Background: an optimization exercise with open tools, aiming at small area. Do not read the settings as production practice. At most, simulation tests tie the RTL to the original design; equivalence was not proved. Some runs may be left out. An edit can pass the tests and still lose a function that they never use. Function not checked in runs 2, 5 and 6: the RTL went through the layout flow alone. Power is estimated from default activity; no workload was simulated.

==> flow/constraint.sdc <==
create_clock -name core_clock -period 100.0 [get_ports {clk}]
set_input_delay 20.0000 -clock core_clock [delete_from_list [all_inputs] [get_ports {clk}]]
set_output_delay 20.0000 -clock core_clock [all_outputs]
set_load 0.01 [all_outputs]
==> flow/run.sh <==
#!/bin/bash
# synth_recipe.tcl (not shown) runs the flow's synth.tcl, then flattens the netlist and writes it again
# the make line also repeats each setting of config.mk as NAME=value (left out here)
make -C /OpenROAD-flow-scripts/flow DESIGN_CONFIG=/design/flow/config.mk WORK_HOME=/design/flow/orfs CLKGATE_MAP_FILE= SYNTH_SCRIPT=/design/flow/synth_recipe.tcl finish
==> flow/design.v <==
`timescale 1ns/1ns
module ALU (
    input  logic clk,
    input  logic rst_n,
    input  logic [5:0] alu_op,
    input  logic word,
    input  logic [15:0] a,
    input  logic [15:0] b,
    input  logic cf_in,
    input  logic [4:0] shift_cnt,
    output logic [15:0] result
);
    logic       valid;
    logic       x0a, use_b, oh_en, force1, inv, divm, mulm, arith0, cin0;
    logic       selx, selq, rcl, ror;
    logic [3:0] lut;     
    always_comb begin
        valid = 1'b1;
        x0a = 1'b0; use_b = 1'b0; oh_en = 1'b0; force1 = 1'b0; inv = 1'b0;
        divm = 1'b0; mulm = 1'b0; arith0 = 1'b0; cin0 = 1'b0;
        selx = 1'b0; selq = 1'b0; rcl = 1'b0; ror = 1'b0; lut = 4'b0000;
        case (alu_op)
            6'd0:        begin x0a = 1'b1; use_b = 1'b1; arith0 = 1'b1; selx = 1'b1; end
            6'd1, 6'd2:  begin x0a = 1'b1; use_b = 1'b1; inv = 1'b1; arith0 = 1'b1; cin0 = 1'b1; selx = 1'b1; end
            6'd3:        begin x0a = 1'b1; arith0 = 1'b1; cin0 = 1'b1; selx = 1'b1; end
            6'd4:        begin x0a = 1'b1; inv = 1'b1; arith0 = 1'b1; selx = 1'b1; end
            6'd5:        begin inv = 1'b1; mulm = 1'b1; selx = 1'b1; end
            6'd6, 6'd10: lut = 4'b1000;
            6'd7:        lut = 4'b1110;
            6'd8:        lut = 4'b0110;
            6'd9:        lut = 4'b0011;
            6'd11:       begin oh_en = 1'b1; mulm = 1'b1; selx = 1'b1; end
            6'd12, 6'd13: begin x0a = 1'b1; oh_en = 1'b1; inv = 1'b1; divm = 1'b1; selq = ~shift_cnt[4]; end
            6'd14, 6'd17: lut = 4'b1100;
            6'd15:       begin x0a = 1'b1; oh_en = 1'b1; force1 = 1'b1; inv = 1'b1; divm = 1'b1; selq = 1'b1; ror = 1'b1; end
            6'd16:       begin oh_en = 1'b1; force1 = 1'b1; mulm = 1'b1; selx = 1'b1; rcl = 1'b1; end
            6'd18, 6'd19: begin use_b = 1'b1; mulm = 1'b1; selx = 1'b1; end
            6'd20, 6'd21: begin x0a = 1'b1; use_b = 1'b1; inv = 1'b1; divm = 1'b1; selq = 1'b1; end
            default:     valid = 1'b0;
        endcase
    end
    logic [15:0] oh, yb, y;
    genvar k;
    generate
        for (k = 0; k < 16; k++) begin : g_oh
            assign oh[k] = oh_en & (force1 ? (k == 1) : (!shift_cnt[4] && shift_cnt[3:0] == k));
        end
    endgenerate
    assign yb = use_b ? b : oh;
    assign y  = yb ^ {16{inv}};
    logic [15:0] hz;
    assign hz[0] = 1'b1;
    generate
        for (k = 1; k < 16; k++) begin : g_hz
            assign hz[k] = hz[k-1] & ~yb[16-k];
        end
    endgenerate
    logic [15:0] x [0:16];
    logic [15:0] q;
    assign x[16] = a & {16{x0a}};
    generate
        for (k = 15; k >= 0; k--) begin : g_row
            localparam int W = 16 - k;
            logic [W-1:0] s, xi;
            logic [W:0]   c;
            logic         sel;
            assign xi = x[k+1][15:k];
            assign c[0] = (k == 0) ? (divm | cin0) : divm;
            assign s = xi ^ y[W-1:0] ^ c[W-1:0];
            assign c[W:1] = (xi & y[W-1:0]) | (c[W-1:0] & (xi ^ y[W-1:0]));
            assign q[k] = c[W] & hz[k];
            assign sel = mulm ? a[k] : divm ? q[k] : ((k == 0) & arith0);
            if (k > 0) begin : g_lo
                assign x[k][k-1:0] = x[k+1][k-1:0];
            end
            assign x[k][15:k] = sel ? s[W-1:0] : x[k+1][15:k];
        end
    endgenerate
    logic [15:0] nxt, ext;
    assign ext = {ror & a[0], 14'd0, rcl & cf_in};
    generate
        for (k = 0; k < 16; k++) begin : g_out
            assign nxt[k] = (selx & x[0][k]) | (selq & q[k]) | lut[{a[k], b[k]}] | ext[k];
        end
    endgenerate
    always_ff @(posedge clk) begin
        if (rst_n && valid)
            result <= nxt;
    end
endmodule
==> flow/config.mk <==
export PLATFORM = sky130hd
export DESIGN_NAME = ALU
export DESIGN_NICKNAME = ALU
export VERILOG_FILES = /design/flow/design.v
export SDC_FILE = /design/flow/constraint.sdc
export NUM_CORES = 4
export LEC_CHECK = 0
export ABC_AREA = 1
export CAP_MARGIN = 20
export CORE_MARGIN = 2
export CORE_UTILIZATION = 40
export SLEW_MARGIN = 20
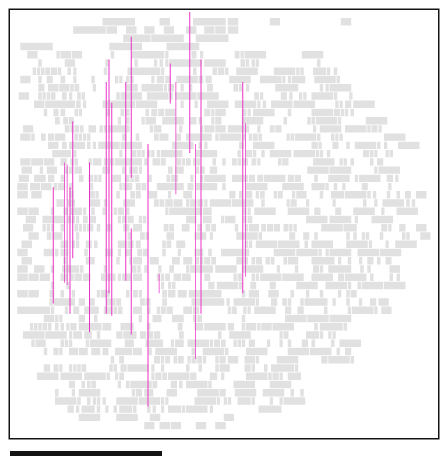
Fig. 1. Metal 4 (run 1).
The bar under the picture is 50 microns long.
share of all routed wire: 5.0%
nets with wire on the layer: 20
longest straight run: 86.4 microns
wire length on this layer: 1090 microns
main direction: vertical
final WL: 21900 microns
via count: 6635

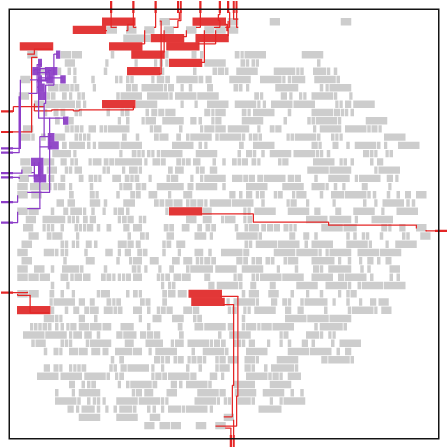
Fig. 2. Nets reached from selected ports (run 1).
[`result`] red | direction: output | end cells: 16 | buffers: 16 | wire: 441 microns
[`alu_op`] purple | direction: input | end cells: 18 | buffers: 6 | wire: 249 microns

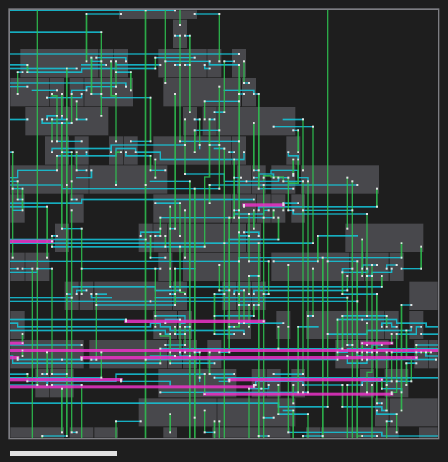
Fig. 3. Zoomed window (run 1).
The bar under the picture is 10 microns long. Region (86, 86) to (126, 126) microns. Cells in gray, sequential cells in the stronger gray; small squares are vias.
[metal 2] green
[metal 3] magenta
[metal 1] cyan
cells with their middle in the window: 86
most frequent: nand2_1 (37), fa_1 (21), nor2_1 (10)
sequential cells in the window: 0

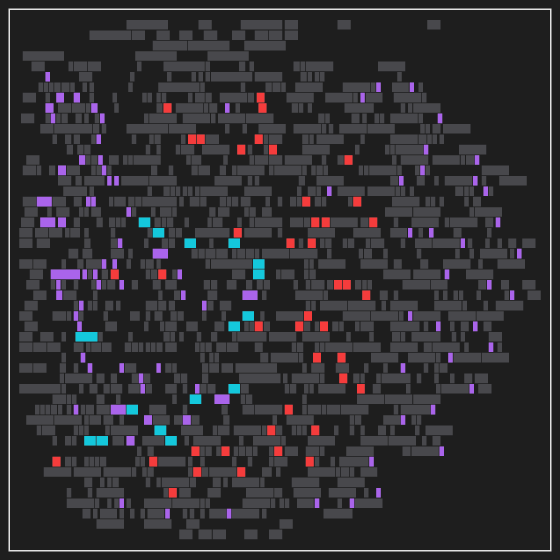
Fig. 4. Gate families picked out (run 1).
[NOR gates] purple | cells: 88 | most used: nor2_1
[XOR/XNOR gates] cyan | cells: 16 | most used: xor2_1
[AND and OR gates] red | cells: 42 | most used: or2_2
commonest non-fill, non-tap cell in the layout: nand2_1
non-filler instance count after layout: 1253
multi-input combinational area share: 75.5%

[run 1: cell usage in the layout (no fill, tap or decap), drive strengths merged]
cell	instances
a31oi	38
o2111ai	9
nand4	13
nor4	1
nor2	83
inv	142
xor2	12
o21a	1
o21ai	31
clkinv	4
a22oi	2
o22ai	3
clkdlybuf4s50	61
a2111oi	1
nand3	94
a221oi	2
buf	8
a21boi	1
nor3	4
xnor2	4
clkbuf	3
and3	2
a32oi	1
nand3b	1
edfxtp	16
a211oi	2
fa	136
o211ai	9
or2	21
o221ai	3
and2	19
nand2	267
a21oi	24
a41oi	1
[run 1: area by class of cell]
type / instances / area share [%]
clock buffer: 3 / 0.887
clock inverter: 1 / 0.0444
inverter: 145 / 6.48
multi-input combinational: 785 / 75.5
sequential: 16 / 5.68
tap: 234 / 3.46
timing repair buffer: 69 / 7.93
[run 1: worst paths after layout]
kind  startpoint   endpoint  slack, ns  cells after the start
max    alu_op[1]  result[0]      11.97                    237
min        cf_in  result[0]      20.50                      3
[run 1: power by group]
group | total (uW) | leakage (uW) | switching, uW | internal [uW]
registers | 8.55 | 0.000130 | 0.263 | 8.29
logic | 47.0 | 0.00322 | 29.6 | 17.4
clock network | 8.63 | 0.0000385 | 3.29 | 5.34
==> flow_metrics.tcl, run 1 <==
set metrics [dict create \
    grt_use_met1_pct 32.1 \
    grt_max_degree 26 \
    stdcell_area_sq_um 8460 \
    syn_area_per_cell_sq_um 7.77 \
    synthArstFlopShare_pct 0 \
    rows 50 \
    dp_hpwl_microns 17900 \
    cts_hold_buf 0 \
    max_slew_margin_pct 32.0 \
    crit_type "in -> reg" \
    synth_edf_count 16 \
    cts_tree "built" \
    synth_top_family_by_area "adder cells" \
    clk_pin_slew_ns 0.05 \
    place_congestion 0.984 \
    tightest_slew_ns 1.02 \
    register_area_sq_um 480 \
    grt_usage_pct 23.0 \
    synth_xor_area_share_pct 1.86 \
    yosysSeqAreaShare_pct 6.38 \
    finalHoldViolCount 0 \
    largestRegisters "result: 16 flops" \
    initial_core_util_pct 40.5 \
    drt-met1-wl_microns 10100 \
    drive_gt1_share_pct 14.2 \
    ctsHtreeMaxLevel 1 \
    critPathSlowestCell "clkinv_1" \
    dpl_cell_area_sq_um 8380 \
    yosys-top-cells-count "nand2_1, fa_1, inv_1, nor2_1, nand3_1" \
    synth_cell_type_count 54 \
    antenna_cells 0 \
    synth_flop_cell "edfxtp_1" \
    maxCapViolations 0 \
    setup_tns_ns 0 \
    grt_antenna_before_repair 0 \
    synth.most_common_cell "nand2_1" \
    ys_warn_count 2 \
    hp-class "in -> reg" \
    vias_per_cell 5.30 \
    wl_per_cell_microns 17.5 \
    powerDensity_nw_per_um2 7.59 \
    synth_compound_area_share_pct 13.5 \
    yosys.area_share.simple_pct 32.9 \
    cp-start-kind "input pin" \
    cts_buffer_depth 2 \
    top_usage_layer "met2" \
    wl_met3_microns 893 \
    critical-path-top-delay-family "adder cells" \
    period_share_pct 88.0 \
    dr.pass1.iters 6 \
    muxShareOfSynthArea_pct 0 \
    leakagePower_uw 0.00339 \
    crit_path_end_kind "flop" \
    die_h_microns 141 \
    largest_register "result" \
    place_ws_ns 11.46 \
    status "no timing/DRC/antenna violations" \
    core-area_sq_um 18600 \
    grt_pass1_vias 6737 \
    nets 1203 \
    cts-root-buf "clkbuf_16" \
    fin_hold_ws_ns 20.50 \
    antenna_left 0 \
    utilization_pct 45.5 \
    synth_area_sq_um 7530 \
    synth_cells 970 \
    total_power_uw 64.2 \
    ios 63 \
    placed_cells 1249 \
    critPathMaxFanout 25 \
    dr_wl_met2_microns 9850 \
    ys_top_cells_by_area "fa_1, nand2_1, inv_1" \
    cts_buffers 3 \
    drtIter0Drc 399 \
    multi_input_area_sq_um 6390 \
    dieArea_sq_um 19900 \
    slew_viol_final 0 \
    path_buf_inv 39 \
    max_freq_ghz 0.0114 \
    required_ns 99.95 \
    worstPathArrival_ns 87.98 \
    overflow 0 \
    io_buffers 61 \
    min_period_ns 88.03 \
    crit_top_cell "fa_1" \
    cts.repair.resized 0 \
    crit_path_max_incr_delay_ns 0.65 \
    die-width_microns 141 \
    ys_seq_elements 16 \
    synth_fa_ha_area_share_pct 36.1 \
    area_growth_pct 12.3 \
    rsz0062_at_grt "false" \
    drc_errors 0 \
    clock-sinks 16 \
    grt_pass1_wl_microns 36000 \
    irDropWorstVdd_mv 0.00581 \
    yosysTopAreaCellShare_pct 36.1 \
    highest_layer "met4" \
    grt_use_met3_pct 1.87 \
    final-setup-viol-count 0 \
    synth_top_cell_by_area "fa_1" \
    largest_register_ffs 16 \
    cts_setup_buffers 0 \
    grtUsageMet2_pct 36.7 \
    fin_ws_ns 11.97 \
    nFillCells 1905 \
]
Fig. 5: run 1, path with the least slack
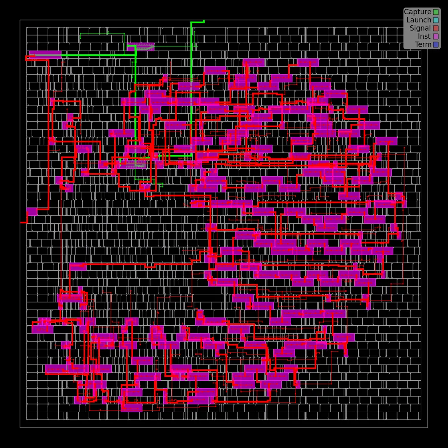

==> run 1 -> run 2 <==
==> flow/design.v (replaced) <==
`timescale 1ns/1ns
module ALU (
    input  logic clk,
    input  logic rst_n,
    input  logic [5:0] alu_op,
    input  logic word,
    input  logic [15:0] a,
    input  logic [15:0] b,
    input  logic cf_in,
    input  logic [4:0] shift_cnt,
    output logic [15:0] result
);
    logic [15:0] a_in, b_in;
    parameter ADD = 6'b000000;
    parameter SUB = 6'b000001;
    parameter CMP = 6'b000010;
    parameter INC = 6'b000011;
    parameter DEC = 6'b000100;
    parameter NEG = 6'b000101;
    parameter AND = 6'b000110;
    parameter OR = 6'b000111;
    parameter XOR = 6'b001000;
    parameter NOT = 6'b001001;
    parameter TEST = 6'b001010;
    parameter SHL = 6'b001011;
    parameter SHR = 6'b001100;
    parameter SAR = 6'b001101;
    parameter ROL = 6'b001110;
    parameter ROR = 6'b001111;
    parameter RCL = 6'b010000;
    parameter RCR = 6'b010001;
    parameter MUL = 6'b010010;
    parameter IMUL = 6'b010011;
    parameter DIV = 6'b010100;
    parameter IDIV = 6'b010101;
    always @(posedge clk or negedge rst_n) begin
        if (!rst_n) begin
            a_in <= 0;
            b_in <= 0;
        end else begin
            case(alu_op)
                ADD: begin
                    result <= a + b;
                end
                SUB: begin
                    result <= a - b;
                end
                CMP: begin
                    result <= a - b;
                end
                INC: begin
                    result <= a + 1;
                end
                DEC: begin
                    result <= a - 1;
                end
                NEG: begin
                    result <= 0 - a;
                end
                AND: begin
                    result <= a & b;
                end
                OR: begin
                    result <= a | b;
                end
                XOR: begin
                    result <= a ^ b;
                end
                NOT: begin
                    result <= ~a;
                end
                TEST: begin
                    result <= a & b;
                end
                SHL: begin
                    result <= a << shift_cnt;
                end
                SHR: begin
                    result <= a >> shift_cnt;
                end
                SAR: begin
                    result <= a >>> shift_cnt;
                end
                ROL: begin
                    result <= {a[15:0], a[15:0]};
                end
                ROR: begin
                    result <= {a[0], a[15:1]};
                end
                RCL: begin
                    result <= {a[15:0], cf_in};
                end
                RCR: begin
                    result <= {cf_in, a[15:0]};
                end
                MUL: begin
                    result <= a * b;    
                end
                IMUL: begin
                    result <= a * b;    
                end
                DIV: begin
                    result <= (b == 16'd0) ? 16'hFFFF : a / b;
                end
                IDIV: begin
                    result <= (b == 16'd0) ? 16'hFFFF : a / b;
                end
            endcase
        end
    end
endmodule
--- a/flow/config.mk
+++ b/flow/config.mk
@@ -7,3 +7,2 @@
 export LEC_CHECK = 0
-export ABC_AREA = 1
 export CAP_MARGIN = 20
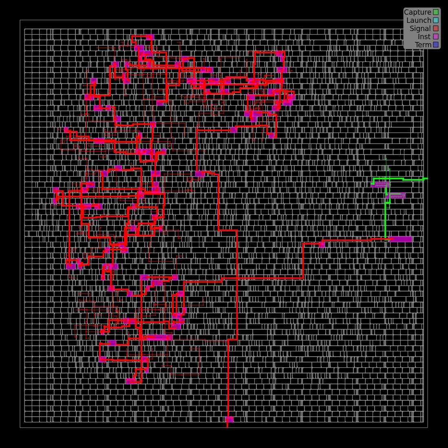
Fig. 6. Path with the least slack (run 2).
minimum clock period: 51.87 ns
Final Util: 44.0%
non-filler instance count after layout: 2678
post-layout worst setup margin: 48.13 ns

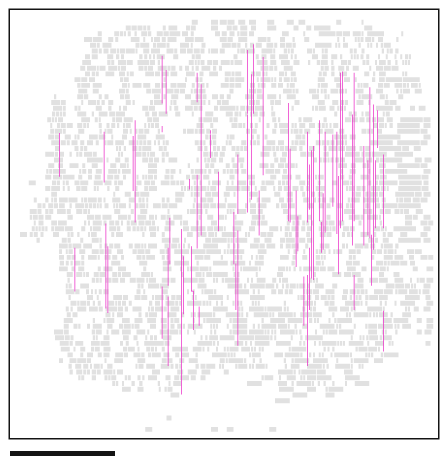
Fig. 7. Metal 4 (run 2).
The bar under the picture is 50 microns long.
longest straight run: 78.2 microns
main direction: vertical
via count: 16800
final WL: 60100 microns

==> flow_metrics.tcl, run 2 <==
set metrics [dict create \
    wl_per_cell_microns 22.4 \
    comb_power_uw 191 \
    crit_type "in -> reg" \
    p_switching_uw 112 \
    cts.repair.resized 0 \
    power-top-group "combinational logic" \
    synth_flop_cell "edfxtp_1" \
    ios 63 \
    antenna_left 0 \
    worstPathArrival_ns 51.82 \
    die_h_microns 203 \
    powerDensity_nw_per_um2 12.1 \
    place_congestion 0.993 \
    overflow 0 \
    dpl_cell_area_sq_um 17000 \
    synth_cells 2158 \
    status "no timing/DRC/antenna violations" \
    grtUsageMet2_pct 48.1 \
    cp-start-kind "input pin" \
    internal_power_uw 95.8 \
    p_seq_share_pct 4.2 \
    hp-class "in -> reg" \
    critPathLaunch "b[15]" \
    grt_pass1_wl_microns 92200 \
    min-delay-start "rst_n" \
    max_freq_ghz 0.0193 \
    dr_wl_met2_microns 27500 \
    pwr.group.clock_uw 7.51 \
    grt_use_met3_pct 2.33 \
    largest_register "result" \
    drc_errors 0 \
    cts_tree "built" \
    fin_hold_ws_ns 20.76 \
    tightest_slew_ns 1.00 \
    stdcell_area_sq_um 17100 \
    max_slew_margin_pct 32.9 \
    cts_setup_buffers 0 \
    crit_path_end_kind "flop" \
    setup_tns_ns 0 \
    clock-sinks 16 \
    clk_pin_slew_ns 0.05 \
    cts-root-buf "clkbuf_16" \
    cts_buffer_depth 2 \
    drtIter0Drc 1868 \
    layout_commonest_cell "ha_1" \
    crit_top_cell "ha_1" \
    path_buf_inv 8 \
    area_growth_pct 8.11 \
    dr.pass1.iters 6 \
    slew_viol_final 0 \
    nets 2527 \
    dieArea_sq_um 41200 \
    highest_layer "met5" \
    placed_cells 2673 \
    largest_register_ffs 16 \
    synthArstFlopShare_pct 0 \
    core-area_sq_um 38900 \
    grt_pass1_vias 16200 \
    crit_path_max_incr_delay_ns 0.80 \
    final-setup-viol-count 0 \
    largestRegisters "result: 16 flops" \
    initial_core_util_pct 40.7 \
    irDropWorstVdd_mv 0.0202 \
    synth_edf_count 16 \
    yosysSeqAreaShare_pct 3.03 \
    rsz0062_at_grt "false" \
    combinationalPowerShare_pct 92.2 \
    leakagePower_uw 0.00750 \
    dp_hpwl_microns 45500 \
    synth_top_cell_by_area "ha_1" \
    yosysTopAreaCellShare_pct 18.8 \
    cts_hold_buf 0 \
    rows 72 \
    critical-path-top-delay-family "compound AO/OA/AOI/OAI gates" \
    die-width_microns 203 \
    finalHoldViolCount 0 \
    layout_common_cells "ha_1, nand2_1, nor2_1, inv_1, a21oi_1" \
    grt_antenna_before_repair 2 \
    yosys-top-cells-count "ha_1, nand2_1, nor2_1, inv_1, a21oi_1" \
    io_buffers 61 \
    total_power_uw 208 \
    drive_gt1_share_pct 7.36 \
    syn_area_per_cell_sq_um 7.34 \
    synth_area_sq_um 15800 \
    synth_cell_type_count 95 \
    ys_warn_count 1 \
    switching_share_pct 53.8 \
    wl_met3_microns 4590 \
    grt_max_degree 43 \
    top_usage_layer "met2" \
    critPathMaxFanout 21 \
    ys_top_cells_by_area "ha_1, fa_1, nand2_1" \
    grt_use_met1_pct 38.0 \
    maxCapViolations 0 \
    p_seq_uw 8.69 \
    grt_usage_pct 28.4 \
    vias_per_cell 6.28 \
    place_ws_ns 48.23 \
    critPathSlowestCell "clkdlybuf4s50_1" \
    ctsHtreeMaxLevel 1 \
    antenna_cells 0 \
    period_share_pct 51.9 \
    synth.most_common_cell "ha_1" \
    drt-met1-wl_microns 25600 \
    ys_seq_elements 16 \
    cts_buffers 3 \
    clock_power_share_pct 3.6 \
    required_ns 99.95 \
]
[run 2: changes by cell type after synthesis, sizes merged, moves of 36 or more]
cell,before,now
a21oi,24,131
a21o,0,40
o21a,1,39
nor2,83,208
nor3,4,58
xnor2,4,76
o211ai,9,45
nand2,267,222
nand3,94,56
fa,136,81
o21ai,31,107
ha,0,238
or3,0,40
clkbuf,9,89
[run 2: cell type report]
type                    count  area [sq um]
fillers                  4046         21800
multi-input cells        1845         14200
repair buffers            114          1010
inverters                 181           679
well taps                 518           648
flip-flops and latches     16           480
clock buffers               3          75.1
clock inverters             1          3.75
[run 2: worst paths after layout]
kind / end / cells past startpoint
worst min-delay path: result[9] / 2
worst max-delay path: result[0] / 113
[run 2: kinds of logic (layout without fill, tap and decap cells)]
logic type | count (synthesis) | after routing | share of synthesized area [%]
AOI/OAI and AO/OA | 615 | 615 | 27.1
muxes | 66 | 66 | 4.97
and+or+nand+nor | 723 | 723 | 21.6
DFF | 16 | 16 | 3.03
xor gates and xnor gates | 122 | 122 | 6.74
buffers and inverters | 297 | 299 | 7.58
adders and majority gates | 319 | 319 | 29.0
Fig. 8: run 2, clock nets
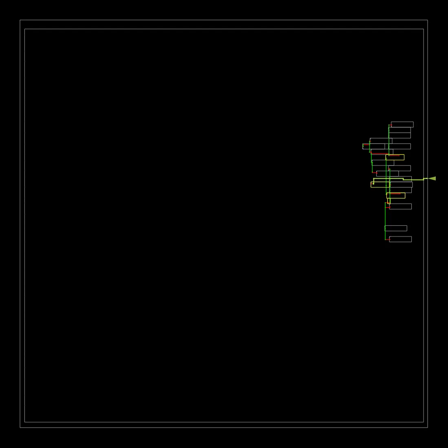

==> run 3: a larger rewrite; changed files in full <==
==> flow/design.v <==
`timescale 1ns/1ns
module ALU_fa (
    input  logic x,
    input  logic y,
    input  logic ci,
    output logic s,
    output logic co
);
    assign s  = x ^ y ^ ci;
    assign co = (x & y) | (ci & (x ^ y));
endmodule
module ALU_mx (
    input  logic s,
    input  logic x,
    input  logic sel,
    input  logic nsel,
    output logic xo_n
);
    assign xo_n = ~((s | nsel) & (x | sel));
endmodule
module ALU_yb (
    input  logic       a,
    input  logic       b,
    input  logic [3:0] lut,
    input  logic       oh,
    output logic       y,
    output logic       yn
);
    assign y  = lut[{a, b}] ^ oh;
    assign yn = ~y;
endmodule
module ALU_ctl #(
    parameter logic P = 1'b0,
    parameter logic LAST = 1'b0
) (
    input  logic co,       
    input  logic hz_in,    
    input  logic ytop,     
    input  logic ak,
    input  logic mulm,
    input  logic divm,
    input  logic arith0,
    output logic hz,
    output logic q,
    output logic sel,
    output logic nsel
);
    assign hz   = hz_in & ytop;
    assign q    = (co ^ P) & hz;
    assign sel  = (mulm & ak) | (divm & q) | (LAST & arith0);
    assign nsel = ~sel;
endmodule
module ALU_ob (
    input  logic x,
    input  logic selx,
    input  logic q,
    input  logic selq,
    output logic o
);
    assign o = (selx & x) | (selq & q);
endmodule
module ALU (
    input  logic clk,
    input  logic rst_n,
    input  logic [5:0] alu_op,
    input  logic word,
    input  logic [15:0] a,
    input  logic [15:0] b,
    input  logic cf_in,
    input  logic [4:0] shift_cnt,
    output logic [15:0] result
);
    logic       valid;
    logic       x0a, oh_en, force1, divm, mulm, arith0, cin0;
    logic       selx, selq, rcl, ror;
    logic [3:0] lut;     
    always_comb begin
        valid = 1'b1;
        x0a = 1'b0; oh_en = 1'b0; force1 = 1'b0;
        divm = 1'b0; mulm = 1'b0; arith0 = 1'b0; cin0 = 1'b0;
        selx = 1'b0; selq = 1'b0; rcl = 1'b0; ror = 1'b0; lut = 4'b0000;
        case (alu_op)
            6'd0:         begin x0a = 1'b1; lut = 4'b1010; arith0 = 1'b1; selx = 1'b1; end               
            6'd1, 6'd2:   begin x0a = 1'b1; lut = 4'b0101; arith0 = 1'b1; cin0 = 1'b1; selx = 1'b1; end  
            6'd3:         begin x0a = 1'b1; lut = 4'b0000; arith0 = 1'b1; cin0 = 1'b1; selx = 1'b1; end  
            6'd4:         begin x0a = 1'b1; lut = 4'b1111; arith0 = 1'b1; selx = 1'b1; end               
            6'd5:         begin lut = 4'b1111; mulm = 1'b1; selx = 1'b1; end                             
            6'd6, 6'd10:  begin lut = 4'b1000; arith0 = 1'b1; selx = 1'b1; end                           
            6'd7:         begin lut = 4'b1110; arith0 = 1'b1; selx = 1'b1; end                           
            6'd8:         begin lut = 4'b0110; arith0 = 1'b1; selx = 1'b1; end                           
            6'd9:         begin lut = 4'b0011; arith0 = 1'b1; selx = 1'b1; end                           
            6'd11:        begin oh_en = 1'b1; mulm = 1'b1; selx = 1'b1; end                              
            6'd12, 6'd13: begin x0a = 1'b1; oh_en = 1'b1; lut = 4'b1111; divm = 1'b1; selq = ~shift_cnt[4]; end  
            6'd14, 6'd17: begin lut = 4'b1100; arith0 = 1'b1; selx = 1'b1; end                           
            6'd15:        begin x0a = 1'b1; oh_en = 1'b1; force1 = 1'b1; lut = 4'b1111; divm = 1'b1; selq = 1'b1; ror = 1'b1; end  
            6'd16:        begin oh_en = 1'b1; force1 = 1'b1; mulm = 1'b1; selx = 1'b1; rcl = 1'b1; end   
            6'd18, 6'd19: begin lut = 4'b1010; mulm = 1'b1; selx = 1'b1; end                             
            6'd20, 6'd21: begin x0a = 1'b1; lut = 4'b0101; divm = 1'b1; selq = 1'b1; end                 
            default:      valid = 1'b0;
        endcase
    end
    genvar k;
    logic [15:0] oh, y, yn;
    generate
        for (k = 0; k < 16; k++) begin : g_y
            assign oh[k] = oh_en & (force1 ? (k == 1) : (!shift_cnt[4] && shift_cnt[3:0] == k));
            ALU_yb u_yb (.a(a[k]), .b(b[k]), .lut(lut), .oh(oh[k]), .y(y[k]), .yn(yn[k]));
        end
    endgenerate
    logic [16:0] hz, ypad;
    assign hz[0] = 1'b1;
    assign ypad  = {1'b1, y};
    logic [15:0] x0;
    logic [15:0] xo [0:15];    
    logic [15:0] q;
    assign x0 = a & {16{x0a}};
    generate
        for (k = 15; k >= 0; k--) begin : g_row
            localparam int W = 16 - k;
            localparam logic P = 1'((15 - k) & 1);
            logic [W-1:0] xi, yi;
            logic [W:0]   c;
            logic         sel, nsel;
            if (k == 15) begin : g_first
                assign xi = x0[15] ^ P;
            end else begin : g_next
                assign xi = {xo[k+1][15:k+1], x0[k] ^ P};
            end
            assign yi   = P ? yn[W-1:0] : y[W-1:0];
            assign c[0] = ((k == 0) ? (divm | cin0) : divm) ^ P;
            ALU_ctl #(.P(P), .LAST(k == 0)) u_ctl (
                .co(c[W]), .hz_in(hz[k]), .ytop(ypad[16-k]),
                .ak(a[k]), .mulm(mulm), .divm(divm), .arith0(arith0),
                .hz(hz[k+1]), .q(q[k]), .sel(sel), .nsel(nsel)
            );
            for (genvar j = 0; j < W; j++) begin : g_bit
                logic s;
                ALU_fa u_fa (.x(xi[j]), .y(yi[j]), .ci(c[j]), .s(s), .co(c[j+1]));
                ALU_mx u_mx (.s(s), .x(xi[j]), .sel(sel), .nsel(nsel), .xo_n(xo[k][k+j]));
            end
            if (k > 0) begin : g_lo
                assign xo[k][k-1:0] = '0;
            end
        end
    endgenerate
    logic [15:0] nxt, ext;
    assign ext = {ror & a[0], 14'd0, rcl & cf_in};
    logic [15:0] ob;
    generate
        for (k = 0; k < 16; k++) begin : g_ob
            ALU_ob u_ob (.x(xo[0][k]), .selx(selx), .q(q[k]), .selq(selq), .o(ob[k]));
        end
    endgenerate
    assign nxt = ob | ext;
    always_ff @(posedge clk) begin
        if (rst_n && valid)
            result <= nxt;
    end
endmodule
==> flow/config.mk <==
export PLATFORM = sky130hd
export DESIGN_NAME = ALU
export DESIGN_NICKNAME = ALU
export VERILOG_FILES = /design/flow/design.v
export SDC_FILE = /design/flow/constraint.sdc
export NUM_CORES = 4
export LEC_CHECK = 0
export CAP_MARGIN = 20
export CORE_MARGIN = 2
export CORE_UTILIZATION = 40
export SLEW_MARGIN = 20
export SYNTH_HIERARCHICAL = 1
export SYNTH_MINIMUM_KEEP_SIZE = 0
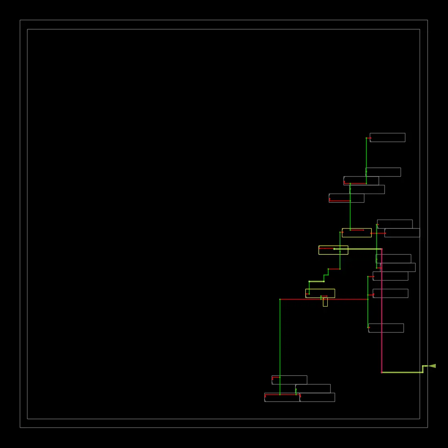
Fig. 9. Clock nets (run 3).
CTS Buf Count: 3
CTS sink cnt: 16
FF+latch count: 16

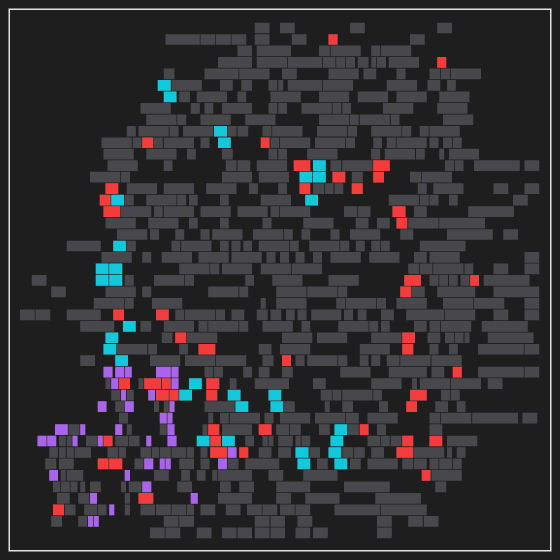
Fig. 10. Gate families picked out (run 3).
[NOR gates] purple | cells: 37 | most used: nor2_1 | where: south-west
[AND and OR gates] red | cells: 50 | most used: and2_2
[XOR/XNOR gates] cyan | cells: 32
non-filler instance count after layout: 819
commonest non-fill, non-tap cell in the layout: o22ai_1
multi-input combinational area share: 77.4%

==> flow_metrics.tcl, run 3 <==
set metrics [dict create \
    status "no timing/DRC/antenna violations" \
    slew_viol_final 0 \
    critPathLaunch "alu_op[2]" \
    critPathSlowestCell "clkdlybuf4s50_1" \
    multi_input_area_sq_um 5600 \
    antenna_cells 0 \
    p_seq_share_pct 14.8 \
    core-area_sq_um 15100 \
    tightest_slew_ns 0.877 \
    worstPathArrival_ns 87.13 \
    drtIter0Drc 377 \
    taps 188 \
    dieArea_sq_um 16400 \
    area_growth_pct 17.5 \
    wl_per_cell_microns 24.4 \
    drc_errors 0 \
    clock_power_share_pct 14.7 \
    leakagePower_uw 0.00243 \
    signal_buffers 89 \
    grt_pass1_wl_microns 31600 \
    crit_top_cell "fa_1" \
    setup_tns_ns 0 \
    vias_per_cell 6.63 \
    rows 45 \
    largestRegisters "result: 16 flops" \
    critical-path-top-delay-family "adder cells" \
    vias 5427 \
    irDropWorstVdd_mv 0.00491 \
    powerDensity_nw_per_um2 7.48 \
    drive_gt1_share_pct 12.4 \
    cts_tree "built" \
    layout_common_cells "o22ai_1, fa_1, clkdlybuf4s50_1, a22o_1, buf_4" \
    setup.worst_path.end "result[15]" \
    nets 815 \
    pwr.group.clock_uw 7.92 \
    largestClassByArea "multi-input combinational cells" \
    dp_hpwl_microns 15800 \
    ios 63 \
    internal_power_uw 28.2 \
    maxCapViolations 0 \
    initial_core_util_pct 40.8 \
    rsz0062_at_grt "false" \
    die-width_microns 128 \
    syn_area_per_cell_sq_um 11.2 \
    required_ns 100.00 \
    cp_num_cells 193 \
    p_seq_uw 8.02 \
    max_freq_ghz 0.0115 \
    critPathMaxFanout 21 \
    clk_share_pct 1.09 \
    nFillCells 1390 \
    dpl_cell_area_sq_um 7140 \
    stdcell_area_sq_um 7230 \
    grt_max_degree 41 \
    finalHoldViolCount 0 \
    seq-cell-share_pct 6.65 \
    clk_pin_slew_ns 0.05 \
    totalWireLength_microns 20000 \
    bufAreaShareNonClock_pct 11.3 \
    cts_buffer_depth 2 \
    grt_usage_pct 25.2 \
    inv_count 5 \
    die_h_microns 128 \
    register_area_sq_um 480 \
    grt_antenna_before_repair 0 \
    hp-class "in -> reg" \
    cp-start-kind "input pin" \
    max_slew_margin_pct 41.1 \
    place_congestion 0.896 \
    cts_hold_buf 0 \
    crit_path_max_incr_delay_ns 0.79 \
    period_share_pct 87.1 \
    largest_register "result" \
    power-top-group "combinational logic" \
    largest_register_ffs 16 \
    dr.pass1.iters 5 \
    comb.multi_input.count 517 \
    grt_pass1_vias 5603 \
    final-setup-viol-count 0 \
    path_buf_inv 3 \
    p_switching_uw 25.9 \
    synth_cells 549 \
    switching_share_pct 47.8 \
    cts-root-buf "clkbuf_16" \
    cts_setup_buffers 0 \
    crit_type "in -> reg" \
    clockBufferCount 3 \
    crit_path_end_kind "flop" \
    cts.repair.resized 0 \
    ctsHtreeMaxLevel 1 \
    antenna_left 0 \
    ys_warn_count 9 \
    overflow 0 \
    comb_power_uw 38.1 \
    combinationalPowerShare_pct 70.5 \
    io_buffers 61 \
    min_period_ns 87.14 \
    synth_area_sq_um 6150 \
]
-- run 3: how the worst min path moves through the flow --
stage               cells past startpoint  start  slack (ns)        end
floorplan                               1  cf_in       20.24  result[0]
global placement                        2  cf_in       20.74  result[0]
global route                            2  cf_in       20.50  result[0]
CTS                                     2  cf_in       20.49  result[0]
detailed placement                      2  cf_in       20.74  result[0]
finish                                  2  cf_in       20.50  result[0]
-- run 3: metrics by stage --
| stage | utilization [%] | instances | total power (uW) | worst slack [ns] | hold slack (ns) |
|---|---|---|---|---|---|
| 3_3_place_gp | 47.3 | 814 | 44.5 | 13.94 | 20.74 |
| 4_1_cts | 47.9 | 818 | 54.0 | 13.10 | 20.49 |
| 2_1_floorplan | - | 552 | 33.2 | 17.56 | 20.24 |
| 5_1_grt | 47.9 | 819 | 59.1 | 10.38 | 20.50 |
| 6_report | 47.9 | 819 | 54.1 | 12.86 | 20.50 |
| 3_5_place_dp | 47.3 | 814 | 46.0 | 12.88 | 20.74 |
-- run 3: per-layer routing --
metal	global-route usage [%]	up-vias	routed length, microns
li1	-	2358	-
met1	34.7	2814	8500
met2	41.2	217	9560
met3	3.76	38	1250
met4	8.40	0	647
met5	0	-	0
Fig. 11: run 3, zoomed window
The bar under the picture is 10 microns long. Region (76, 76) to (116, 116) microns. Cells in gray, sequential cells in the stronger gray; small squares are vias.
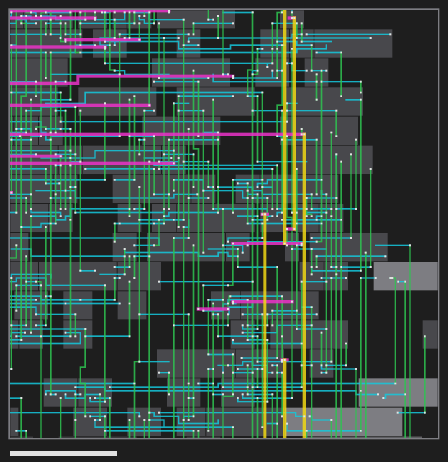

==> run 4: a larger rewrite; changed files in full <==
==> flow/design.v <==
`timescale 1ns/1ns
module ALU_fa (
    input  logic x,
    input  logic y,
    input  logic ci,
    output logic s,
    output logic co
);
    assign s  = x ^ y ^ ci;
    assign co = (x & y) | (ci & (x ^ y));
endmodule
module ALU_mx (
    input  logic s,
    input  logic x,
    input  logic sel,
    input  logic nsel,
    output logic xo_n
);
    assign xo_n = ~((s | nsel) & (x | sel));
endmodule
module ALU_inv (
    input  logic a,
    output logic y
);
    assign y = ~a;
endmodule
module ALU_bs (
    input  logic b,
    input  logic nsh,
    input  logic pa,
    input  logic pb,
    output logic bs
);
    assign bs = (b & nsh) | (pa & pb);
endmodule
module ALU_yb (
    input  logic       a,
    input  logic       bs,
    input  logic [3:0] lut,
    output logic       y
);
    assign y = lut[{a, bs}];
endmodule
module ALU_ctl #(
    parameter logic P = 1'b0
) (
    input  logic co,       
    input  logic hz_in,    
    input  logic ytop,     
    input  logic mulm,
    input  logic ak,
    output logic hz,
    output logic q,
    output logic nsel
);
    assign hz   = hz_in & ytop;
    assign q    = (co ^ P) & hz;
    assign nsel = ~((mulm & ak) | q);
endmodule
module ALU_ob (
    input  logic x,
    input  logic selx,
    input  logic q,
    input  logic selq,
    input  logic r,
    input  logic hold,
    output logic d
);
    assign d = (selx & x) | (selq & q) | (hold & r);
endmodule
module ALU (
    input  logic clk,
    input  logic rst_n,
    input  logic [5:0] alu_op,
    input  logic word,
    input  logic [15:0] a,
    input  logic [15:0] b,
    input  logic cf_in,
    input  logic [4:0] shift_cnt,
    output logic [15:0] result
);
    logic       valid;
    logic       x0a, sh, force1, divm, mulm, arith0, cin0;
    logic       selx, selq, rcl, ror;
    logic [3:0] lut;     
    always_comb begin
        valid = 1'b1;
        x0a = 1'b0; sh = 1'b0; force1 = 1'b0;
        divm = 1'b0; mulm = 1'b0; arith0 = 1'b0; cin0 = 1'b0;
        selx = 1'b0; selq = 1'b0; rcl = 1'b0; ror = 1'b0; lut = 4'b0000;
        case (alu_op)
            6'd0:         begin x0a = 1'b1; lut = 4'b1010; arith0 = 1'b1; selx = 1'b1; end               
            6'd1, 6'd2:   begin x0a = 1'b1; lut = 4'b0101; arith0 = 1'b1; cin0 = 1'b1; selx = 1'b1; end  
            6'd3:         begin x0a = 1'b1; lut = 4'b0000; arith0 = 1'b1; cin0 = 1'b1; selx = 1'b1; end  
            6'd4:         begin x0a = 1'b1; lut = 4'b1111; arith0 = 1'b1; selx = 1'b1; end               
            6'd5:         begin lut = 4'b1111; mulm = 1'b1; selx = 1'b1; end                             
            6'd6, 6'd10:  begin lut = 4'b1000; arith0 = 1'b1; selx = 1'b1; end                           
            6'd7:         begin lut = 4'b1110; arith0 = 1'b1; selx = 1'b1; end                           
            6'd8:         begin lut = 4'b0110; arith0 = 1'b1; selx = 1'b1; end                           
            6'd9:         begin lut = 4'b0011; arith0 = 1'b1; selx = 1'b1; end                           
            6'd11:        begin sh = 1'b1; lut = 4'b1010; mulm = 1'b1; selx = 1'b1; end                  
            6'd12, 6'd13: begin x0a = 1'b1; sh = 1'b1; lut = 4'b0101; divm = 1'b1; selq = ~shift_cnt[4]; end  
            6'd14, 6'd17: begin lut = 4'b1100; arith0 = 1'b1; selx = 1'b1; end                           
            6'd15:        begin x0a = 1'b1; sh = 1'b1; force1 = 1'b1; lut = 4'b0101; divm = 1'b1; selq = 1'b1; ror = 1'b1; end  
            6'd16:        begin sh = 1'b1; force1 = 1'b1; lut = 4'b1010; mulm = 1'b1; selx = 1'b1; rcl = 1'b1; end  
            6'd18, 6'd19: begin lut = 4'b1010; mulm = 1'b1; selx = 1'b1; end                             
            6'd20, 6'd21: begin x0a = 1'b1; lut = 4'b0101; divm = 1'b1; selq = 1'b1; end                 
            default:      valid = 1'b0;
        endcase
    end
    genvar k;
    logic [3:0] pa, pb;
    always_comb begin
        for (int i = 0; i < 4; i++) begin
            pa[i] = sh & (force1 ? (i == 1) : (shift_cnt[1:0] == i));
            pb[i] = force1 ? (i == 0) : (!shift_cnt[4] && shift_cnt[3:2] == i);
        end
    end
    logic [15:0] bs, y, yn;
    generate
        for (k = 0; k < 16; k++) begin : g_y
            ALU_bs  u_bs (.b(b[k]), .nsh(~sh), .pa(pa[k % 4]), .pb(pb[k / 4]), .bs(bs[k]));
            ALU_yb  u_yb (.a(a[k]), .bs(bs[k]), .lut(lut), .y(y[k]));
            ALU_inv u_yn (.a(y[k]), .y(yn[k]));
        end
    endgenerate
    logic [16:0] hz, ypad;
    assign hz[0] = divm;
    assign ypad  = {1'b1, y};
    logic [15:0] x0;
    logic [15:0] xo [0:15];    
    logic [15:0] q;
    assign x0 = a & {16{x0a}};
    generate
        for (k = 15; k >= 0; k--) begin : g_row
            localparam int W = 16 - k;
            localparam logic P = 1'((15 - k) & 1);
            logic [W-1:0] xi, yi;
            logic [W:0]   c;
            logic         sel, nsel, nsel0;
            if (k == 15) begin : g_first
                assign xi = x0[15] ^ P;
            end else begin : g_next
                assign xi = {xo[k+1][15:k+1], x0[k] ^ P};
            end
            assign yi   = P ? yn[W-1:0] : y[W-1:0];
            assign c[0] = ((k == 0) ? (divm | cin0) : divm) ^ P;
            ALU_ctl #(.P(P)) u_ctl (
                .co(c[W]), .hz_in(hz[k]), .ytop(ypad[16-k]), .mulm(mulm), .ak(a[k]),
                .hz(hz[k+1]), .q(q[k]), .nsel(nsel0)
            );
            if (k == 0) begin : g_last
                assign nsel = nsel0 & ~arith0;
            end else begin : g_mid
                assign nsel = nsel0;
            end
            ALU_inv u_sel (.a(nsel), .y(sel));
            for (genvar j = 0; j < W; j++) begin : g_bit
                logic s;
                ALU_fa u_fa (.x(xi[j]), .y(yi[j]), .ci(c[j]), .s(s), .co(c[j+1]));
                ALU_mx u_mx (.s(s), .x(xi[j]), .sel(sel), .nsel(nsel), .xo_n(xo[k][k+j]));
            end
            if (k > 0) begin : g_lo
                assign xo[k][k-1:0] = '0;
            end
        end
    endgenerate
    logic        en;
    logic [15:0] d;
    assign en = rst_n & valid;
    generate
        for (k = 0; k < 16; k++) begin : g_ob
            logic dk;
            ALU_ob u_ob (
                .x(xo[0][k]), .selx(selx & en), .q(q[k]), .selq(selq & en),
                .r(result[k]), .hold(~en), .d(dk)
            );
            if (k == 0) begin : g_rcl
                assign d[k] = dk | (rcl & en & cf_in);
            end else if (k == 15) begin : g_ror
                assign d[k] = dk | (ror & en & a[0]);
            end else begin : g_plain
                assign d[k] = dk;
            end
        end
    endgenerate
    always_ff @(posedge clk)
        result <= d;
endmodule
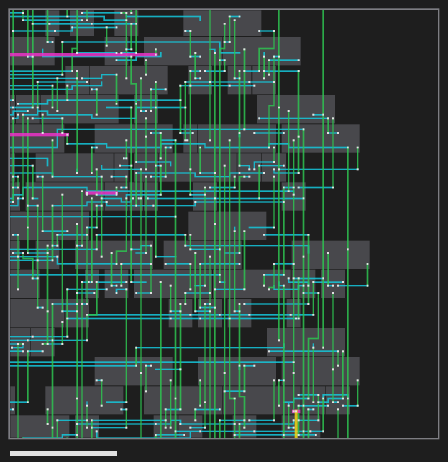
Fig. 12. Zoomed window (run 4).
The bar under the picture is 10 microns long. Region (74, 74) to (114, 114) microns. Cells in gray, sequential cells in the stronger gray; small squares are vias.
[metal 2] green
[metal 1] cyan
[metal 3] magenta
[metal 4] yellow
most frequent: o22ai_1 (32), fa_1 (30), inv_1 (8)
sequential cells in the window: 0
cells with their middle in the window: 70

==> flow_metrics.tcl, run 4 <==
set metrics [dict create \
    ctsHtreeMaxLevel 1 \
    path_buf_inv 13 \
    irDropWorstVdd_mv 0.00746 \
    min_period_ns 86.49 \
    crit_path_max_incr_delay_ns 0.77 \
    status "no timing/DRC/antenna violations" \
    drtIter0Drc 367 \
    initial_core_util_pct 40.8 \
    finalHoldViolCount 0 \
    p_seq_uw 8.01 \
    overflow 0 \
    area_growth_pct 15.8 \
    wl_per_cell_microns 23.4 \
    nFillCells 1387 \
    clock_power_share_pct 13.7 \
    pwr.group.clock_uw 7.49 \
    cp-start-kind "input pin" \
    leakagePower_uw 0.00260 \
    slew_viol_final 0 \
    placed_cells 792 \
    stdcell_count 796 \
    power-top-group "combinational logic" \
    cts_setup_buffers 0 \
    cts_tree "built" \
    vias_per_cell 6.58 \
    p_switching_uw 26.1 \
    drive_gt1_share_pct 11.6 \
    grt_usage_pct 24.3 \
    drc_errors 0 \
    worstPathArrival_ns 86.62 \
    dr.pass1.iters 5 \
    crit_path_end_kind "flop" \
    p_seq_share_pct 14.7 \
    dieArea_sq_um 15800 \
    grt_pass1_wl_microns 30400 \
    largestRegisters "result: 16 flops" \
    ys_warn_count 9 \
    combinationalPowerShare_pct 71.6 \
    max_freq_ghz 0.0116 \
    syn_area_per_cell_sq_um 10.8 \
    place_congestion 0.938 \
    grt_max_degree 26 \
    totalWireLength_microns 18600 \
    antenna_left 0 \
    cts-root-buf "clkbuf_16" \
    layout_common_cells "fa_1, o22ai_1, clkdlybuf4s50_1, inv_1" \
    switching_share_pct 47.8 \
    rows 44 \
    io_buffers 61 \
    cts.repair.resized 0 \
    synth_area_sq_um 5910 \
    largest_register "result" \
    total_power_uw 54.6 \
    required_ns 100.13 \
    critical-path-top-delay-family "adder cells" \
    max_slew_margin_pct 38.7 \
    vias 5234 \
    setup_tns_ns 0 \
    antenna_cells 0 \
    largest_register_ffs 16 \
    comb_power_uw 39.1 \
    core-area_sq_um 14500 \
    clk_pin_slew_ns 0.05 \
    period_share_pct 86.5 \
    tightest_slew_ns 0.917 \
    cts_buffer_depth 2 \
    nets 797 \
    final-setup-viol-count 0 \
    multi_input_area_sq_um 5310 \
    critPathMaxFanout 20 \
    powerDensity_nw_per_um2 7.97 \
    maxCapViolations 0 \
    dp_hpwl_microns 15400 \
    critPathSlowestCell "clkdlybuf4s50_1" \
    clock-sinks 16 \
    grt_pass1_vias 5438 \
    cts_buffers 3 \
    rsz0062_at_grt "false" \
    crit_top_cell "fa_1" \
    cts_hold_buf 0 \
    hp-class "reg -> reg" \
    internal_power_uw 28.5 \
    grt_antenna_before_repair 0 \
    synth_cells 549 \
    ios 63 \
    die_h_microns 126 \
    die-width_microns 126 \
    crit_type "in -> reg" \
    register_area_sq_um 320 \
]
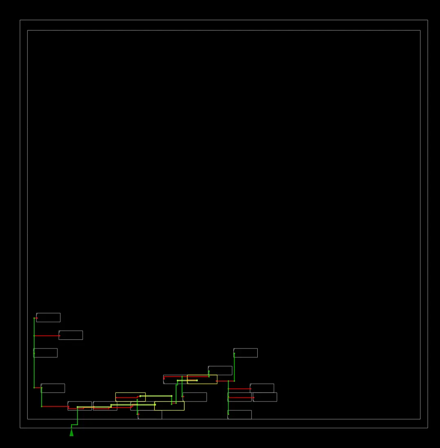
Fig. 13. Clock nets (run 4).
clk latency of the worst-skew pair: 0.24 ns
# clk buffers: 3
clk_skew: 0 ns

-- run 4: worst paths after layout --
check / start / endpoint / slack [ns] / depth (start not counted)
max: alu_op[2] / result[15] / 13.51 / 194
min: result[13] / result[13] / 0.48 / 2
max reg2reg: result[15] / result[15] / 98.99 / 3
min reg2reg: result[13] / result[13] / 0.48 / 2
-- run 4: through the flow --
stage          cell area [sq um]  setup WS, ns  util, %  hold slack, ns
6_report                    6850         13.51     47.3           0.478
5_1_grt                     6850         10.67     47.3           0.505
4_1_cts                     6840         13.43     47.2           0.484
3_5_place_dp                6760         13.32     46.7           0.468
3_3_place_gp                6760         14.31     46.7           0.466
2_1_floorplan               5920         17.38        -           0.521
-- run 4: cell type report --
| cell class | count | share of cell area (%) |
|---|---|---|
| Timing Repair Buffer | 73 | 10.2 |
| Tap cell | 184 | 3.36 |
| Sequential cell | 16 | 4.68 |
| Inverter | 55 | 3.02 |
| Multi-Input combinational cell | 465 | 77.6 |
| Clock buffer | 3 | 1.10 |
-- run 4: per-layer routing --
metal  GRT usage, %  vias to the layer above  wire, microns
met5              0                        -              0
met4           6.34                        0            552
met3           1.93                       28            745
met2           42.5                      170           9660
met1           32.7                     2737           7670
li1               -                     2299              -
Fig. 14: run 4, path with the least slack
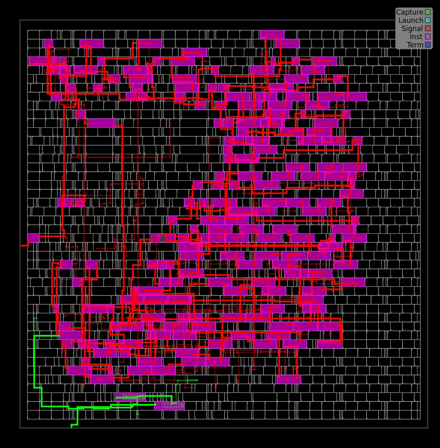

## Run 5: files that changed since run 4, shown whole
==> flow/design.v <==
`timescale 1ns/1ns
module ALU_fa (
    input  logic x,
    input  logic y,
    input  logic ci,
    output logic s,
    output logic co
);
    assign s  = x ^ y ^ ci;
    assign co = (x & y) | (ci & (x ^ y));
endmodule
module ALU_mx (
    input  logic s,
    input  logic x,
    input  logic sel,
    input  logic nsel,
    output logic xo_n
);
    assign xo_n = ~((s | nsel) & (x | sel));
endmodule
module ALU_inv (
    input  logic a,
    output logic y
);
    assign y = ~a;
endmodule
module ALU_bs (
    input  logic b,
    input  logic nsh,
    input  logic pa,
    input  logic pb,
    output logic bs
);
    assign bs = (b & nsh) | (pa & pb);
endmodule
module ALU_yb (
    input  logic       a,
    input  logic       bs,
    input  logic [3:0] lut,
    output logic       y
);
    assign y = lut[{a, bs}];
endmodule
module ALU_ctl #(
    parameter logic P = 1'b0
) (
    input  logic co,       
    input  logic hz_in,    
    input  logic ytop,     
    input  logic mulm,
    input  logic ak,
    output logic hz,
    output logic q,
    output logic nsel
);
    assign hz   = hz_in & ytop;
    assign q    = (co ^ P) & hz;
    assign nsel = ~((mulm & ak) | q);
endmodule
module ALU_ob (
    input  logic x,
    input  logic selx,
    input  logic q,
    input  logic selq,
    input  logic r,
    input  logic hold,
    output logic d
);
    assign d = (selx & x) | (selq & q) | (hold & r);
endmodule
module ALU_and2 (
    input  logic a,
    input  logic b,
    output logic y
);
    assign y = a & b;
endmodule
module ALU_nand2 (
    input  logic a,
    input  logic b,
    output logic y
);
    assign y = ~(a & b);
endmodule
module ALU_a21o (
    input  logic a1,
    input  logic a2,
    input  logic b1,
    output logic x
);
    assign x = (a1 & a2) | b1;
endmodule
module ALU_dec (
    input  logic [5:0] alu_op,
    input  logic [4:0] shift_cnt,
    input  logic       rst_n,
    output logic       x0a,      
    output logic       nsh,      
    output logic [3:0] pa,       
    output logic [3:0] pb,
    output logic       divm,     
    output logic       mulm,     
    output logic       narith0,  
    output logic       cin0,     
    output logic [3:0] lut,      
    output logic       selx,     
    output logic       selq,     
    output logic       hold,     
    output logic       rcl,      
    output logic       ror       
);
    logic valid, sh, force1, arith0, cin, sx, sq, rc, rr;
    always_comb begin
        valid = 1'b1;
        x0a = 1'b0; sh = 1'b0; force1 = 1'b0;
        divm = 1'b0; mulm = 1'b0; arith0 = 1'b0; cin = 1'b0;
        sx = 1'b0; sq = 1'b0; rc = 1'b0; rr = 1'b0; lut = 4'b0000;
        case (alu_op)
            6'd0:         begin x0a = 1'b1; lut = 4'b1010; arith0 = 1'b1; sx = 1'b1; end               
            6'd1, 6'd2:   begin x0a = 1'b1; lut = 4'b0101; arith0 = 1'b1; cin = 1'b1; sx = 1'b1; end   
            6'd3:         begin x0a = 1'b1; lut = 4'b0000; arith0 = 1'b1; cin = 1'b1; sx = 1'b1; end   
            6'd4:         begin x0a = 1'b1; lut = 4'b1111; arith0 = 1'b1; sx = 1'b1; end               
            6'd5:         begin lut = 4'b1111; mulm = 1'b1; sx = 1'b1; end                             
            6'd6, 6'd10:  begin lut = 4'b1000; arith0 = 1'b1; sx = 1'b1; end                           
            6'd7:         begin lut = 4'b1110; arith0 = 1'b1; sx = 1'b1; end                           
            6'd8:         begin lut = 4'b0110; arith0 = 1'b1; sx = 1'b1; end                           
            6'd9:         begin lut = 4'b0011; arith0 = 1'b1; sx = 1'b1; end                           
            6'd11:        begin sh = 1'b1; lut = 4'b1010; mulm = 1'b1; sx = 1'b1; end                  
            6'd12, 6'd13: begin x0a = 1'b1; sh = 1'b1; lut = 4'b0101; divm = 1'b1; sq = ~shift_cnt[4]; end  
            6'd14, 6'd17: begin lut = 4'b1100; arith0 = 1'b1; sx = 1'b1; end                           
            6'd15:        begin x0a = 1'b1; sh = 1'b1; force1 = 1'b1; lut = 4'b0101; divm = 1'b1; sq = 1'b1; rr = 1'b1; end  
            6'd16:        begin sh = 1'b1; force1 = 1'b1; lut = 4'b1010; mulm = 1'b1; sx = 1'b1; rc = 1'b1; end  
            6'd18, 6'd19: begin lut = 4'b1010; mulm = 1'b1; sx = 1'b1; end                             
            6'd20, 6'd21: begin x0a = 1'b1; lut = 4'b0101; divm = 1'b1; sq = 1'b1; end                 
            default:      valid = 1'b0;
        endcase
        for (int i = 0; i < 4; i++) begin
            pa[i] = sh & (force1 ? (i == 1) : (shift_cnt[1:0] == i));
            pb[i] = force1 ? (i == 0) : (!shift_cnt[4] && shift_cnt[3:2] == i);
        end
    end
    logic en;
    assign en      = rst_n & valid;
    assign nsh     = ~sh;
    assign narith0 = ~arith0;
    assign cin0    = divm | cin;
    assign selx    = sx & en;
    assign selq    = sq & en;
    assign hold    = ~en;
    assign rcl     = rc & en;
    assign ror     = rr & en;
endmodule
module ALU (
    input  logic clk,
    input  logic rst_n,
    input  logic [5:0] alu_op,
    input  logic word,
    input  logic [15:0] a,
    input  logic [15:0] b,
    input  logic cf_in,
    input  logic [4:0] shift_cnt,
    output logic [15:0] result
);
    genvar k;
    logic       x0a, nsh, divm, mulm, narith0, cin0, selx, selq, hold, rcl, ror;
    logic [3:0] pa, pb, lut;
    ALU_dec u_dec (
        .alu_op(alu_op), .shift_cnt(shift_cnt), .rst_n(rst_n),
        .x0a(x0a), .nsh(nsh), .pa(pa), .pb(pb), .divm(divm), .mulm(mulm),
        .narith0(narith0), .cin0(cin0), .lut(lut), .selx(selx), .selq(selq),
        .hold(hold), .rcl(rcl), .ror(ror)
    );
    logic [15:0] bs, y, yn;
    generate
        for (k = 0; k < 16; k++) begin : g_y
            ALU_bs  u_bs (.b(b[k]), .nsh(nsh), .pa(pa[k % 4]), .pb(pb[k / 4]), .bs(bs[k]));
            ALU_yb  u_yb (.a(a[k]), .bs(bs[k]), .lut(lut), .y(y[k]));
            ALU_inv u_yn (.a(y[k]), .y(yn[k]));
        end
    endgenerate
    logic [16:0] hz, ypad;
    assign hz[0] = divm;
    assign ypad  = {1'b1, y};
    logic [15:0] x0;
    generate
        for (k = 0; k < 16; k++) begin : g_x0
            if (((15 - k) & 1) == 1) begin : g_n
                ALU_nand2 u_x0 (.a(a[k]), .b(x0a), .y(x0[k]));
            end else begin : g_p
                ALU_and2 u_x0 (.a(a[k]), .b(x0a), .y(x0[k]));
            end
        end
    endgenerate
    logic [15:0] xo [0:15];    
    logic [15:0] q;
    generate
        for (k = 15; k >= 0; k--) begin : g_row
            localparam int W = 16 - k;
            localparam logic P = 1'((15 - k) & 1);
            logic [W-1:0] xi, yi;
            logic [W:0]   c;
            logic         sel, nsel, nsel0;
            if (k == 15) begin : g_first
                assign xi = x0[15];
            end else begin : g_next
                assign xi = {xo[k+1][15:k+1], x0[k]};
            end
            assign yi   = P ? yn[W-1:0] : y[W-1:0];
            assign c[0] = ((k == 0) ? cin0 : divm) ^ P;
            ALU_ctl #(.P(P)) u_ctl (
                .co(c[W]), .hz_in(hz[k]), .ytop(ypad[16-k]), .mulm(mulm), .ak(a[k]),
                .hz(hz[k+1]), .q(q[k]), .nsel(nsel0)
            );
            if (k == 0) begin : g_last
                ALU_and2 u_n0 (.a(nsel0), .b(narith0), .y(nsel));
            end else begin : g_mid
                assign nsel = nsel0;
            end
            ALU_inv u_sel (.a(nsel), .y(sel));
            for (genvar j = 0; j < W; j++) begin : g_bit
                logic s;
                ALU_fa u_fa (.x(xi[j]), .y(yi[j]), .ci(c[j]), .s(s), .co(c[j+1]));
                ALU_mx u_mx (.s(s), .x(xi[j]), .sel(sel), .nsel(nsel), .xo_n(xo[k][k+j]));
            end
            if (k > 0) begin : g_lo
                assign xo[k][k-1:0] = '0;
            end
        end
    endgenerate
    logic [15:0] d;
    generate
        for (k = 0; k < 16; k++) begin : g_ob
            logic dk;
            ALU_ob u_ob (
                .x(xo[0][k]), .selx(selx), .q(q[k]), .selq(selq),
                .r(result[k]), .hold(hold), .d(dk)
            );
            if (k == 0) begin : g_rcl
                ALU_a21o u_e (.a1(rcl), .a2(cf_in), .b1(dk), .x(d[k]));
            end else if (k == 15) begin : g_ror
                ALU_a21o u_e (.a1(ror), .a2(a[0]), .b1(dk), .x(d[k]));
            end else begin : g_plain
                assign d[k] = dk;
            end
        end
    endgenerate
    always_ff @(posedge clk)
        result <= d;
endmodule
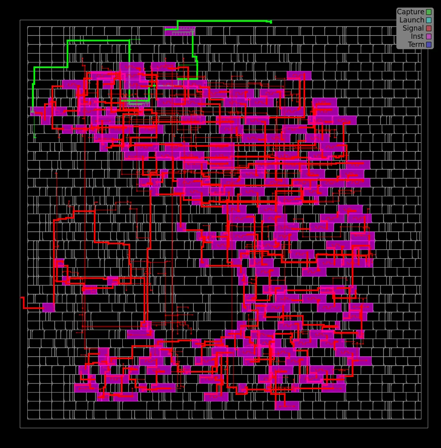
Fig. 15. Path with the least slack (run 5).
Final Util: 47.2%
non-filler instance count after layout: 799
setup total negative slack: 0 ns

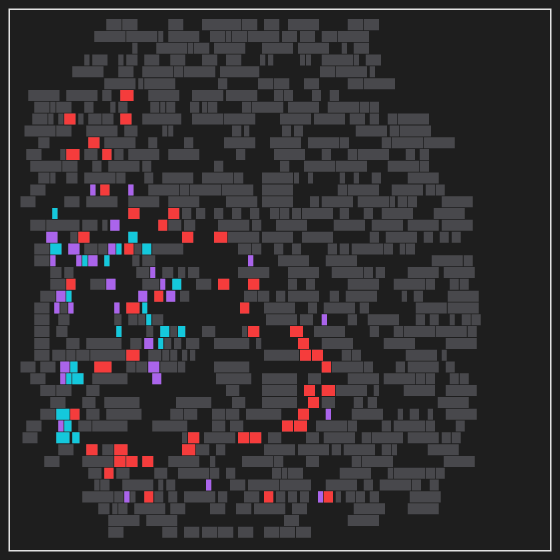
Fig. 16. Gate families picked out (run 5).
[AND and OR gates] red | cells: 48 | most used: and2_2
[NAND gates] purple | cells: 30 | most used: nand2_1 | where: west
[NOR gates] cyan | cells: 22 | most used: nor2_1
multi-input combinational area share: 77.8%

==> flow_metrics.tcl, run 5 <==
set metrics [dict create \
    drc_errors 0 \
    cp-start-kind "input pin" \
    nets 800 \
    crit_path_end_kind "flop" \
    cts_tree "built" \
    setup.worst_path.end "result[15]" \
    period_share_pct 86.6 \
    ys_warn_count 10 \
    finalHoldViolCount 0 \
    antenna_cells 0 \
    crit_path_max_incr_delay_ns 0.82 \
    place_congestion 0.913 \
    tightest_slew_ns 0.989 \
    grt_antenna_before_repair 0 \
    powerDensity_nw_per_um2 7.96 \
    largestRegisters "result: 16 flops" \
    max_freq_ghz 0.0115 \
    critPathLaunch "alu_op[2]" \
    vias 5166 \
    dieArea_sq_um 15500 \
    drive_gt1_share_pct 10.7 \
    die_h_microns 124 \
    min_period_ns 86.65 \
    critical-path-top-delay-family "adder cells" \
    cts_setup_buffers 0 \
    clkLatencyLatePin_ns 0.25 \
    grt_pass1_wl_microns 30100 \
    core-area_sq_um 14400 \
    maxCapViolations 0 \
    die-width_microns 124 \
    reg2reg_to "result[15]" \
    leakagePower_uw 0.00249 \
    stdcell_area_sq_um 6780 \
    cts.repair.resized 0 \
    rows 44 \
    path_buf_inv 13 \
    largest_register_ffs 16 \
    syn_area_per_cell_sq_um 10.5 \
    initial_core_util_pct 40.4 \
    antenna_left 0 \
    cts_hold_buf 0 \
    critPathMaxFanout 22 \
    cts_buffer_depth 2 \
    dp_hpwl_microns 15100 \
    synth_area_sq_um 5800 \
    irDropWorstVdd_mv 0.00676 \
    slew_viol_final 0 \
    grt_pass1_vias 5457 \
    wl_per_cell_microns 23.0 \
    rsz0062_at_grt "false" \
    crit_type "in -> reg" \
    dr.pass1.iters 5 \
    fin_worst_skew_ns 0 \
    ff2ff_setup_slack_ns 99.09 \
    worstHoldEndpoint "result[7]" \
    totalWireLength_microns 18400 \
    rr_startpoint "result[15]" \
    worstPathArrival_ns 86.79 \
    layout_common_cells "o22ai_1, fa_1, clkdlybuf4s50_1, inv_1, nand2_1" \
    final-setup-viol-count 0 \
    status "no timing/DRC/antenna violations" \
    critPathSlowestCell "clkdlybuf4s50_1" \
    ios 63 \
    synth_cells 550 \
    ctsHtreeMaxLevel 1 \
    cts_buffers 3 \
    grt_max_degree 23 \
    overflow 0 \
    max_slew_margin_pct 33.1 \
    vias_per_cell 6.47 \
    io_buffers 61 \
    crit_top_cell "fa_1" \
    whs_path_depth 2 \
    cp_num_cells 194 \
    dpl_cell_area_sq_um 6690 \
    cts-root-buf "clkbuf_16" \
    hp-class "reg -> reg" \
    clk_pin_slew_ns 0.05 \
    reg2reg_depth 3 \
    layout_commonest_cell "o22ai_1" \
    area_growth_pct 16.8 \
    grt_usage_pct 24.4 \
    drtIter0Drc 403 \
    min-delay-start "result[7]" \
    clock-sinks 16 \
    largest_register "result" \
    required_ns 100.14 \
]
## run 5: power breakdown
part	internal, uW	switching, uW
sequential	7.39	0.480
combinational	15.6	23.0
clock	5.23	2.29
total	28.2	25.7
## run 5: layer usage
metal	up-vias	share of wire, %	track usage [%]	routed length, microns
met4	0	4.0	8.00	743
met2	193	51	42.3	9410
met3	29	4.8	2.36	891
met5	-	0	0	0
met1	2667	40	32.1	7350
li1	2277	-	-	-
## run 5: layout make-up
class | instances | area, sq um
Sequential cell | 16 | 320
Timing Repair Buffer | 71 | 686
Inverter | 51 | 191
Multi-Input combinational cell | 474 | 5270
Tap cell | 184 | 230
Clock buffer | 3 | 75.1
Fill cell | 1377 | 7590
## run 5: through the flow
stage / std cells / hold WS (ns) / total power [uW] / util (%) / setup WS (ns)
2_1_floorplan: 551 / 0.521 / 34.0 / - / 17.94
3_3_place_gp: 795 / 0.468 / 45.2 / 46.5 / 14.29
3_5_place_dp: 796 / 0.467 / 46.6 / 46.6 / 13.51
4_1_cts: 799 / 0.478 / 54.4 / 47.1 / 13.56
5_1_grt: 799 / 0.513 / 60.3 / 47.2 / 10.55
6_report: 799 / 0.474 / 53.9 / 47.2 / 13.35
Fig. 17: run 5, clock nets
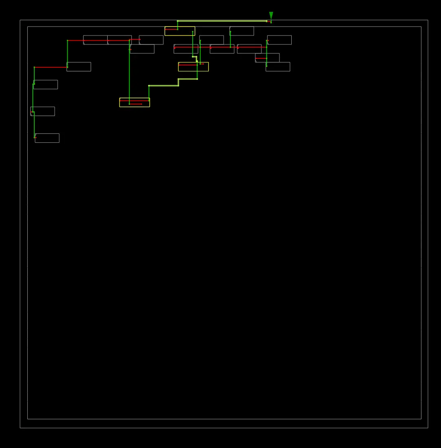

==> run 5 -> run 6 <==
--- a/flow/config.mk
+++ b/flow/config.mk
@@ -7,6 +7,8 @@
 export LEC_CHECK = 0
-export CAP_MARGIN = 20
+export CAP_MARGIN = 0
 export CORE_MARGIN = 2
 export CORE_UTILIZATION = 40
-export SLEW_MARGIN = 20
+export CTS_BUF_LIST = sky130_fd_sc_hd__clkbuf_4
+export CTS_CLUSTER_SIZE = 30
+export SLEW_MARGIN = 0
 export SYNTH_HIERARCHICAL = 1
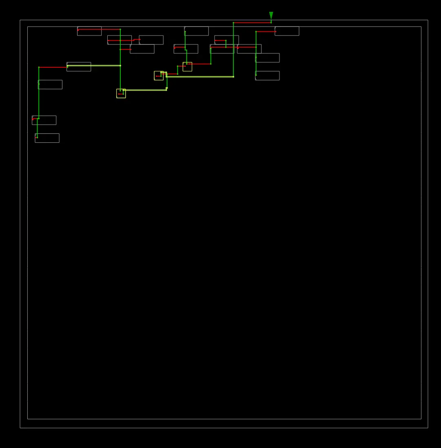
Fig. 18. Clock nets (run 6).
clock-net power: 3.38 uW
clk latency of the worst-skew pair: 0.29 ns

==> flow_metrics.tcl, run 6 <==
set metrics [dict create \
    grt_pass1_wl_microns 30200 \
    initial_core_util_pct 40.4 \
    cts_setup_buffers 0 \
    overflow 0 \
    crit_top_cell "fa_1" \
    vias 5131 \
    largestRegisters "result: 16 flops" \
    powerDensity_nw_per_um2 7.41 \
    syn_area_per_cell_sq_um 10.5 \
    min-delay-start "result[9]" \
    cts_buffers 3 \
    dpl_cell_area_sq_um 6690 \
    drc_errors 0 \
    utilization_pct 46.7 \
    placed_cells 795 \
    irDropWorstVdd_mv 0.00441 \
    layout_common_cells "o22ai_1, fa_1, clkdlybuf4s50_1, inv_1, nand2_1" \
    grt_pass1_vias 5417 \
    rows 44 \
    top_usage_layer "met2" \
    layout_commonest_cell "o22ai_1" \
    status "no timing/DRC/antenna violations" \
    critPathLaunch "alu_op[2]" \
    drive_gt1_share_pct 10.6 \
    grt_usage_pct 24.5 \
    critPathSlowestCell "clkdlybuf4s50_1" \
    antenna_cells 0 \
    fin_ws_ns 13.42 \
    grt_use_met1_pct 32.4 \
    whs_path_depth 2 \
    grtUsageMet2_pct 42.6 \
    cp-start-kind "input pin" \
    crit_type "in -> reg" \
    wl_per_cell_microns 23.1 \
    rsz0062_at_grt "false" \
    cts_buffer_depth 2 \
    nets 799 \
    path_buf_inv 13 \
    grt_antenna_before_repair 0 \
    die_h_microns 124 \
    antenna_left 0 \
    fin_hold_ws_ns 0.488 \
    synth_area_sq_um 5800 \
    max_slew_margin_pct 12.4 \
    dr.pass1.iters 5 \
    grt_use_met3_pct 3.39 \
    ff2ff_setup_slack_ns 99.10 \
    ys_warn_count 10 \
    totalWireLength_microns 18500 \
    largest_register_ffs 16 \
    ctsHtreeMaxLevel 1 \
    required_ns 100.19 \
    fin_worst_skew_ns 0 \
    core-area_sq_um 14400 \
    worstHoldEndpoint "result[9]" \
    cts_hold_buf 0 \
    largest_register "result" \
    finalHoldViolCount 0 \
    ios 63 \
    place_congestion 0.913 \
    stdcell_area_sq_um 6710 \
    period_share_pct 86.6 \
    slew_viol_final 0 \
    dp_hpwl_microns 15100 \
    nFillCells 1378 \
    rr_startpoint "result[0]" \
    die-width_microns 124 \
    place_ws_ns 13.56 \
    maxCapViolations 0 \
    drtIter0Drc 419 \
    clock-sinks 16 \
    max_freq_ghz 0.0115 \
    critPathMaxFanout 22 \
    crit_path_end_kind "flop" \
    io_buffers 61 \
    setup_tns_ns 0 \
    vias_per_cell 6.43 \
    hp-class "reg -> reg" \
    final-setup-viol-count 0 \
    critical-path-top-delay-family "adder cells" \
    reg2reg_to "result[0]" \
    leakagePower_uw 0.00247 \
    cts-root-buf "clkbuf_4" \
    area_growth_pct 15.7 \
    cts_tree "built" \
    cts.repair.resized 0 \
    tightest_slew_ns 1.31 \
    grt_max_degree 23 \
    min_period_ns 86.58 \
    crit_path_max_incr_delay_ns 0.80 \
    synth_cells 550 \
    reg2reg_depth 3 \
    worstPathArrival_ns 86.78 \
    stdcell_count 798 \
    total_power_uw 49.7 \
    dieArea_sq_um 15500 \
    clk_pin_slew_ns 0.09 \
]
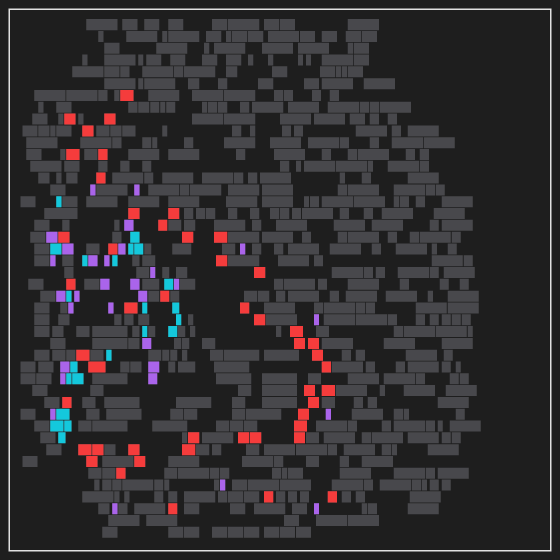
Fig. 19. Gate families picked out (run 6).
[AND and OR gates] red | cells: 48 | most used: and2_2
[NOR gates] cyan | cells: 22 | most used: nor2_1 | where: west
[NAND gates] purple | cells: 30 | most used: nand2_1 | where: west

run 6: cell count changes in the layout (fill, tap and decap cells not counted), sizes merged:
cell	before	now
buf	10	9
run 6: worst max-delay path by stage:
stage	end	slack (ns)	depth (start not counted)
5_1_grt	result[15]	10.62	194
3_5_place_dp	result[15]	13.56	194
3_3_place_gp	result[15]	14.29	194
6_report	result[15]	13.42	194
4_1_cts	result[15]	13.69	194
2_1_floorplan	result[0]	17.94	192
run 6: where the power goes:
group	switching [uW]	internal, uW
combinational	22.9	15.6
clock	1.98	1.40
sequential	0.493	7.36
total	25.4	24.3
run 6: layout make-up:
class                   instances  area [sq um]  share of cell area, %
multi-input cells             474          5270                   78.5
clock buffers                   3          22.5                  0.336
well taps                     184           230                   3.43
flip-flops and latches         16           320                   4.78
inverters                      51           191                   2.85
repair buffers                 70           678                   10.1
run 6: layer usage:
| layer | vias to the layer above | routed length, microns |
|---|---|---|
| met5 | - | 0 |
| met4 | 0 | 591 |
| met3 | 28 | 866 |
| met2 | 159 | 9570 |
| met1 | 2670 | 7430 |
| li1 | 2274 | - |
Fig. 20: run 6, nets reached from selected ports
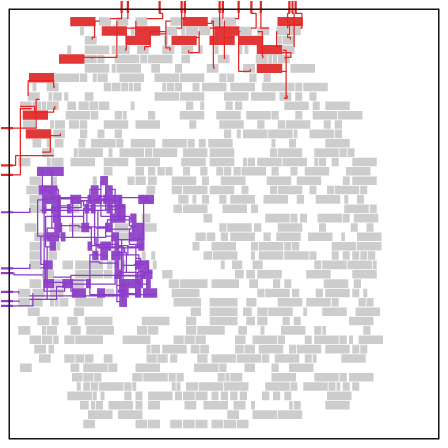

==> run 7: a larger rewrite; changed files in full <==
==> flow/design.v <==
`timescale 1ns/1ns
module ALU_fa (
    input  logic x,
    input  logic y,
    input  logic ci,
    output logic s,
    output logic co
);
    assign s  = x ^ y ^ ci;
    assign co = (x & y) | (ci & (x ^ y));
endmodule
module ALU_mx (
    input  logic s,
    input  logic x,
    input  logic sel,
    input  logic nsel,
    output logic xo_n
);
    assign xo_n = ~((s | nsel) & (x | sel));
endmodule
module ALU_inv (
    input  logic a,
    output logic y
);
    assign y = ~a;
endmodule
module ALU_bs (
    input  logic b,
    input  logic nsh,
    input  logic pa,
    input  logic pb,
    output logic bs
);
    assign bs = (b & nsh) | (pa & pb);
endmodule
module ALU_yb (
    input  logic       a,
    input  logic       bs,
    input  logic [3:0] lut,
    output logic       y
);
    assign y = lut[{a, bs}];
endmodule
module ALU_nor2 (
    input  logic a,
    input  logic b,
    output logic y
);
    assign y = ~(a | b);
endmodule
module ALU_a22o (
    input  logic a1,
    input  logic a2,
    input  logic b1,
    input  logic b2,
    output logic x
);
    assign x = (a1 & a2) | (b1 & b2);
endmodule
module ALU_o21a (
    input  logic a1,
    input  logic a2,
    input  logic b1,
    output logic x
);
    assign x = (a1 | a2) & b1;
endmodule
module ALU_o211a (
    input  logic a1,
    input  logic a2,
    input  logic b1,
    input  logic c1,
    output logic x
);
    assign x = (a1 | a2) & b1 & c1;
endmodule
module ALU_ob (
    input  logic x,
    input  logic selx,
    input  logic q,
    input  logic selq,
    input  logic r,
    input  logic hold,
    output logic d
);
    assign d = (selx & x) | (selq & q) | (hold & r);
endmodule
module ALU_and2 (
    input  logic a,
    input  logic b,
    output logic y
);
    assign y = a & b;
endmodule
module ALU_nand2 (
    input  logic a,
    input  logic b,
    output logic y
);
    assign y = ~(a & b);
endmodule
module ALU_a21o (
    input  logic a1,
    input  logic a2,
    input  logic b1,
    output logic x
);
    assign x = (a1 & a2) | b1;
endmodule
module ALU_dec (
    input  logic [5:0] alu_op,
    input  logic [4:0] shift_cnt,
    input  logic       rst_n,
    input  logic       cf_in,
    output logic       x0a,      
    output logic       nsh,      
    output logic [3:0] pa,       
    output logic [3:0] pb,
    output logic       divm,     
    output logic       mulm,     
    output logic       narith0,  
    output logic       cin0,     
    output logic [3:0] lut,      
    output logic       selx,     
    output logic       selq,     
    output logic       hold,     
    output logic       ror       
);
    logic o0, o1, o2, o3, o4, o5;
    assign {o5, o4, o3, o2, o1, o0} = alu_op;
    logic valid, en, g0, sh, rr;
    logic [4:0] s;
    assign valid = ~o5 & (~o4 | (~o3 & ~(o2 & o1)));
    assign en    = rst_n & valid;
    assign g0    = ~o4 & ~o3;
    assign divm  = o4 ? o2 : (o3 & o2 & (o0 | ~o1));
    assign mulm  = o4 ? (~o2 & o1) : (o0 & (o3 ? (~o2 & o1) : (o2 & ~o1)));
    assign x0a   = o4 ? ~o1 : (o3 ? o2 : ~(o2 & (o1 | o0)));
    assign cin0  = divm | (g0 & ~o2 & (o1 | o0)) | (o4 & ~o2 & ~o1 & ~o0 & cf_in);
    assign narith0 = mulm | divm;
    assign rr    = ~o4 & o3 & o2 & o1 & o0;
    assign sh    = ~o4 & o3 & ((o2 & (~o1 | o0)) | (~o2 & o1 & o0));
    assign nsh   = ~sh;
    assign s     = rr ? 5'd1 : shift_cnt;
    always_comb begin
        for (int i = 0; i < 4; i++) begin
            pa[i] = sh & (s[1:0] == i);
            pb[i] = ~s[4] & (s[3:2] == i);
        end
    end
    always_comb begin
        case (alu_op[4:0])
            5'd0:                  lut = 4'b1010;    
            5'd1, 5'd2:            lut = 4'b0101;    
            5'd3, 5'd14, 5'd17:    lut = 4'b0000;
            5'd4, 5'd5:            lut = 4'b1111;
            5'd6, 5'd10:           lut = 4'b1000;    
            5'd7:                  lut = 4'b1110;    
            5'd8:                  lut = 4'b0110;    
            5'd9:                  lut = 4'b0011;    
            5'd16:                 lut = 4'b1100;    
            5'd11, 5'd18, 5'd19:   lut = 4'b1010;    
            5'd12, 5'd13, 5'd15, 5'd20, 5'd21: lut = 4'b0101;    
            default:               lut = 4'bxxxx;
        endcase
    end
    assign selx = ~divm & en;
    assign selq = divm & ~(shift_cnt[4] & ~o4 & ~o1) & en;
    assign hold = ~en;
    assign ror  = rr & en;
endmodule
module ALU (
    input  logic clk,
    input  logic rst_n,
    input  logic [5:0] alu_op,
    input  logic word,
    input  logic [15:0] a,
    input  logic [15:0] b,
    input  logic cf_in,
    input  logic [4:0] shift_cnt,
    output logic [15:0] result
);
    genvar k;
    logic       x0a, nsh, divm, mulm, narith0, cin0, selx, selq, hold, ror;
    logic [3:0] pa, pb, lut;
    ALU_dec u_dec (
        .alu_op(alu_op), .shift_cnt(shift_cnt), .rst_n(rst_n), .cf_in(cf_in),
        .x0a(x0a), .nsh(nsh), .pa(pa), .pb(pb), .divm(divm), .mulm(mulm),
        .narith0(narith0), .cin0(cin0), .lut(lut), .selx(selx), .selq(selq),
        .hold(hold), .ror(ror)
    );
    logic [15:0] bs, y, yn;
    generate
        for (k = 0; k < 16; k++) begin : g_y
            ALU_bs  u_bs (.b(b[k]), .nsh(nsh), .pa(pa[k % 4]), .pb(pb[k / 4]), .bs(bs[k]));
            ALU_yb  u_yb (.a(a[k]), .bs(bs[k]), .lut(lut), .y(y[k]));
            ALU_inv u_yn (.a(y[k]), .y(yn[k]));
        end
    endgenerate
    logic [16:0] hz;           
    assign hz[0] = divm;
    logic [15:0] x0;
    generate
        for (k = 0; k < 16; k++) begin : g_x0
            if (((15 - k) & 1) == 1) begin : g_n
                ALU_nand2 u_x0 (.a(a[k]), .b(x0a), .y(x0[k]));
            end else begin : g_p
                ALU_and2 u_x0 (.a(a[k]), .b(x0a), .y(x0[k]));
            end
        end
    endgenerate
    logic [15:0] xo [0:15];    
    logic [15:0] q;
    generate
        for (k = 15; k >= 0; k--) begin : g_row
            localparam int W = 16 - k;
            localparam logic P = 1'((15 - k) & 1);
            logic [W-1:0] xi, yi;
            logic [W:0]   c;
            logic         sel, nsel;
            if (k == 15) begin : g_first
                assign xi = x0[15];
            end else begin : g_next
                assign xi = {xo[k+1][15:k+1], x0[k]};
            end
            assign yi   = P ? yn[W-1:0] : y[W-1:0];
            assign c[0] = ((k == 0) ? cin0 : divm) ^ P;
            if (P) begin : g_ctl_n
                logic nma;
                if (k == 0) begin : g_h0
                    ALU_inv u_hz (.a(divm), .y(hz[k+1]));
                end else begin : g_h
                    ALU_nand2 u_hz (.a(hz[k]), .b(y[16-k]), .y(hz[k+1]));
                end
                ALU_nand2 u_ma (.a(mulm), .b(a[k]), .y(nma));
                if (k == 0) begin : g_s0
                    ALU_o211a u_s (.a1(c[W]), .a2(hz[k+1]), .b1(nma), .c1(narith0), .x(nsel));
                end else begin : g_s
                    ALU_o21a u_s (.a1(c[W]), .a2(hz[k+1]), .b1(nma), .x(nsel));
                end
                ALU_inv u_sel (.a(nsel), .y(sel));
            end else begin : g_ctl_p
                ALU_nor2 u_hz (.a(hz[k]), .b(yn[16-k]), .y(hz[k+1]));
                ALU_a22o u_s (.a1(mulm), .a2(a[k]), .b1(c[W]), .b2(hz[k+1]), .x(sel));
                ALU_inv u_nsel (.a(sel), .y(nsel));
            end
            assign q[k] = sel;
            for (genvar j = 0; j < W; j++) begin : g_bit
                logic s;
                ALU_fa u_fa (.x(xi[j]), .y(yi[j]), .ci(c[j]), .s(s), .co(c[j+1]));
                ALU_mx u_mx (.s(s), .x(xi[j]), .sel(sel), .nsel(nsel), .xo_n(xo[k][k+j]));
            end
            if (k > 0) begin : g_lo
                assign xo[k][k-1:0] = '0;
            end
        end
    endgenerate
    logic [15:0] d;
    generate
        for (k = 0; k < 16; k++) begin : g_ob
            logic dk;
            ALU_ob u_ob (
                .x(xo[0][k]), .selx(selx), .q(q[k]), .selq(selq),
                .r(result[k]), .hold(hold), .d(dk)
            );
            if (k == 15) begin : g_ror
                ALU_a21o u_e (.a1(ror), .a2(a[0]), .b1(dk), .x(d[k]));
            end else begin : g_plain
                assign d[k] = dk;
            end
        end
    endgenerate
    always_ff @(posedge clk)
        result <= d;
endmodule
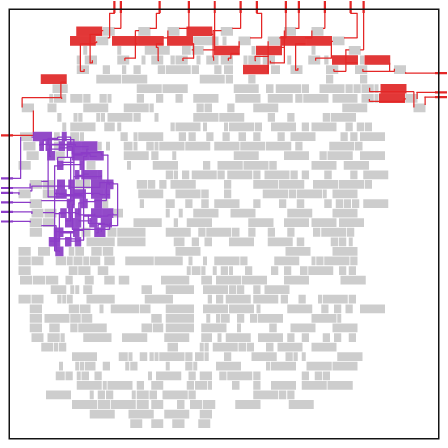
Fig. 21. Nets reached from selected ports (run 7).
[`alu_op`] purple | direction: input | end cells: 44 | buffers: 6 | wire: 480 microns
[`result`] red | direction: output | end cells: 16 | buffers: 16 | wire: 355 microns

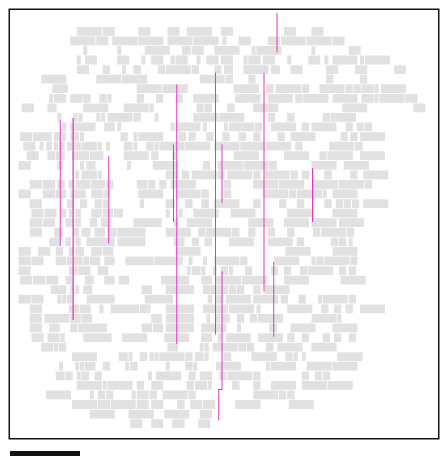
Fig. 22. Metal 4 (run 7).
The bar under the picture is 20 microns long.
nets with wire on the layer: 12
share of all routed wire: 2.8%
main direction: vertical
longest straight run: 74.1 microns

==> flow_metrics.tcl, run 7 <==
set metrics [dict create \
    status "no timing/DRC/antenna violations" \
    combinationalPowerShare_pct 87.0 \
    critical-path-top-delay-family "adder cells" \
    leakagePower_uw 0.00234 \
    synth_flop_cell "dfxtp_1" \
    clock_power_share_pct 3.0 \
    ys_top_cells_by_area "fa_1, o22ai_1, mux4_2" \
    cts-root-buf "clkbuf_4" \
    crit_path_max_incr_delay_ns 0.86 \
    clock-sinks 16 \
    utilization_pct 47.8 \
    irDropWorstVdd_mv 0.00601 \
    whs_path_depth 2 \
    vias 4680 \
    crit_type "in -> reg" \
    powerDensity_nw_per_um2 16.9 \
    drc_errors 0 \
    highest_layer "met4" \
    drtIter0Drc 313 \
    yosysTopAreaCellShare_pct 49.2 \
    die-width_microns 122 \
    place_congestion 0.917 \
    setup.worst_path.end "result[15]" \
    ys_seq_elements 16 \
    grt_pass1_wl_microns 26800 \
    reg2reg_to "result[15]" \
    synth_area_sq_um 5540 \
    grt_use_met1_pct 30.5 \
    rsz0062_at_grt "false" \
    min_period_ns 85.19 \
    dr_wl_met2_microns 8290 \
    p_seq_share_pct 10.0 \
    ios 63 \
    ys_warn_count 10 \
    synth_edf_count 0 \
    required_ns 100.18 \
    p_switching_uw 55.8 \
    comb_power_uw 94.1 \
    crit_path_end_kind "flop" \
    dr.pass1.iters 7 \
    cts_hold_buf 0 \
    core-area_sq_um 13400 \
    cp-start-kind "input pin" \
    worstHoldEndpoint "result[9]" \
    ff2ff_setup_slack_ns 99.10 \
    cts.repair.resized 0 \
    synthArstFlopShare_pct 0 \
    max_slew_margin_pct 22.9 \
    drt-met1-wl_microns 6620 \
    p_seq_uw 10.8 \
    cp_num_cells 193 \
    place_ws_ns 14.46 \
    pwr.group.clock_uw 3.23 \
    layout_commonest_cell "o22ai_1" \
    synth_fa_ha_area_share_pct 50.1 \
    final-setup-viol-count 0 \
    clk_pin_slew_ns 0.08 \
    rows 42 \
    synth_compound_area_share_pct 26.2 \
    clkLatencyLatePin_ns 0.28 \
    tightest_slew_ns 1.15 \
    syn_area_per_cell_sq_um 10.7 \
    finalHoldViolCount 0 \
    grt_antenna_before_repair 0 \
    synth_top_family_by_area "adder cells" \
    synth_cells 516 \
    synth_top_cell_by_area "fa_1" \
    largest_register_ffs 16 \
    grtUsageMet2_pct 41.9 \
    switching_share_pct 51.6 \
    path_buf_inv 19 \
    maxCapViolations 0 \
    max_freq_ghz 0.0117 \
    largest_register "result" \
    yosys-top-cells-count "o22ai_1, fa_1, inv_1, nand2_1, a22o_1" \
    wl_per_cell_microns 21.3 \
    antenna_left 0 \
    wl_met3_microns 708 \
    period_share_pct 85.2 \
    synth.most_common_cell "o22ai_1" \
    critPathMaxFanout 17 \
    initial_core_util_pct 41.3 \
    nets 769 \
    critPathSlowestCell "a31oi_1" \
    overflow 0 \
    antenna_cells 0 \
    worstPathArrival_ns 85.37 \
    fin_worst_skew_ns 0 \
    power-top-group "combinational logic" \
    vias_per_cell 6.19 \
    yosys.area_share.simple_pct 6.44 \
    grt_usage_pct 23.4 \
    muxShareOfSynthArea_pct 7.10 \
    layout_common_cells "o22ai_1, fa_1, clkdlybuf4s50_1, inv_1, nand2_1" \
    drive_gt1_share_pct 5.86 \
    grt_pass1_vias 5117 \
    internal_power_uw 52.3 \
    largestRegisters "result: 16 flops" \
    cts_tree "built" \
    dp_hpwl_microns 14000 \
    die_h_microns 122 \
    cts_buffer_depth 2 \
    crit_top_cell "fa_1" \
    synth_cell_type_count 41 \
    setup_tns_ns 0 \
    area_growth_pct 15.6 \
    grt_max_degree 20 \
    cts_buffers 3 \
    cts_setup_buffers 0 \
    fin_ws_ns 14.81 \
    grt_use_met3_pct 2.57 \
    rr_startpoint "result[15]" \
    min-delay-start "result[9]" \
    top_usage_layer "met2" \
    ctsHtreeMaxLevel 1 \
    io_buffers 61 \
    hp-class "reg -> reg" \
    dieArea_sq_um 14800 \
    slew_viol_final 0 \
    critPathLaunch "alu_op[1]" \
    totalWireLength_microns 16100 \
    reg2reg_depth 3 \
    yosysSeqAreaShare_pct 5.79 \
    synth_xor_area_share_pct 0 \
]
## run 7: logic make-up after synthesis
kind of cell             after synthesis
flip-flops                            16
AND/OR/NAND/NOR                       71
multiplexers                          19
AO/OA/AOI/OAI                        210
buffers and inverters                 60
adder cells (fa/ha/maj)              140
## run 7: final cells by class
cell class	count	area, sq um
Fill cell	1266	7000
Multi-Input combinational cell	440	4980
Timing Repair Buffer	67	656
Sequential cell	16	320
Tap cell	176	220
Inverter	54	203
Clock buffer	3	22.5
## run 7: worst min-delay path, cell delays in order (launching register included)
cell and delay (ns):
dfxtp_1 0.33, a222oi_1 0.08, inv_1 0.05
## run 7: per-stage QoR
stage	total power, uW	hold WS, ns	cell area, sq um	std cells
2_1_floorplan	78.8	0.522	5540	516
3_3_place_gp	100	0.469	6380	753
3_5_place_dp	106	0.471	6380	753
4_1_cts	109	0.494	6400	756
5_1_grt	124	0.504	6400	756
6_report	108	0.488	6400	756
## run 7: per-module statistics from Yosys (local to each module, per instance), excerpt
module    cells inside  times used
ALU                 18           1
ALU_a22o             1           8
ALU_mx               1         136
ALU_bs               1          16
ALU_o21a             1           7
ALU_inv              1          33
ALU_a21o             1           1
ALU_nor2             1           8
ALU_dec             73           1
ALU_yb               1          16
Fig. 23: run 7, clock nets
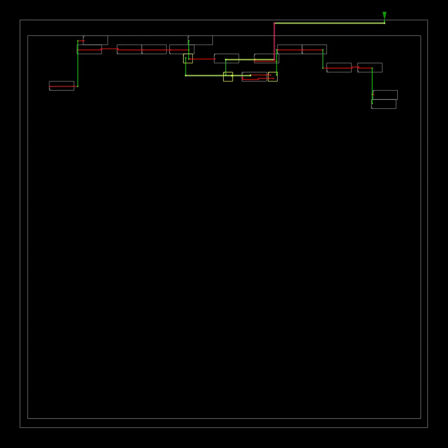

==> run 7 -> run 8 <==
==> flow/flow/run.sh (new file) <==
#!/bin/bash
# The standard layout (standard.sh, unchanged synthesis), with the
# port buffers made from the smallest buffer cell instead of the default pick.
set -euo pipefail
export BUFFER_PORTS_ARGS="-buffer_cell sky130_fd_sc_hd__buf_1"
bash standard.sh > standard.log 2>&1
==> flow/standard.sh (new file) <==
#!/bin/bash
# synth_recipe.tcl (not shown) runs the flow's synth.tcl, then flattens the netlist and writes it again
# the make line also repeats each setting of config.mk as NAME=value (left out here)
make -C /OpenROAD-flow-scripts/flow DESIGN_CONFIG=/design/flow/config.mk WORK_HOME=/design/flow/orfs CLKGATE_MAP_FILE= SYNTH_SCRIPT=/design/flow/synth_recipe.tcl "${@:-finish}"
removed: flow/run.sh
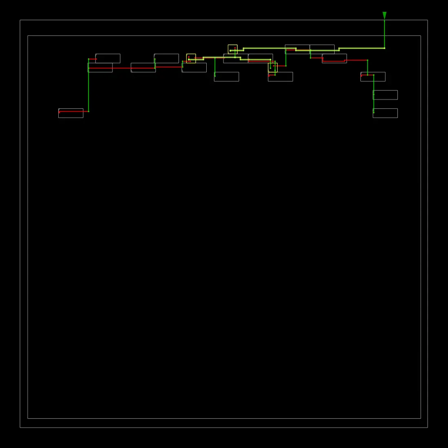
Fig. 24. Clock nets (run 8).
clock-net power: 3.24 uW
clk latency of the worst-skew pair: 0.28 ns

==> flow_metrics.tcl, run 8 <==
set metrics [dict create \
    status "no timing/DRC/antenna violations" \
    synth_cells 516 \
    register_area_sq_um 320 \
    fin_worst_skew_ns 0 \
    overflow 0 \
    cts_buffer_depth 2 \
    yosys.area_share.simple_pct 6.44 \
    ys_warn_count 10 \
    cts_setup_buffers 0 \
    tightest_slew_ns 1.06 \
    totalWireLength_microns 15700 \
    setup_tns_ns 0 \
    reg2reg_to "result[15]" \
    critPathLaunch "alu_op[1]" \
    comb_power_uw 88.3 \
    hp-class "reg -> reg" \
    ios 63 \
    ys_seq_elements 16 \
    ctsHtreeMaxLevel 1 \
    nets 771 \
    clk_pin_slew_ns 0.08 \
    crit_path_end_kind "flop" \
    yosys-top-cells-count "o22ai_1, fa_1, inv_1, nand2_1, a22o_1" \
    min_period_ns 84.13 \
    power-top-group "combinational logic" \
    drtIter0Drc 317 \
    yosysTopAreaCellShare_pct 49.2 \
    internal_power_uw 47.4 \
    synth_fa_ha_area_share_pct 50.1 \
    max_slew_margin_pct 29.0 \
    largest_register "result" \
    cts_tree "built" \
    synth_top_cell_by_area "fa_1" \
    cts_buffers 3 \
    critical-path-top-delay-family "adder cells" \
    ys_top_cells_by_area "fa_1, o22ai_1, mux4_2" \
    io_buffers 61 \
    vias_per_cell 6.31 \
    synth_cell_type_count 41 \
    muxShareOfSynthArea_pct 7.10 \
    p_switching_uw 54.9 \
    required_ns 100.18 \
    rows 42 \
    combinationalPowerShare_pct 86.3 \
    critPathSlowestCell "inv_1" \
    drc_errors 0 \
    nFillCells 1328 \
    layout_commonest_cell "o22ai_1" \
    core-area_sq_um 13400 \
    cts-root-buf "clkbuf_4" \
    cp-start-kind "input pin" \
    antenna_cells 0 \
    min-delay-start "result[12]" \
    leakagePower_uw 0.00219 \
    cts_hold_buf 0 \
    grt_pass1_wl_microns 26200 \
    dieArea_sq_um 14800 \
    crit_top_cell "fa_1" \
    vias 4786 \
    path_buf_inv 21 \
    switching_share_pct 53.7 \
    synth_top_family_by_area "adder cells" \
    synth_edf_count 0 \
    crit_path_max_incr_delay_ns 0.47 \
    clock_power_share_pct 3.2 \
    p_seq_share_pct 10.6 \
    dp_hpwl_microns 13600 \
    stdcell_area_sq_um 6030 \
    grt_antenna_before_repair 0 \
    whs_path_depth 2 \
    syn_area_per_cell_sq_um 10.7 \
    drive_gt1_share_pct 6.01 \
    cts.repair.resized 0 \
    grt_usage_pct 22.8 \
    slew_viol_final 0 \
    synth_xor_area_share_pct 0 \
    die_h_microns 122 \
    irDropWorstVdd_mv 0.00568 \
    max_freq_ghz 0.0119 \
    ff2ff_setup_slack_ns 99.07 \
    synth.most_common_cell "o22ai_1" \
    rr_startpoint "result[15]" \
    rsz0062_at_grt "false" \
    clock-sinks 16 \
    die-width_microns 122 \
    worstHoldEndpoint "result[12]" \
    synth_area_sq_um 5540 \
    period_share_pct 84.1 \
    final-setup-viol-count 0 \
    dr.pass1.iters 5 \
    synthArstFlopShare_pct 0 \
    worstPathArrival_ns 84.31 \
    wl_per_cell_microns 20.7 \
    p_seq_uw 10.8 \
    dpl_cell_area_sq_um 6010 \
    antenna_left 0 \
    place_congestion 0.910 \
    synth_flop_cell "dfxtp_1" \
    critPathMaxFanout 17 \
    maxCapViolations 0 \
    synth_compound_area_share_pct 26.2 \
    crit_type "in -> reg" \
    area_growth_pct 8.95 \
    multi_input_area_sq_um 4980 \
    grt_max_degree 20 \
    finalHoldViolCount 0 \
    layout_common_cells "o22ai_1, fa_1, buf_1, inv_1, nand2_1" \
    powerDensity_nw_per_um2 17.0 \
    grt_pass1_vias 5038 \
    largestRegisters "result: 16 flops" \
    reg2reg_depth 3 \
    yosysSeqAreaShare_pct 5.79 \
    initial_core_util_pct 41.3 \
    largest_register_ffs 16 \
]
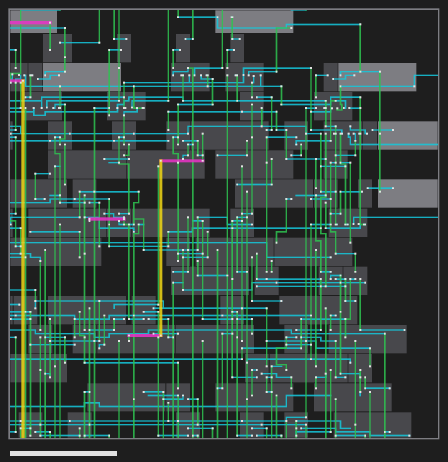
Fig. 25. Zoomed window (run 8).
The bar under the picture is 10 microns long. Region (71, 71) to (111, 111) microns. Cells in gray, sequential cells in the stronger gray; small squares are vias.
[metal 4] yellow
[metal 1] cyan
[metal 3] magenta
[metal 2] green
sequential cells in the window: 6
cells with their middle in the window: 72
netlist names of flops here include: `result` (6)
most frequent: o22ai_1 (28), fa_1 (23)

[run 8: metal layers]
metal	GRT usage, %	vias to the layer above	wire [microns]
met4	4.60	0	290
met3	1.78	19	634
met2	41.2	140	8200
met5	0	-	0
li1	-	2133	-
met1	30.4	2494	6590
[run 8: metrics by stage]
step                hold WS (ns)  util, %  setup WS [ns]  total power, uW  instances
detailed placement         0.475     44.8          15.63             99.8        755
finish                     0.489     45.0          15.87              102        758
CTS                        0.498     45.0          15.92              103        758
global placement           0.472     44.8          16.85             95.6        755
global route               0.523     45.0          12.75              118        758
floorplan                  0.522        -          20.69             78.8        516
[run 8: worst max path at each step]
stage | to | slack [ns] | cells past startpoint
3_5_place_dp | result[15] | 15.63 | 195
6_report | result[15] | 15.87 | 195
2_1_floorplan | result[15] | 20.69 | 191
4_1_cts | result[15] | 15.92 | 195
3_3_place_gp | result[15] | 16.85 | 195
5_1_grt | result[15] | 12.75 | 195
[run 8: layout make-up]
type	instances	area share [%]
Sequential cell	16	5.31
Inverter	54	3.36
Clock buffer	3	0.373
Tap cell	176	3.65
Multi-Input combinational cell	440	82.5
Timing Repair Buffer	69	4.79
Fig. 26: run 8, metal 4
The bar under the picture is 20 microns long.
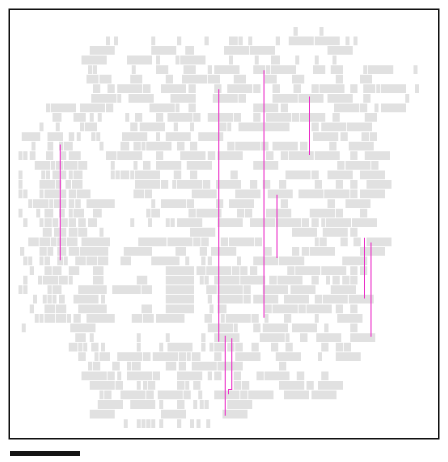

==> run 8 -> run 9 <==
--- a/flow/config.mk
+++ b/flow/config.mk
@@ -9,5 +9,7 @@
 export CORE_MARGIN = 2
-export CORE_UTILIZATION = 40
+export CORE_UTILIZATION = 70
 export CTS_BUF_LIST = sky130_fd_sc_hd__clkbuf_4
-export CTS_CLUSTER_SIZE = 30
+export CTS_CLUSTER_DIAMETER = 500
+export CTS_CLUSTER_SIZE = 50
+export GPL_TIMING_DRIVEN = 0
 export SLEW_MARGIN = 0
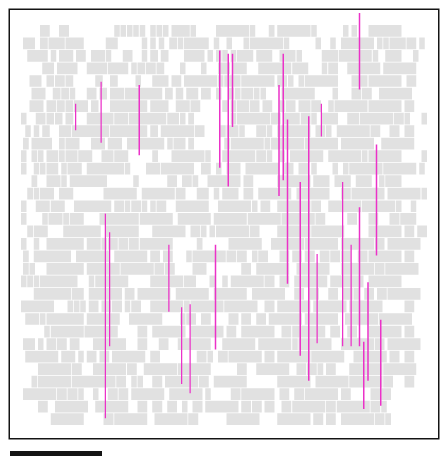
Fig. 27. Metal 4 (run 9).
The bar under the picture is 20 microns long.
wire length on this layer: 631 microns
nets with wire on the layer: 26
longest straight run: 57.1 microns
share of all routed wire: 3.9%
final WL: 16300 microns
via count: 5073

==> flow_metrics.tcl, run 9 <==
set metrics [dict create \
    required_ns 100.20 \
    switching_share_pct 54.7 \
    cts-root-buf "clkbuf_4" \
    worstPathArrival_ns 86.41 \
    critical-path-top-delay-family "adder cells" \
    comb.multi_input.count 440 \
    seq-cell-share_pct 5.39 \
    synth_area_sq_um 5540 \
    ys_warn_count 10 \
    place_ws_ns 14.12 \
    nets 770 \
    p_seq_share_pct 10.2 \
    initial_core_util_pct 72.0 \
    synth_edf_count 0 \
    clock-sinks 16 \
    maxCapViolations 1 \
    fin_ws_ns 13.80 \
    rsz0062_at_grt "false" \
    dr_wl_met2_microns 7840 \
    fin_worst_skew_ns 0 \
    grt_use_met3_pct 9.52 \
    grt_use_met1_pct 56.5 \
    fin_hold_ws_ns 0.487 \
    synth_cells 516 \
    rr_startpoint "result[15]" \
    register_area_sq_um 320 \
    ys_seq_elements 16 \
    largestRegisters "result: 16 flops" \
    clkLatencyLatePin_ns 0.29 \
    leakagePower_uw 0.00220 \
    signal_buffers 68 \
    largest_register "result" \
    yosysSeqAreaShare_pct 5.79 \
    cts_tree "built" \
    grt_usage_pct 41.2 \
    stdcell_area_sq_um 5940 \
    nFillCells 571 \
    dpl_cell_area_sq_um 5910 \
    drive_gt1_share_pct 6.36 \
    total_power_uw 108 \
    wl_met3_microns 1940 \
    synth_cell_type_count 41 \
    die_h_microns 92.9 \
    status "finished with violations" \
    powerDensity_nw_per_um2 18.2 \
    critPathSlowestCell "a31oi_1" \
    so_faults "capacitance limit, slew limit" \
    crit_path_end_kind "flop" \
    grt_max_degree 20 \
    vias_per_cell 7.42 \
    max_slew_margin_pct -3.10 \
    clock_power_share_pct 3.4 \
    yosysTopAreaCellShare_pct 49.2 \
    critPathMaxFanout 17 \
    cts_buffer_depth 2 \
    dp_hpwl_microns 13300 \
    grt_antenna_before_repair 0 \
    layout_common_cells "o22ai_1, fa_1, buf_1, inv_1, nand2_1" \
    grtUsageMet2_pct 64.4 \
    min_period_ns 86.20 \
    top_usage_layer "met2" \
    clk_pin_slew_ns 0.10 \
    layout_commonest_cell "o22ai_1" \
    p_switching_uw 59.2 \
    irDropWorstVdd_mv 0.00923 \
    crit_path_max_incr_delay_ns 0.82 \
    clockBufferCount 3 \
    slew_viol_final 17 \
    grt_pass1_vias 5370 \
    inv_count 54 \
    utilization_pct 77.3 \
    placed_cells 679 \
]
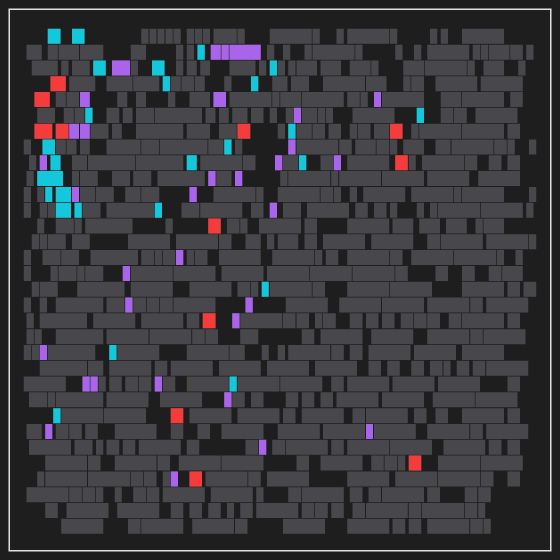
Fig. 28. Gate families picked out (run 9).
[NOR gates] cyan | cells: 26 | most used: nor2_1
[AND and OR gates] red | cells: 12 | most used: and2_1 | where: spread over the die
[NAND gates] purple | cells: 33 | most used: nand2_1
multi-input combinational area share: 83.9%
non-filler instance count after layout: 684

run 9: cell counts after synthesis:
No cell type changed its count.
run 9: kinds of logic after synthesis:
kind of cell	after synthesis	synth area share, %
AO/OA/AOI/OAI	210	26.2
adder cells (fa/ha/maj)	140	50.1
multiplexers	19	7.10
flip-flops	16	5.79
buffers and inverters	60	4.41
AND/OR/NAND/NOR	71	6.44
run 9: path summary, 6_finish.rpt:
kind | endpoint | slack, ns | cells past startpoint
setup / recovery | result[15] | 13.80 | 194
setup reg to reg | result[15] | 99.09 | 3
hold / removal | result[4] | 0.49 | 2
hold reg to reg | result[4] | 0.49 | 2
run 9: power groups by stage:
stage / Combinational, uW / Clock, uW / Sequential, uW
5_1_grt: 105 / 3.86 / 11.3
3_5_place_dp: 91.0 / 0 / 11.1
2_1_floorplan: 66.6 / 0 / 12.2
3_3_place_gp: 83.8 / 0 / 11.0
4_1_cts: 91.1 / 3.70 / 11.0
6_report: 93.4 / 3.71 / 11.0
run 9: worst reg2reg max path: stages (launching register included):
cell,delay (ns)
dfxtp_1,0.32
a222oi_1,0.26
inv_1,0.08
a21o_1,0.16
Fig. 29: run 9, clock nets
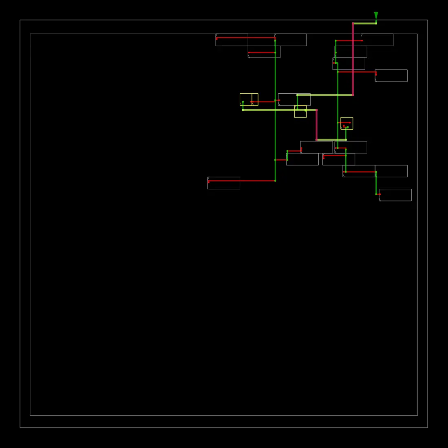

## Run 10: large edit since run 9, in outline
flow/design.v: 275 -> 716 lines; modules unchanged: 14
  ALU_c_a21o: new, 8 lines
  ALU_c_a22o: new, 9 lines
  ALU_c_and2: new, 7 lines
  ALU_c_and3: new, 8 lines
  ALU_c_inv: new, 6 lines
  ALU_c_nand2: new, 7 lines
  ALU_c_nand3: new, 8 lines
  ALU_c_nand3b: new, 8 lines
  ALU_c_nor2: new, 7 lines
  ALU_c_o211a: new, 9 lines
  ALU_c_o21a: new, 8 lines
  ALU_c_o21ai: new, 8 lines
  ALU_c_or2: new, 7 lines
  ALU_c_or3: new, 8 lines
  ALU_dec: edited, 62 -> 395 lines
==> module ALU_c_a21o as of run 10 <==
module ALU_c_a21o (
    input  logic A1,
    input  logic A2,
    input  logic B1,
    output logic X
);
    assign X = (A1&A2) | (B1);
endmodule
==> module ALU_c_o21ai as of run 10 <==
module ALU_c_o21ai (
    input  logic A1,
    input  logic A2,
    input  logic B1,
    output logic Y
);
    assign Y = (~A1&~A2) | (~B1);
endmodule
==> module ALU_c_a22o as of run 10 <==
module ALU_c_a22o (
    input  logic A1,
    input  logic A2,
    input  logic B1,
    input  logic B2,
    output logic X
);
    assign X = (B1&B2) | (A1&A2);
endmodule
==> module ALU_c_nand2 as of run 10 <==
module ALU_c_nand2 (
    input  logic A,
    input  logic B,
    output logic Y
);
    assign Y = (~A) | (~B);
endmodule
==> module ALU_c_o21a as of run 10 <==
module ALU_c_o21a (
    input  logic A1,
    input  logic A2,
    input  logic B1,
    output logic X
);
    assign X = (A1&B1) | (A2&B1);
endmodule
==> module ALU_c_or2 as of run 10 <==
module ALU_c_or2 (
    input  logic A,
    input  logic B,
    output logic X
);
    assign X = (A) | (B);
endmodule
==> module ALU_c_o211a as of run 10 <==
module ALU_c_o211a (
    input  logic A1,
    input  logic A2,
    input  logic B1,
    input  logic C1,
    output logic X
);
    assign X = (A1&B1&C1) | (A2&B1&C1);
endmodule
==> module ALU_c_and3 as of run 10 <==
module ALU_c_and3 (
    input  logic A,
    input  logic B,
    input  logic C,
    output logic X
);
    assign X = (A&B&C);
endmodule
==> module ALU_c_and2 as of run 10 <==
module ALU_c_and2 (
    input  logic A,
    input  logic B,
    output logic X
);
    assign X = (A&B);
endmodule
==> module ALU_c_inv as of run 10 <==
module ALU_c_inv (
    input  logic A,
    output logic Y
);
    assign Y = (~A);
endmodule
==> module ALU_c_or3 as of run 10 <==
module ALU_c_or3 (
    input  logic A,
    input  logic B,
    input  logic C,
    output logic X
);
    assign X = (A) | (B) | (C);
endmodule
==> module ALU_c_nand3 as of run 10 <==
module ALU_c_nand3 (
    input  logic A,
    input  logic B,
    input  logic C,
    output logic Y
);
    assign Y = (~A) | (~B) | (~C);
endmodule
==> module ALU_c_nand3b as of run 10 <==
module ALU_c_nand3b (
    input  logic A_N,
    input  logic B,
    input  logic C,
    output logic Y
);
    assign Y = (A_N) | (~B) | (~C);
endmodule
==> module ALU_c_nor2 as of run 10 <==
module ALU_c_nor2 (
    input  logic A,
    input  logic B,
    output logic Y
);
    assign Y = (~A&~B);
endmodule
--- a/flow/config.mk
+++ b/flow/config.mk
@@ -8,9 +8,7 @@
 export CAP_MARGIN = 0
 export CORE_MARGIN = 2
-export CORE_UTILIZATION = 70
+export CORE_UTILIZATION = 60
 export CTS_BUF_LIST = sky130_fd_sc_hd__clkbuf_4
-export CTS_CLUSTER_DIAMETER = 500
-export CTS_CLUSTER_SIZE = 50
-export GPL_TIMING_DRIVEN = 0
+export CTS_CLUSTER_SIZE = 30
 export SLEW_MARGIN = 0
 export SYNTH_HIERARCHICAL = 1
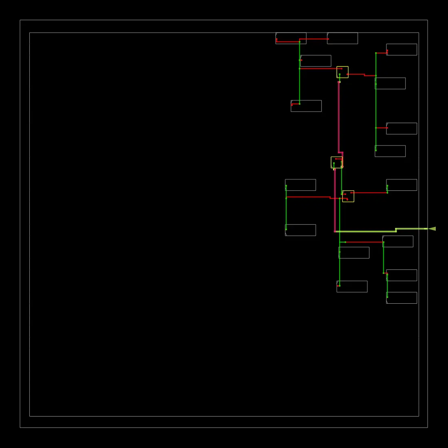
Fig. 30. Clock nets (run 10).
clk latency of the worst-skew pair: 0.29 ns
clock-net power: 3.58 uW

==> flow_metrics.tcl, run 10 <==
set metrics [dict create \
    status "no timing/DRC/antenna violations" \
    whs_path_depth 2 \
    critical-path-top-delay-family "adder cells" \
    critPathMaxFanout 17 \
    largestRegisters "result: 16 flops" \
    reg2reg_to "result[15]" \
    slew_viol_final 0 \
    comb_power_uw 102 \
    initial_core_util_pct 61.4 \
    grt_pass1_vias 4922 \
    stdcell_area_sq_um 5740 \
    vias_per_cell 7.04 \
    power-top-group "combinational logic" \
    rr_startpoint "result[15]" \
    place_ws_ns 12.20 \
    leakagePower_uw 0.00214 \
    synth_cell_type_count 19 \
    ff2ff_setup_slack_ns 99.08 \
    placed_cells 674 \
    p_seq_uw 11.1 \
    clock-sinks 16 \
    synth_cells 502 \
    fin_worst_skew_ns 0 \
    crit_path_max_incr_delay_ns 0.63 \
    grtUsageMet2_pct 57.0 \
    cts_tree "built" \
    yosys.area_share.simple_pct 6.62 \
    yosysTopAreaCellShare_pct 51.1 \
    layout_common_cells "fa_1, o22ai_1, buf_1, inv_1, nand2_1" \
    synth_edf_count 0 \
    synth_xor_area_share_pct 0 \
    grt_use_met1_pct 52.7 \
    dr_wl_met2_microns 7750 \
    nets 754 \
    p_switching_uw 64.5 \
    cts-root-buf "clkbuf_4" \
    maxCapViolations 0 \
    p_seq_share_pct 9.5 \
    dp_hpwl_microns 13100 \
    cp_num_cells 202 \
    fin_ws_ns 11.71 \
    clock_power_share_pct 3.1 \
    worstHoldEndpoint "result[5]" \
    drive_gt1_share_pct 3.87 \
    powerDensity_nw_per_um2 20.4 \
    synth_fa_ha_area_share_pct 51.1 \
    irDropWorstVdd_mv 0.0103 \
    cts_buffer_depth 2 \
    top_usage_layer "met2" \
    setup.worst_path.end "result[15]" \
    grt_usage_pct 35.6 \
    fin_hold_ws_ns 0.492 \
    clk_pin_slew_ns 0.10 \
    crit_path_end_kind "flop" \
    synth_compound_area_share_pct 25.5 \
    largest_register "result" \
    worstPathArrival_ns 88.49 \
    wl_met3_microns 1510 \
    max_slew_margin_pct 15.2 \
    critPathSlowestCell "and3_1" \
    stdcell_count 677 \
    dpl_cell_area_sq_um 5720 \
]
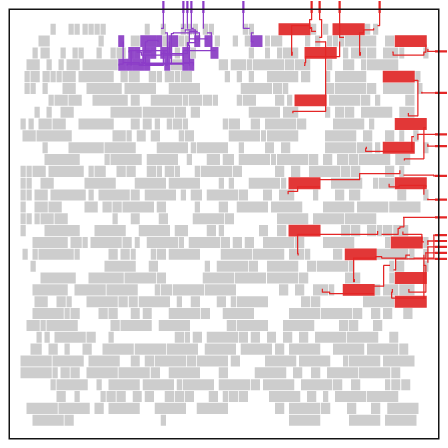
Fig. 31. Nets reached from selected ports (run 10).
[`result`] red | direction: output | end cells: 16 | buffers: 16 | wire: 358 microns
[`alu_op`] purple | direction: input | end cells: 22 | buffers: 6 | wire: 186 microns

==> run 10: cell types whose count changed after synthesis, moves of 3 or more <==
cell and change:
inv_1 +3, ha_1 -4, nor2_1 +11, buf_2 -3, a21oi_1 -5, o21ai_0 -7, nor2b_1 -5, o21ai_1 +6
nand3_1 -3, and3_1 +4, nand2_1 +9
==> run 10: final cells by class <==
cell class | instances | area [sq um]
clock buffers | 3 | 22.5
fillers | 756 | 2940
inverters | 57 | 214
multi-input cells | 429 | 4800
flip-flops and latches | 16 | 320
well taps | 108 | 135
repair buffers | 64 | 251
==> run 10: Yosys stat by module (local to each module, per instance), a selection <==
module	cells	flops+latches	times used	area [sq um]
ALU_c_nand2	1	0	12	3.75
ALU_c_nand3	1	0	1	5.00
ALU_c_and3	1	0	4	6.26
ALU_fa	1	0	136	20.0
ALU_nor2	1	0	8	3.75
ALU_a22o	1	0	8	8.76
ALU_bs	1	0	16	8.76
ALU_c_nor2	1	0	19	3.75
ALU_mx	1	0	136	6.26
ALU_inv	1	0	33	3.75
ALU_c_or2	1	0	1	6.26
ALU_c_and2	1	0	2	6.26
ALU_yb	1	0	16	22.5
ALU_c_o211a	1	0	1	10.0
ALU_and2	1	0	8	6.26
Fig. 32: run 10, path with the least slack
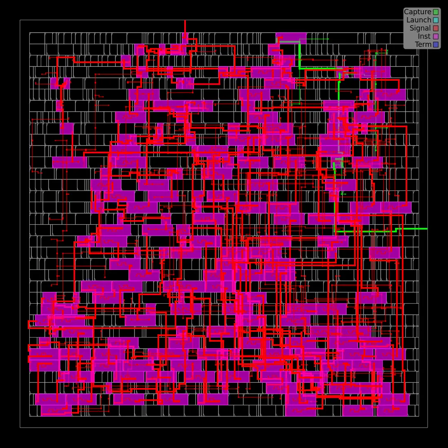

==> run 10 -> run 11 <==
--- a/flow/config.mk
+++ b/flow/config.mk
@@ -9,3 +9,3 @@
 export CORE_MARGIN = 2
-export CORE_UTILIZATION = 60
+export CORE_UTILIZATION = 25
 export CTS_BUF_LIST = sky130_fd_sc_hd__clkbuf_4
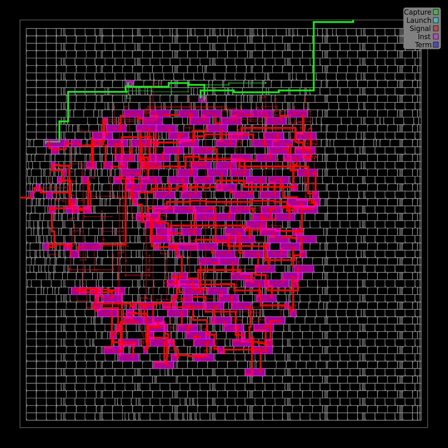
Fig. 33. Path with the least slack (run 11).
minimum clock period: 85.70 ns
Final Util: 28.4%

==> flow_metrics.tcl, run 11 <==
set metrics [dict create \
    status "no timing/DRC/antenna violations" \
    grt_usage_pct 14.7 \
    clockBufferCount 3 \
    pwr.group.clock_uw 3.65 \
    rr_startpoint "result[15]" \
    taps 275 \
    synth_cells 502 \
    rows 53 \
    comb_power_uw 98.2 \
    reg2reg_to "result[15]" \
    worstPathArrival_ns 85.90 \
    dr_wl_met2_microns 7890 \
    signal_buffers 65 \
    synth_cell_type_count 19 \
    irDropWorstVdd_mv 0.00756 \
    slew_viol_final 0 \
    crit_path_max_incr_delay_ns 0.51 \
    ff2ff_setup_slack_ns 99.09 \
    stdcell_area_sq_um 5960 \
    yosysTopAreaCellShare_pct 51.1 \
    syn_area_per_cell_sq_um 10.6 \
    design.seq.count 16 \
    vias 4598 \
    power-top-group "combinational logic" \
    p_switching_uw 61.8 \
    bufAreaShareNonClock_pct 4.35 \
    register_area_sq_um 320 \
    io_buffers 61 \
    setup.worst_path.end "result[15]" \
    powerDensity_nw_per_um2 19.0 \
    clock-sinks 16 \
    grt_pass1_vias 4672 \
    layout_common_cells "fa_1, o22ai_1, buf_1, inv_1, nand2_1" \
    min-delay-start "result[14]" \
    crit_path_end_kind "flop" \
    drive_gt1_share_pct 4.03 \
    p_seq_share_pct 10.0 \
    overflow 0 \
    crit_type "in -> reg" \
    whs_path_depth 2 \
    initial_core_util_pct 25.4 \
    grtUsageMet2_pct 25.0 \
    grt_max_degree 20 \
    fin_ws_ns 14.30 \
    cts_tree "built" \
    largest_register "result" \
    wl_met3_microns 822 \
    dieArea_sq_um 22500 \
    cts-root-buf "clkbuf_4" \
    worstHoldEndpoint "result[14]" \
    synth_top_cell_by_area "fa_1" \
    nFillCells 2290 \
    finalHoldViolCount 0 \
    clkLatencyLatePin_ns 0.29 \
    wl_per_cell_microns 18.6 \
    fin_worst_skew_ns 0 \
    setup_tns_ns 0 \
    combinationalPowerShare_pct 86.8 \
    critPathMaxFanout 17 \
    largestRegisters "result: 16 flops" \
    nets 755 \
    leakagePower_uw 0.00215 \
    vias_per_cell 5.43 \
    place_ws_ns 13.83 \
    antenna_cells 0 \
    clk_share_pct 0.441 \
    grt_use_met3_pct 1.92 \
    inv_count 57 \
    dp_hpwl_microns 13800 \
    drt-met1-wl_microns 6730 \
    grt_use_met1_pct 20.4 \
    seq-cell-share_pct 5.37 \
    top_usage_layer "met2" \
    max_slew_margin_pct 25.9 \
    maxCapViolations 0 \
    synth_edf_count 0 \
    comb.multi_input.count 429 \
    largestClassByArea "multi-input combinational cells" \
    dpl_cell_area_sq_um 5930 \
    ctsHtreeMaxLevel 1 \
    cts_buffer_depth 2 \
    p_seq_uw 11.3 \
    final-setup-viol-count 0 \
    largest_register_ffs 16 \
    clock_power_share_pct 3.2 \
    clk_pin_slew_ns 0.09 \
    multi_input_area_sq_um 4800 \
    critPathSlowestCell "inv_1" \
    dr.pass1.iters 5 \
    synth_area_sq_um 5330 \
]
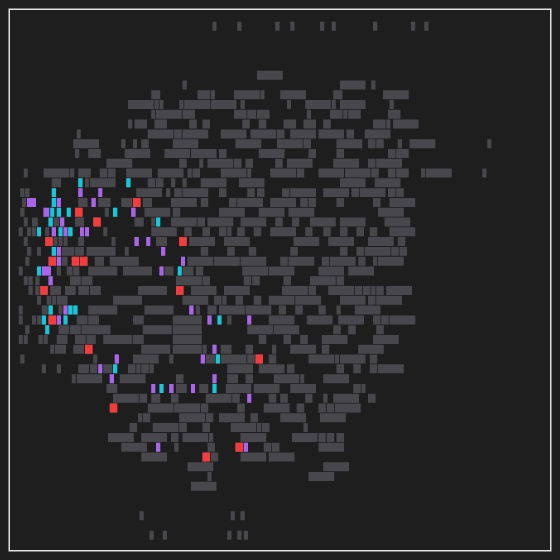
Fig. 34. Gate families picked out (run 11).
[NOR gates] cyan | cells: 27 | most used: nor2_1 | where: west
[NAND gates] purple | cells: 38 | most used: nand2_1 | where: west
[AND and OR gates] red | cells: 16 | most used: and2_1 | where: west
multi-input combinational area share: 80.5%
non-filler instance count after layout: 846

-- run 11: changes by cell type in the layout (fill, tap and decap cells not counted), sizes merged --
| cell | previous run | this run |
|---|---|---|
| buf | 64 | 65 |
| clkinv | 0 | 1 |
-- run 11: worst max-delay path: cells and delay by family --
| kind | cells | cell delay [ns] |
|---|---|---|
| adders and majority gates | 120 | 47.10 |
| muxes | 1 | 0.39 |
| and+or+nand+nor | 23 | 3.85 |
| buffers and inverters | 21 | 5.51 |
| AOI/OAI and AO/OA | 37 | 8.97 |
-- run 11: through the flow --
stage	power [uW]	instances	hold slack (ns)
2_1_floorplan	86.8	502	0.522
3_3_place_gp	105	842	0.469
3_5_place_dp	111	842	0.471
4_1_cts	115	846	0.498
5_1_grt	131	846	0.534
6_report	113	846	0.490
-- run 11: kinds of logic after synthesis --
| kind of cell | count (synthesis) | synth area share, % |
|---|---|---|
| buffers and inverters | 57 | 4.01 |
| AO/OA/AOI/OAI | 196 | 25.5 |
| flip-flops | 16 | 6.01 |
| AND/OR/NAND/NOR | 81 | 6.62 |
| multiplexers | 16 | 6.76 |
| adder cells (fa/ha/maj) | 136 | 51.1 |
Fig. 35: run 11, nets reached from selected ports
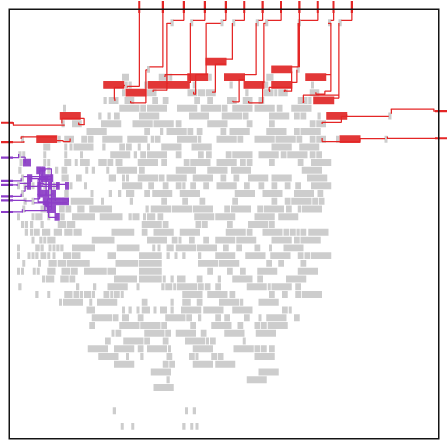

==> run 11 -> run 12 <==
--- a/flow/config.mk
+++ b/flow/config.mk
@@ -9,3 +9,3 @@
 export CORE_MARGIN = 2
-export CORE_UTILIZATION = 25
+export CORE_UTILIZATION = 75
 export CTS_BUF_LIST = sky130_fd_sc_hd__clkbuf_4
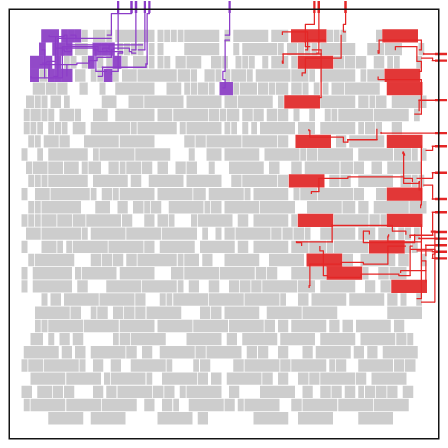
Fig. 36. Nets reached from selected ports (run 12).
[`alu_op`] purple | direction: input | end cells: 22 | buffers: 6 | wire: 222 microns
[`result`] red | direction: output | end cells: 16 | buffers: 16 | wire: 423 microns

==> flow_metrics.tcl, run 12 <==
set metrics [dict create \
    io_buffers 61 \
    crit_path_end_kind "flop" \
    syn_area_per_cell_sq_um 10.6 \
    maxCapViolations 0 \
    top_usage_layer "met2" \
    ff2ff_setup_slack_ns 99.06 \
    whs_path_depth 2 \
    dpl_cell_area_sq_um 5700 \
    place_congestion 0.938 \
    synth_cell_type_count 19 \
    setup_tns_ns 0 \
    clock-sinks 16 \
    finalHoldViolCount 0 \
    grt_pass1_vias 5231 \
    final-setup-viol-count 0 \
    synth_top_cell_by_area "fa_1" \
    totalWireLength_microns 16500 \
    cts_buffers 3 \
    synthArstFlopShare_pct 0 \
    dr_wl_met2_microns 7880 \
    wl_met3_microns 2400 \
    antenna_cells 0 \
    dr.pass1.iters 6 \
    stdcell_area_sq_um 5720 \
    drc_errors 0 \
    total_power_uw 121 \
    grt_use_met1_pct 60.7 \
    min-delay-start "result[1]" \
    largest_register_ffs 16 \
    rows 30 \
    critPathLaunch "alu_op[1]" \
    die-width_microns 88.3 \
    drive_gt1_share_pct 3.87 \
    yosysSeqAreaShare_pct 6.01 \
    grtUsageMet2_pct 69.9 \
    ctsHtreeMaxLevel 1 \
    max_slew_margin_pct 20.8 \
    clk_pin_slew_ns 0.09 \
    place_ws_ns 12.52 \
    rr_startpoint "result[15]" \
    core-area_sq_um 6830 \
    max_freq_ghz 0.0113 \
    worstHoldEndpoint "result[1]" \
    critPathSlowestCell "and3_1" \
    die_h_microns 88.3 \
    cts-root-buf "clkbuf_4" \
    grt_use_met3_pct 13.7 \
    vias_per_cell 7.69 \
    clkLatencyLatePin_ns 0.28 \
    irDropWorstVdd_mv 0.0102 \
    reg2reg_to "result[15]" \
    fin_worst_skew_ns 0 \
    period_share_pct 88.5 \
    cts_tree "built" \
    crit_type "in -> reg" \
    required_ns 100.18 \
    ios 63 \
    cp-start-kind "input pin" \
    setup.worst_path.end "result[15]" \
    antenna_left 0 \
    grt_usage_pct 45.2 \
    vias 5113 \
    fin_hold_ws_ns 0.490 \
    wl_per_cell_microns 24.9 \
    leakagePower_uw 0.00214 \
    powerDensity_nw_per_um2 21.2 \
    yosysTopAreaCellShare_pct 51.1 \
    cts.repair.resized 0 \
    worstPathArrival_ns 88.68 \
    min_period_ns 88.50 \
    critPathMaxFanout 17 \
    synth_edf_count 0 \
    nets 754 \
    crit_path_max_incr_delay_ns 0.63 \
    dieArea_sq_um 7800 \
    ys_seq_elements 16 \
    area_growth_pct 7.39 \
    crit_top_cell "fa_1" \
    cts_setup_buffers 0 \
    initial_core_util_pct 78.0 \
    synth_flop_cell "dfxtp_1" \
    cts_hold_buf 0 \
    hp-class "reg -> reg" \
    layout_common_cells "fa_1, o22ai_1, buf_1, inv_1, nand2_1" \
    status "no timing/DRC/antenna violations" \
    ys_top_cells_by_area "fa_1, o22ai_1, mux4_2" \
    largestRegisters "result: 16 flops" \
    synth_cells 502 \
    fin_ws_ns 11.50 \
    dp_hpwl_microns 12900 \
    highest_layer "met4" \
    grt_pass1_wl_microns 26200 \
    slew_viol_final 0 \
    largest_register "result" \
    reg2reg_depth 3 \
    yosys-top-cells-count "fa_1, o22ai_1, inv_1, nand2_1, nor2_1" \
    placed_cells 662 \
    ys_warn_count 9 \
    utilization_pct 83.8 \
    rsz0062_at_grt "false" \
    drt-met1-wl_microns 5620 \
    grt_antenna_before_repair 0 \
    cts_buffer_depth 2 \
    grt_max_degree 20 \
    drtIter0Drc 774 \
    overflow 0 \
    tightest_slew_ns 1.18 \
    synth_area_sq_um 5330 \
]
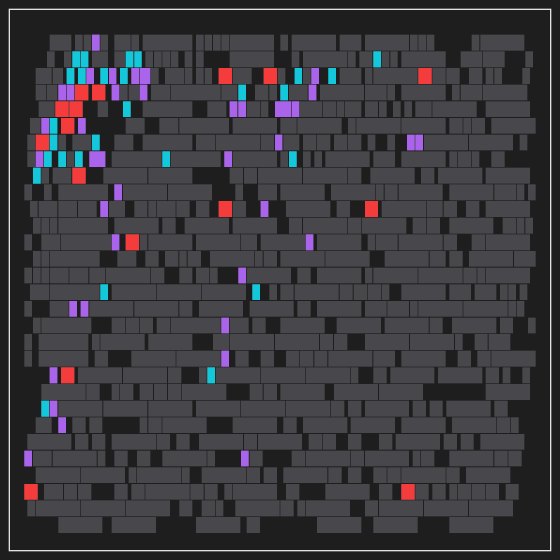
Fig. 37. Gate families picked out (run 12).
[AND and OR gates] red | cells: 16 | most used: and2_1 | where: spread over the die
[NOR gates] cyan | cells: 27 | most used: nor2_1 | where: north-west
[NAND gates] purple | cells: 38 | most used: nand2_1
multi-input combinational area share: 83.8%
non-filler instance count after layout: 665

==> run 12: worst max-delay path: cells and delay by family <==
kind | cells | cell delay, ns
adder cells (fa/ha/maj) | 120 | 48.26
AO/OA/AOI/OAI | 37 | 9.31
buffers and inverters | 21 | 5.82
AND/OR/NAND/NOR | 23 | 4.81
multiplexers | 1 | 0.38
==> run 12: kinds of logic (layout without fill, tap and decap cells) <==
kind of cell,count (synthesis),after routing,share of synthesized area [%]
AOI/OAI and AO/OA,196,196,25.5
adders and majority gates,136,136,51.1
buffers and inverters,57,124,4.01
DFF,16,16,6.01
muxes,16,16,6.76
and+or+nand+nor,81,81,6.62
==> run 12: final cells by class <==
type / instances / area [sq um]
clock buffers: 3 / 22.5
fillers: 405 / 1110
inverters: 57 / 214
multi-input cells: 429 / 4800
flip-flops and latches: 16 / 320
well taps: 96 / 120
repair buffers: 64 / 251
==> run 12: power by group <==
| group | internal [uW] | switching (uW) |
|---|---|---|
| clock network | 1.40 | 2.01 |
| registers | 9.44 | 1.83 |
| logic | 42.9 | 63.7 |
| total | 53.8 | 67.5 |

static timing again, ports no longer ideal:
The flow's constraints put no driver on any port. The routed layouts listed below were extracted and timed again, unchanged, in two steps.
Step 1 sets driving cells, clkbuf_16 on the clock port and buf_2 on the other inputs (assumed; they add their load-dependent delay and slew).
Step 2, shift: input delay + t, output delay - t, t = (earliest + latest rising clock arrival at the registers) / 2. This alone moves slack from input paths to output paths.
Slacks: ideal ports / drivers / drivers and shift; pairs: ideal ports / drivers.
run | t (ns) | setup WS [ns] | hold WS [ns] | worst setup path at the end
run 1 | 0.293 | 11.967 / 11.980 / 11.687 | 20.498 / 20.482 / 20.776 | input to register
run 2 | 0.264 | 48.130 / 48.136 / 47.872 | 20.761 / 20.764 / 20.822 | input to register
run 3 | 0.279 | 12.863 / 12.865 / 12.586 | 20.497 / 20.487 / 20.765 | input to register
run 4 | 0.266 | 13.512 / 13.516 / 13.250 | 0.478 / 0.478 / 0.478 | input to register
run 5 | 0.269 | 13.351 / 13.351 / 13.083 | 0.474 / 0.474 / 0.474 | input to register
run 6 | 0.305 | 13.417 / 13.419 / 13.114 | 0.488 / 0.488 / 0.488 | input to register
run 7 | 0.300 | 14.808 / 14.808 / 14.508 | 0.488 / 0.488 / 0.488 | input to register
run 8 | 0.299 | 15.870 / 15.869 / 15.570 | 0.489 / 0.489 / 0.489 | input to register
run 9 | 0.317 | 13.798 / 13.797 / 13.481 | 0.487 / 0.487 / 0.487 | input to register
run 10 | 0.311 | 11.712 / 11.712 / 11.401 | 0.492 / 0.492 / 0.492 | input to register
run 11 | 0.325 | 14.304 / 14.309 / 13.984 | 0.490 / 0.490 / 0.490 | input to register
run 12 | 0.301 | 11.504 / 11.497 / 11.196 | 0.490 / 0.490 / 0.490 | input to register
For run 11, which loses most, drivers alone change the setup slack by +0.005 ns; drivers and shift together by -0.320 ns.
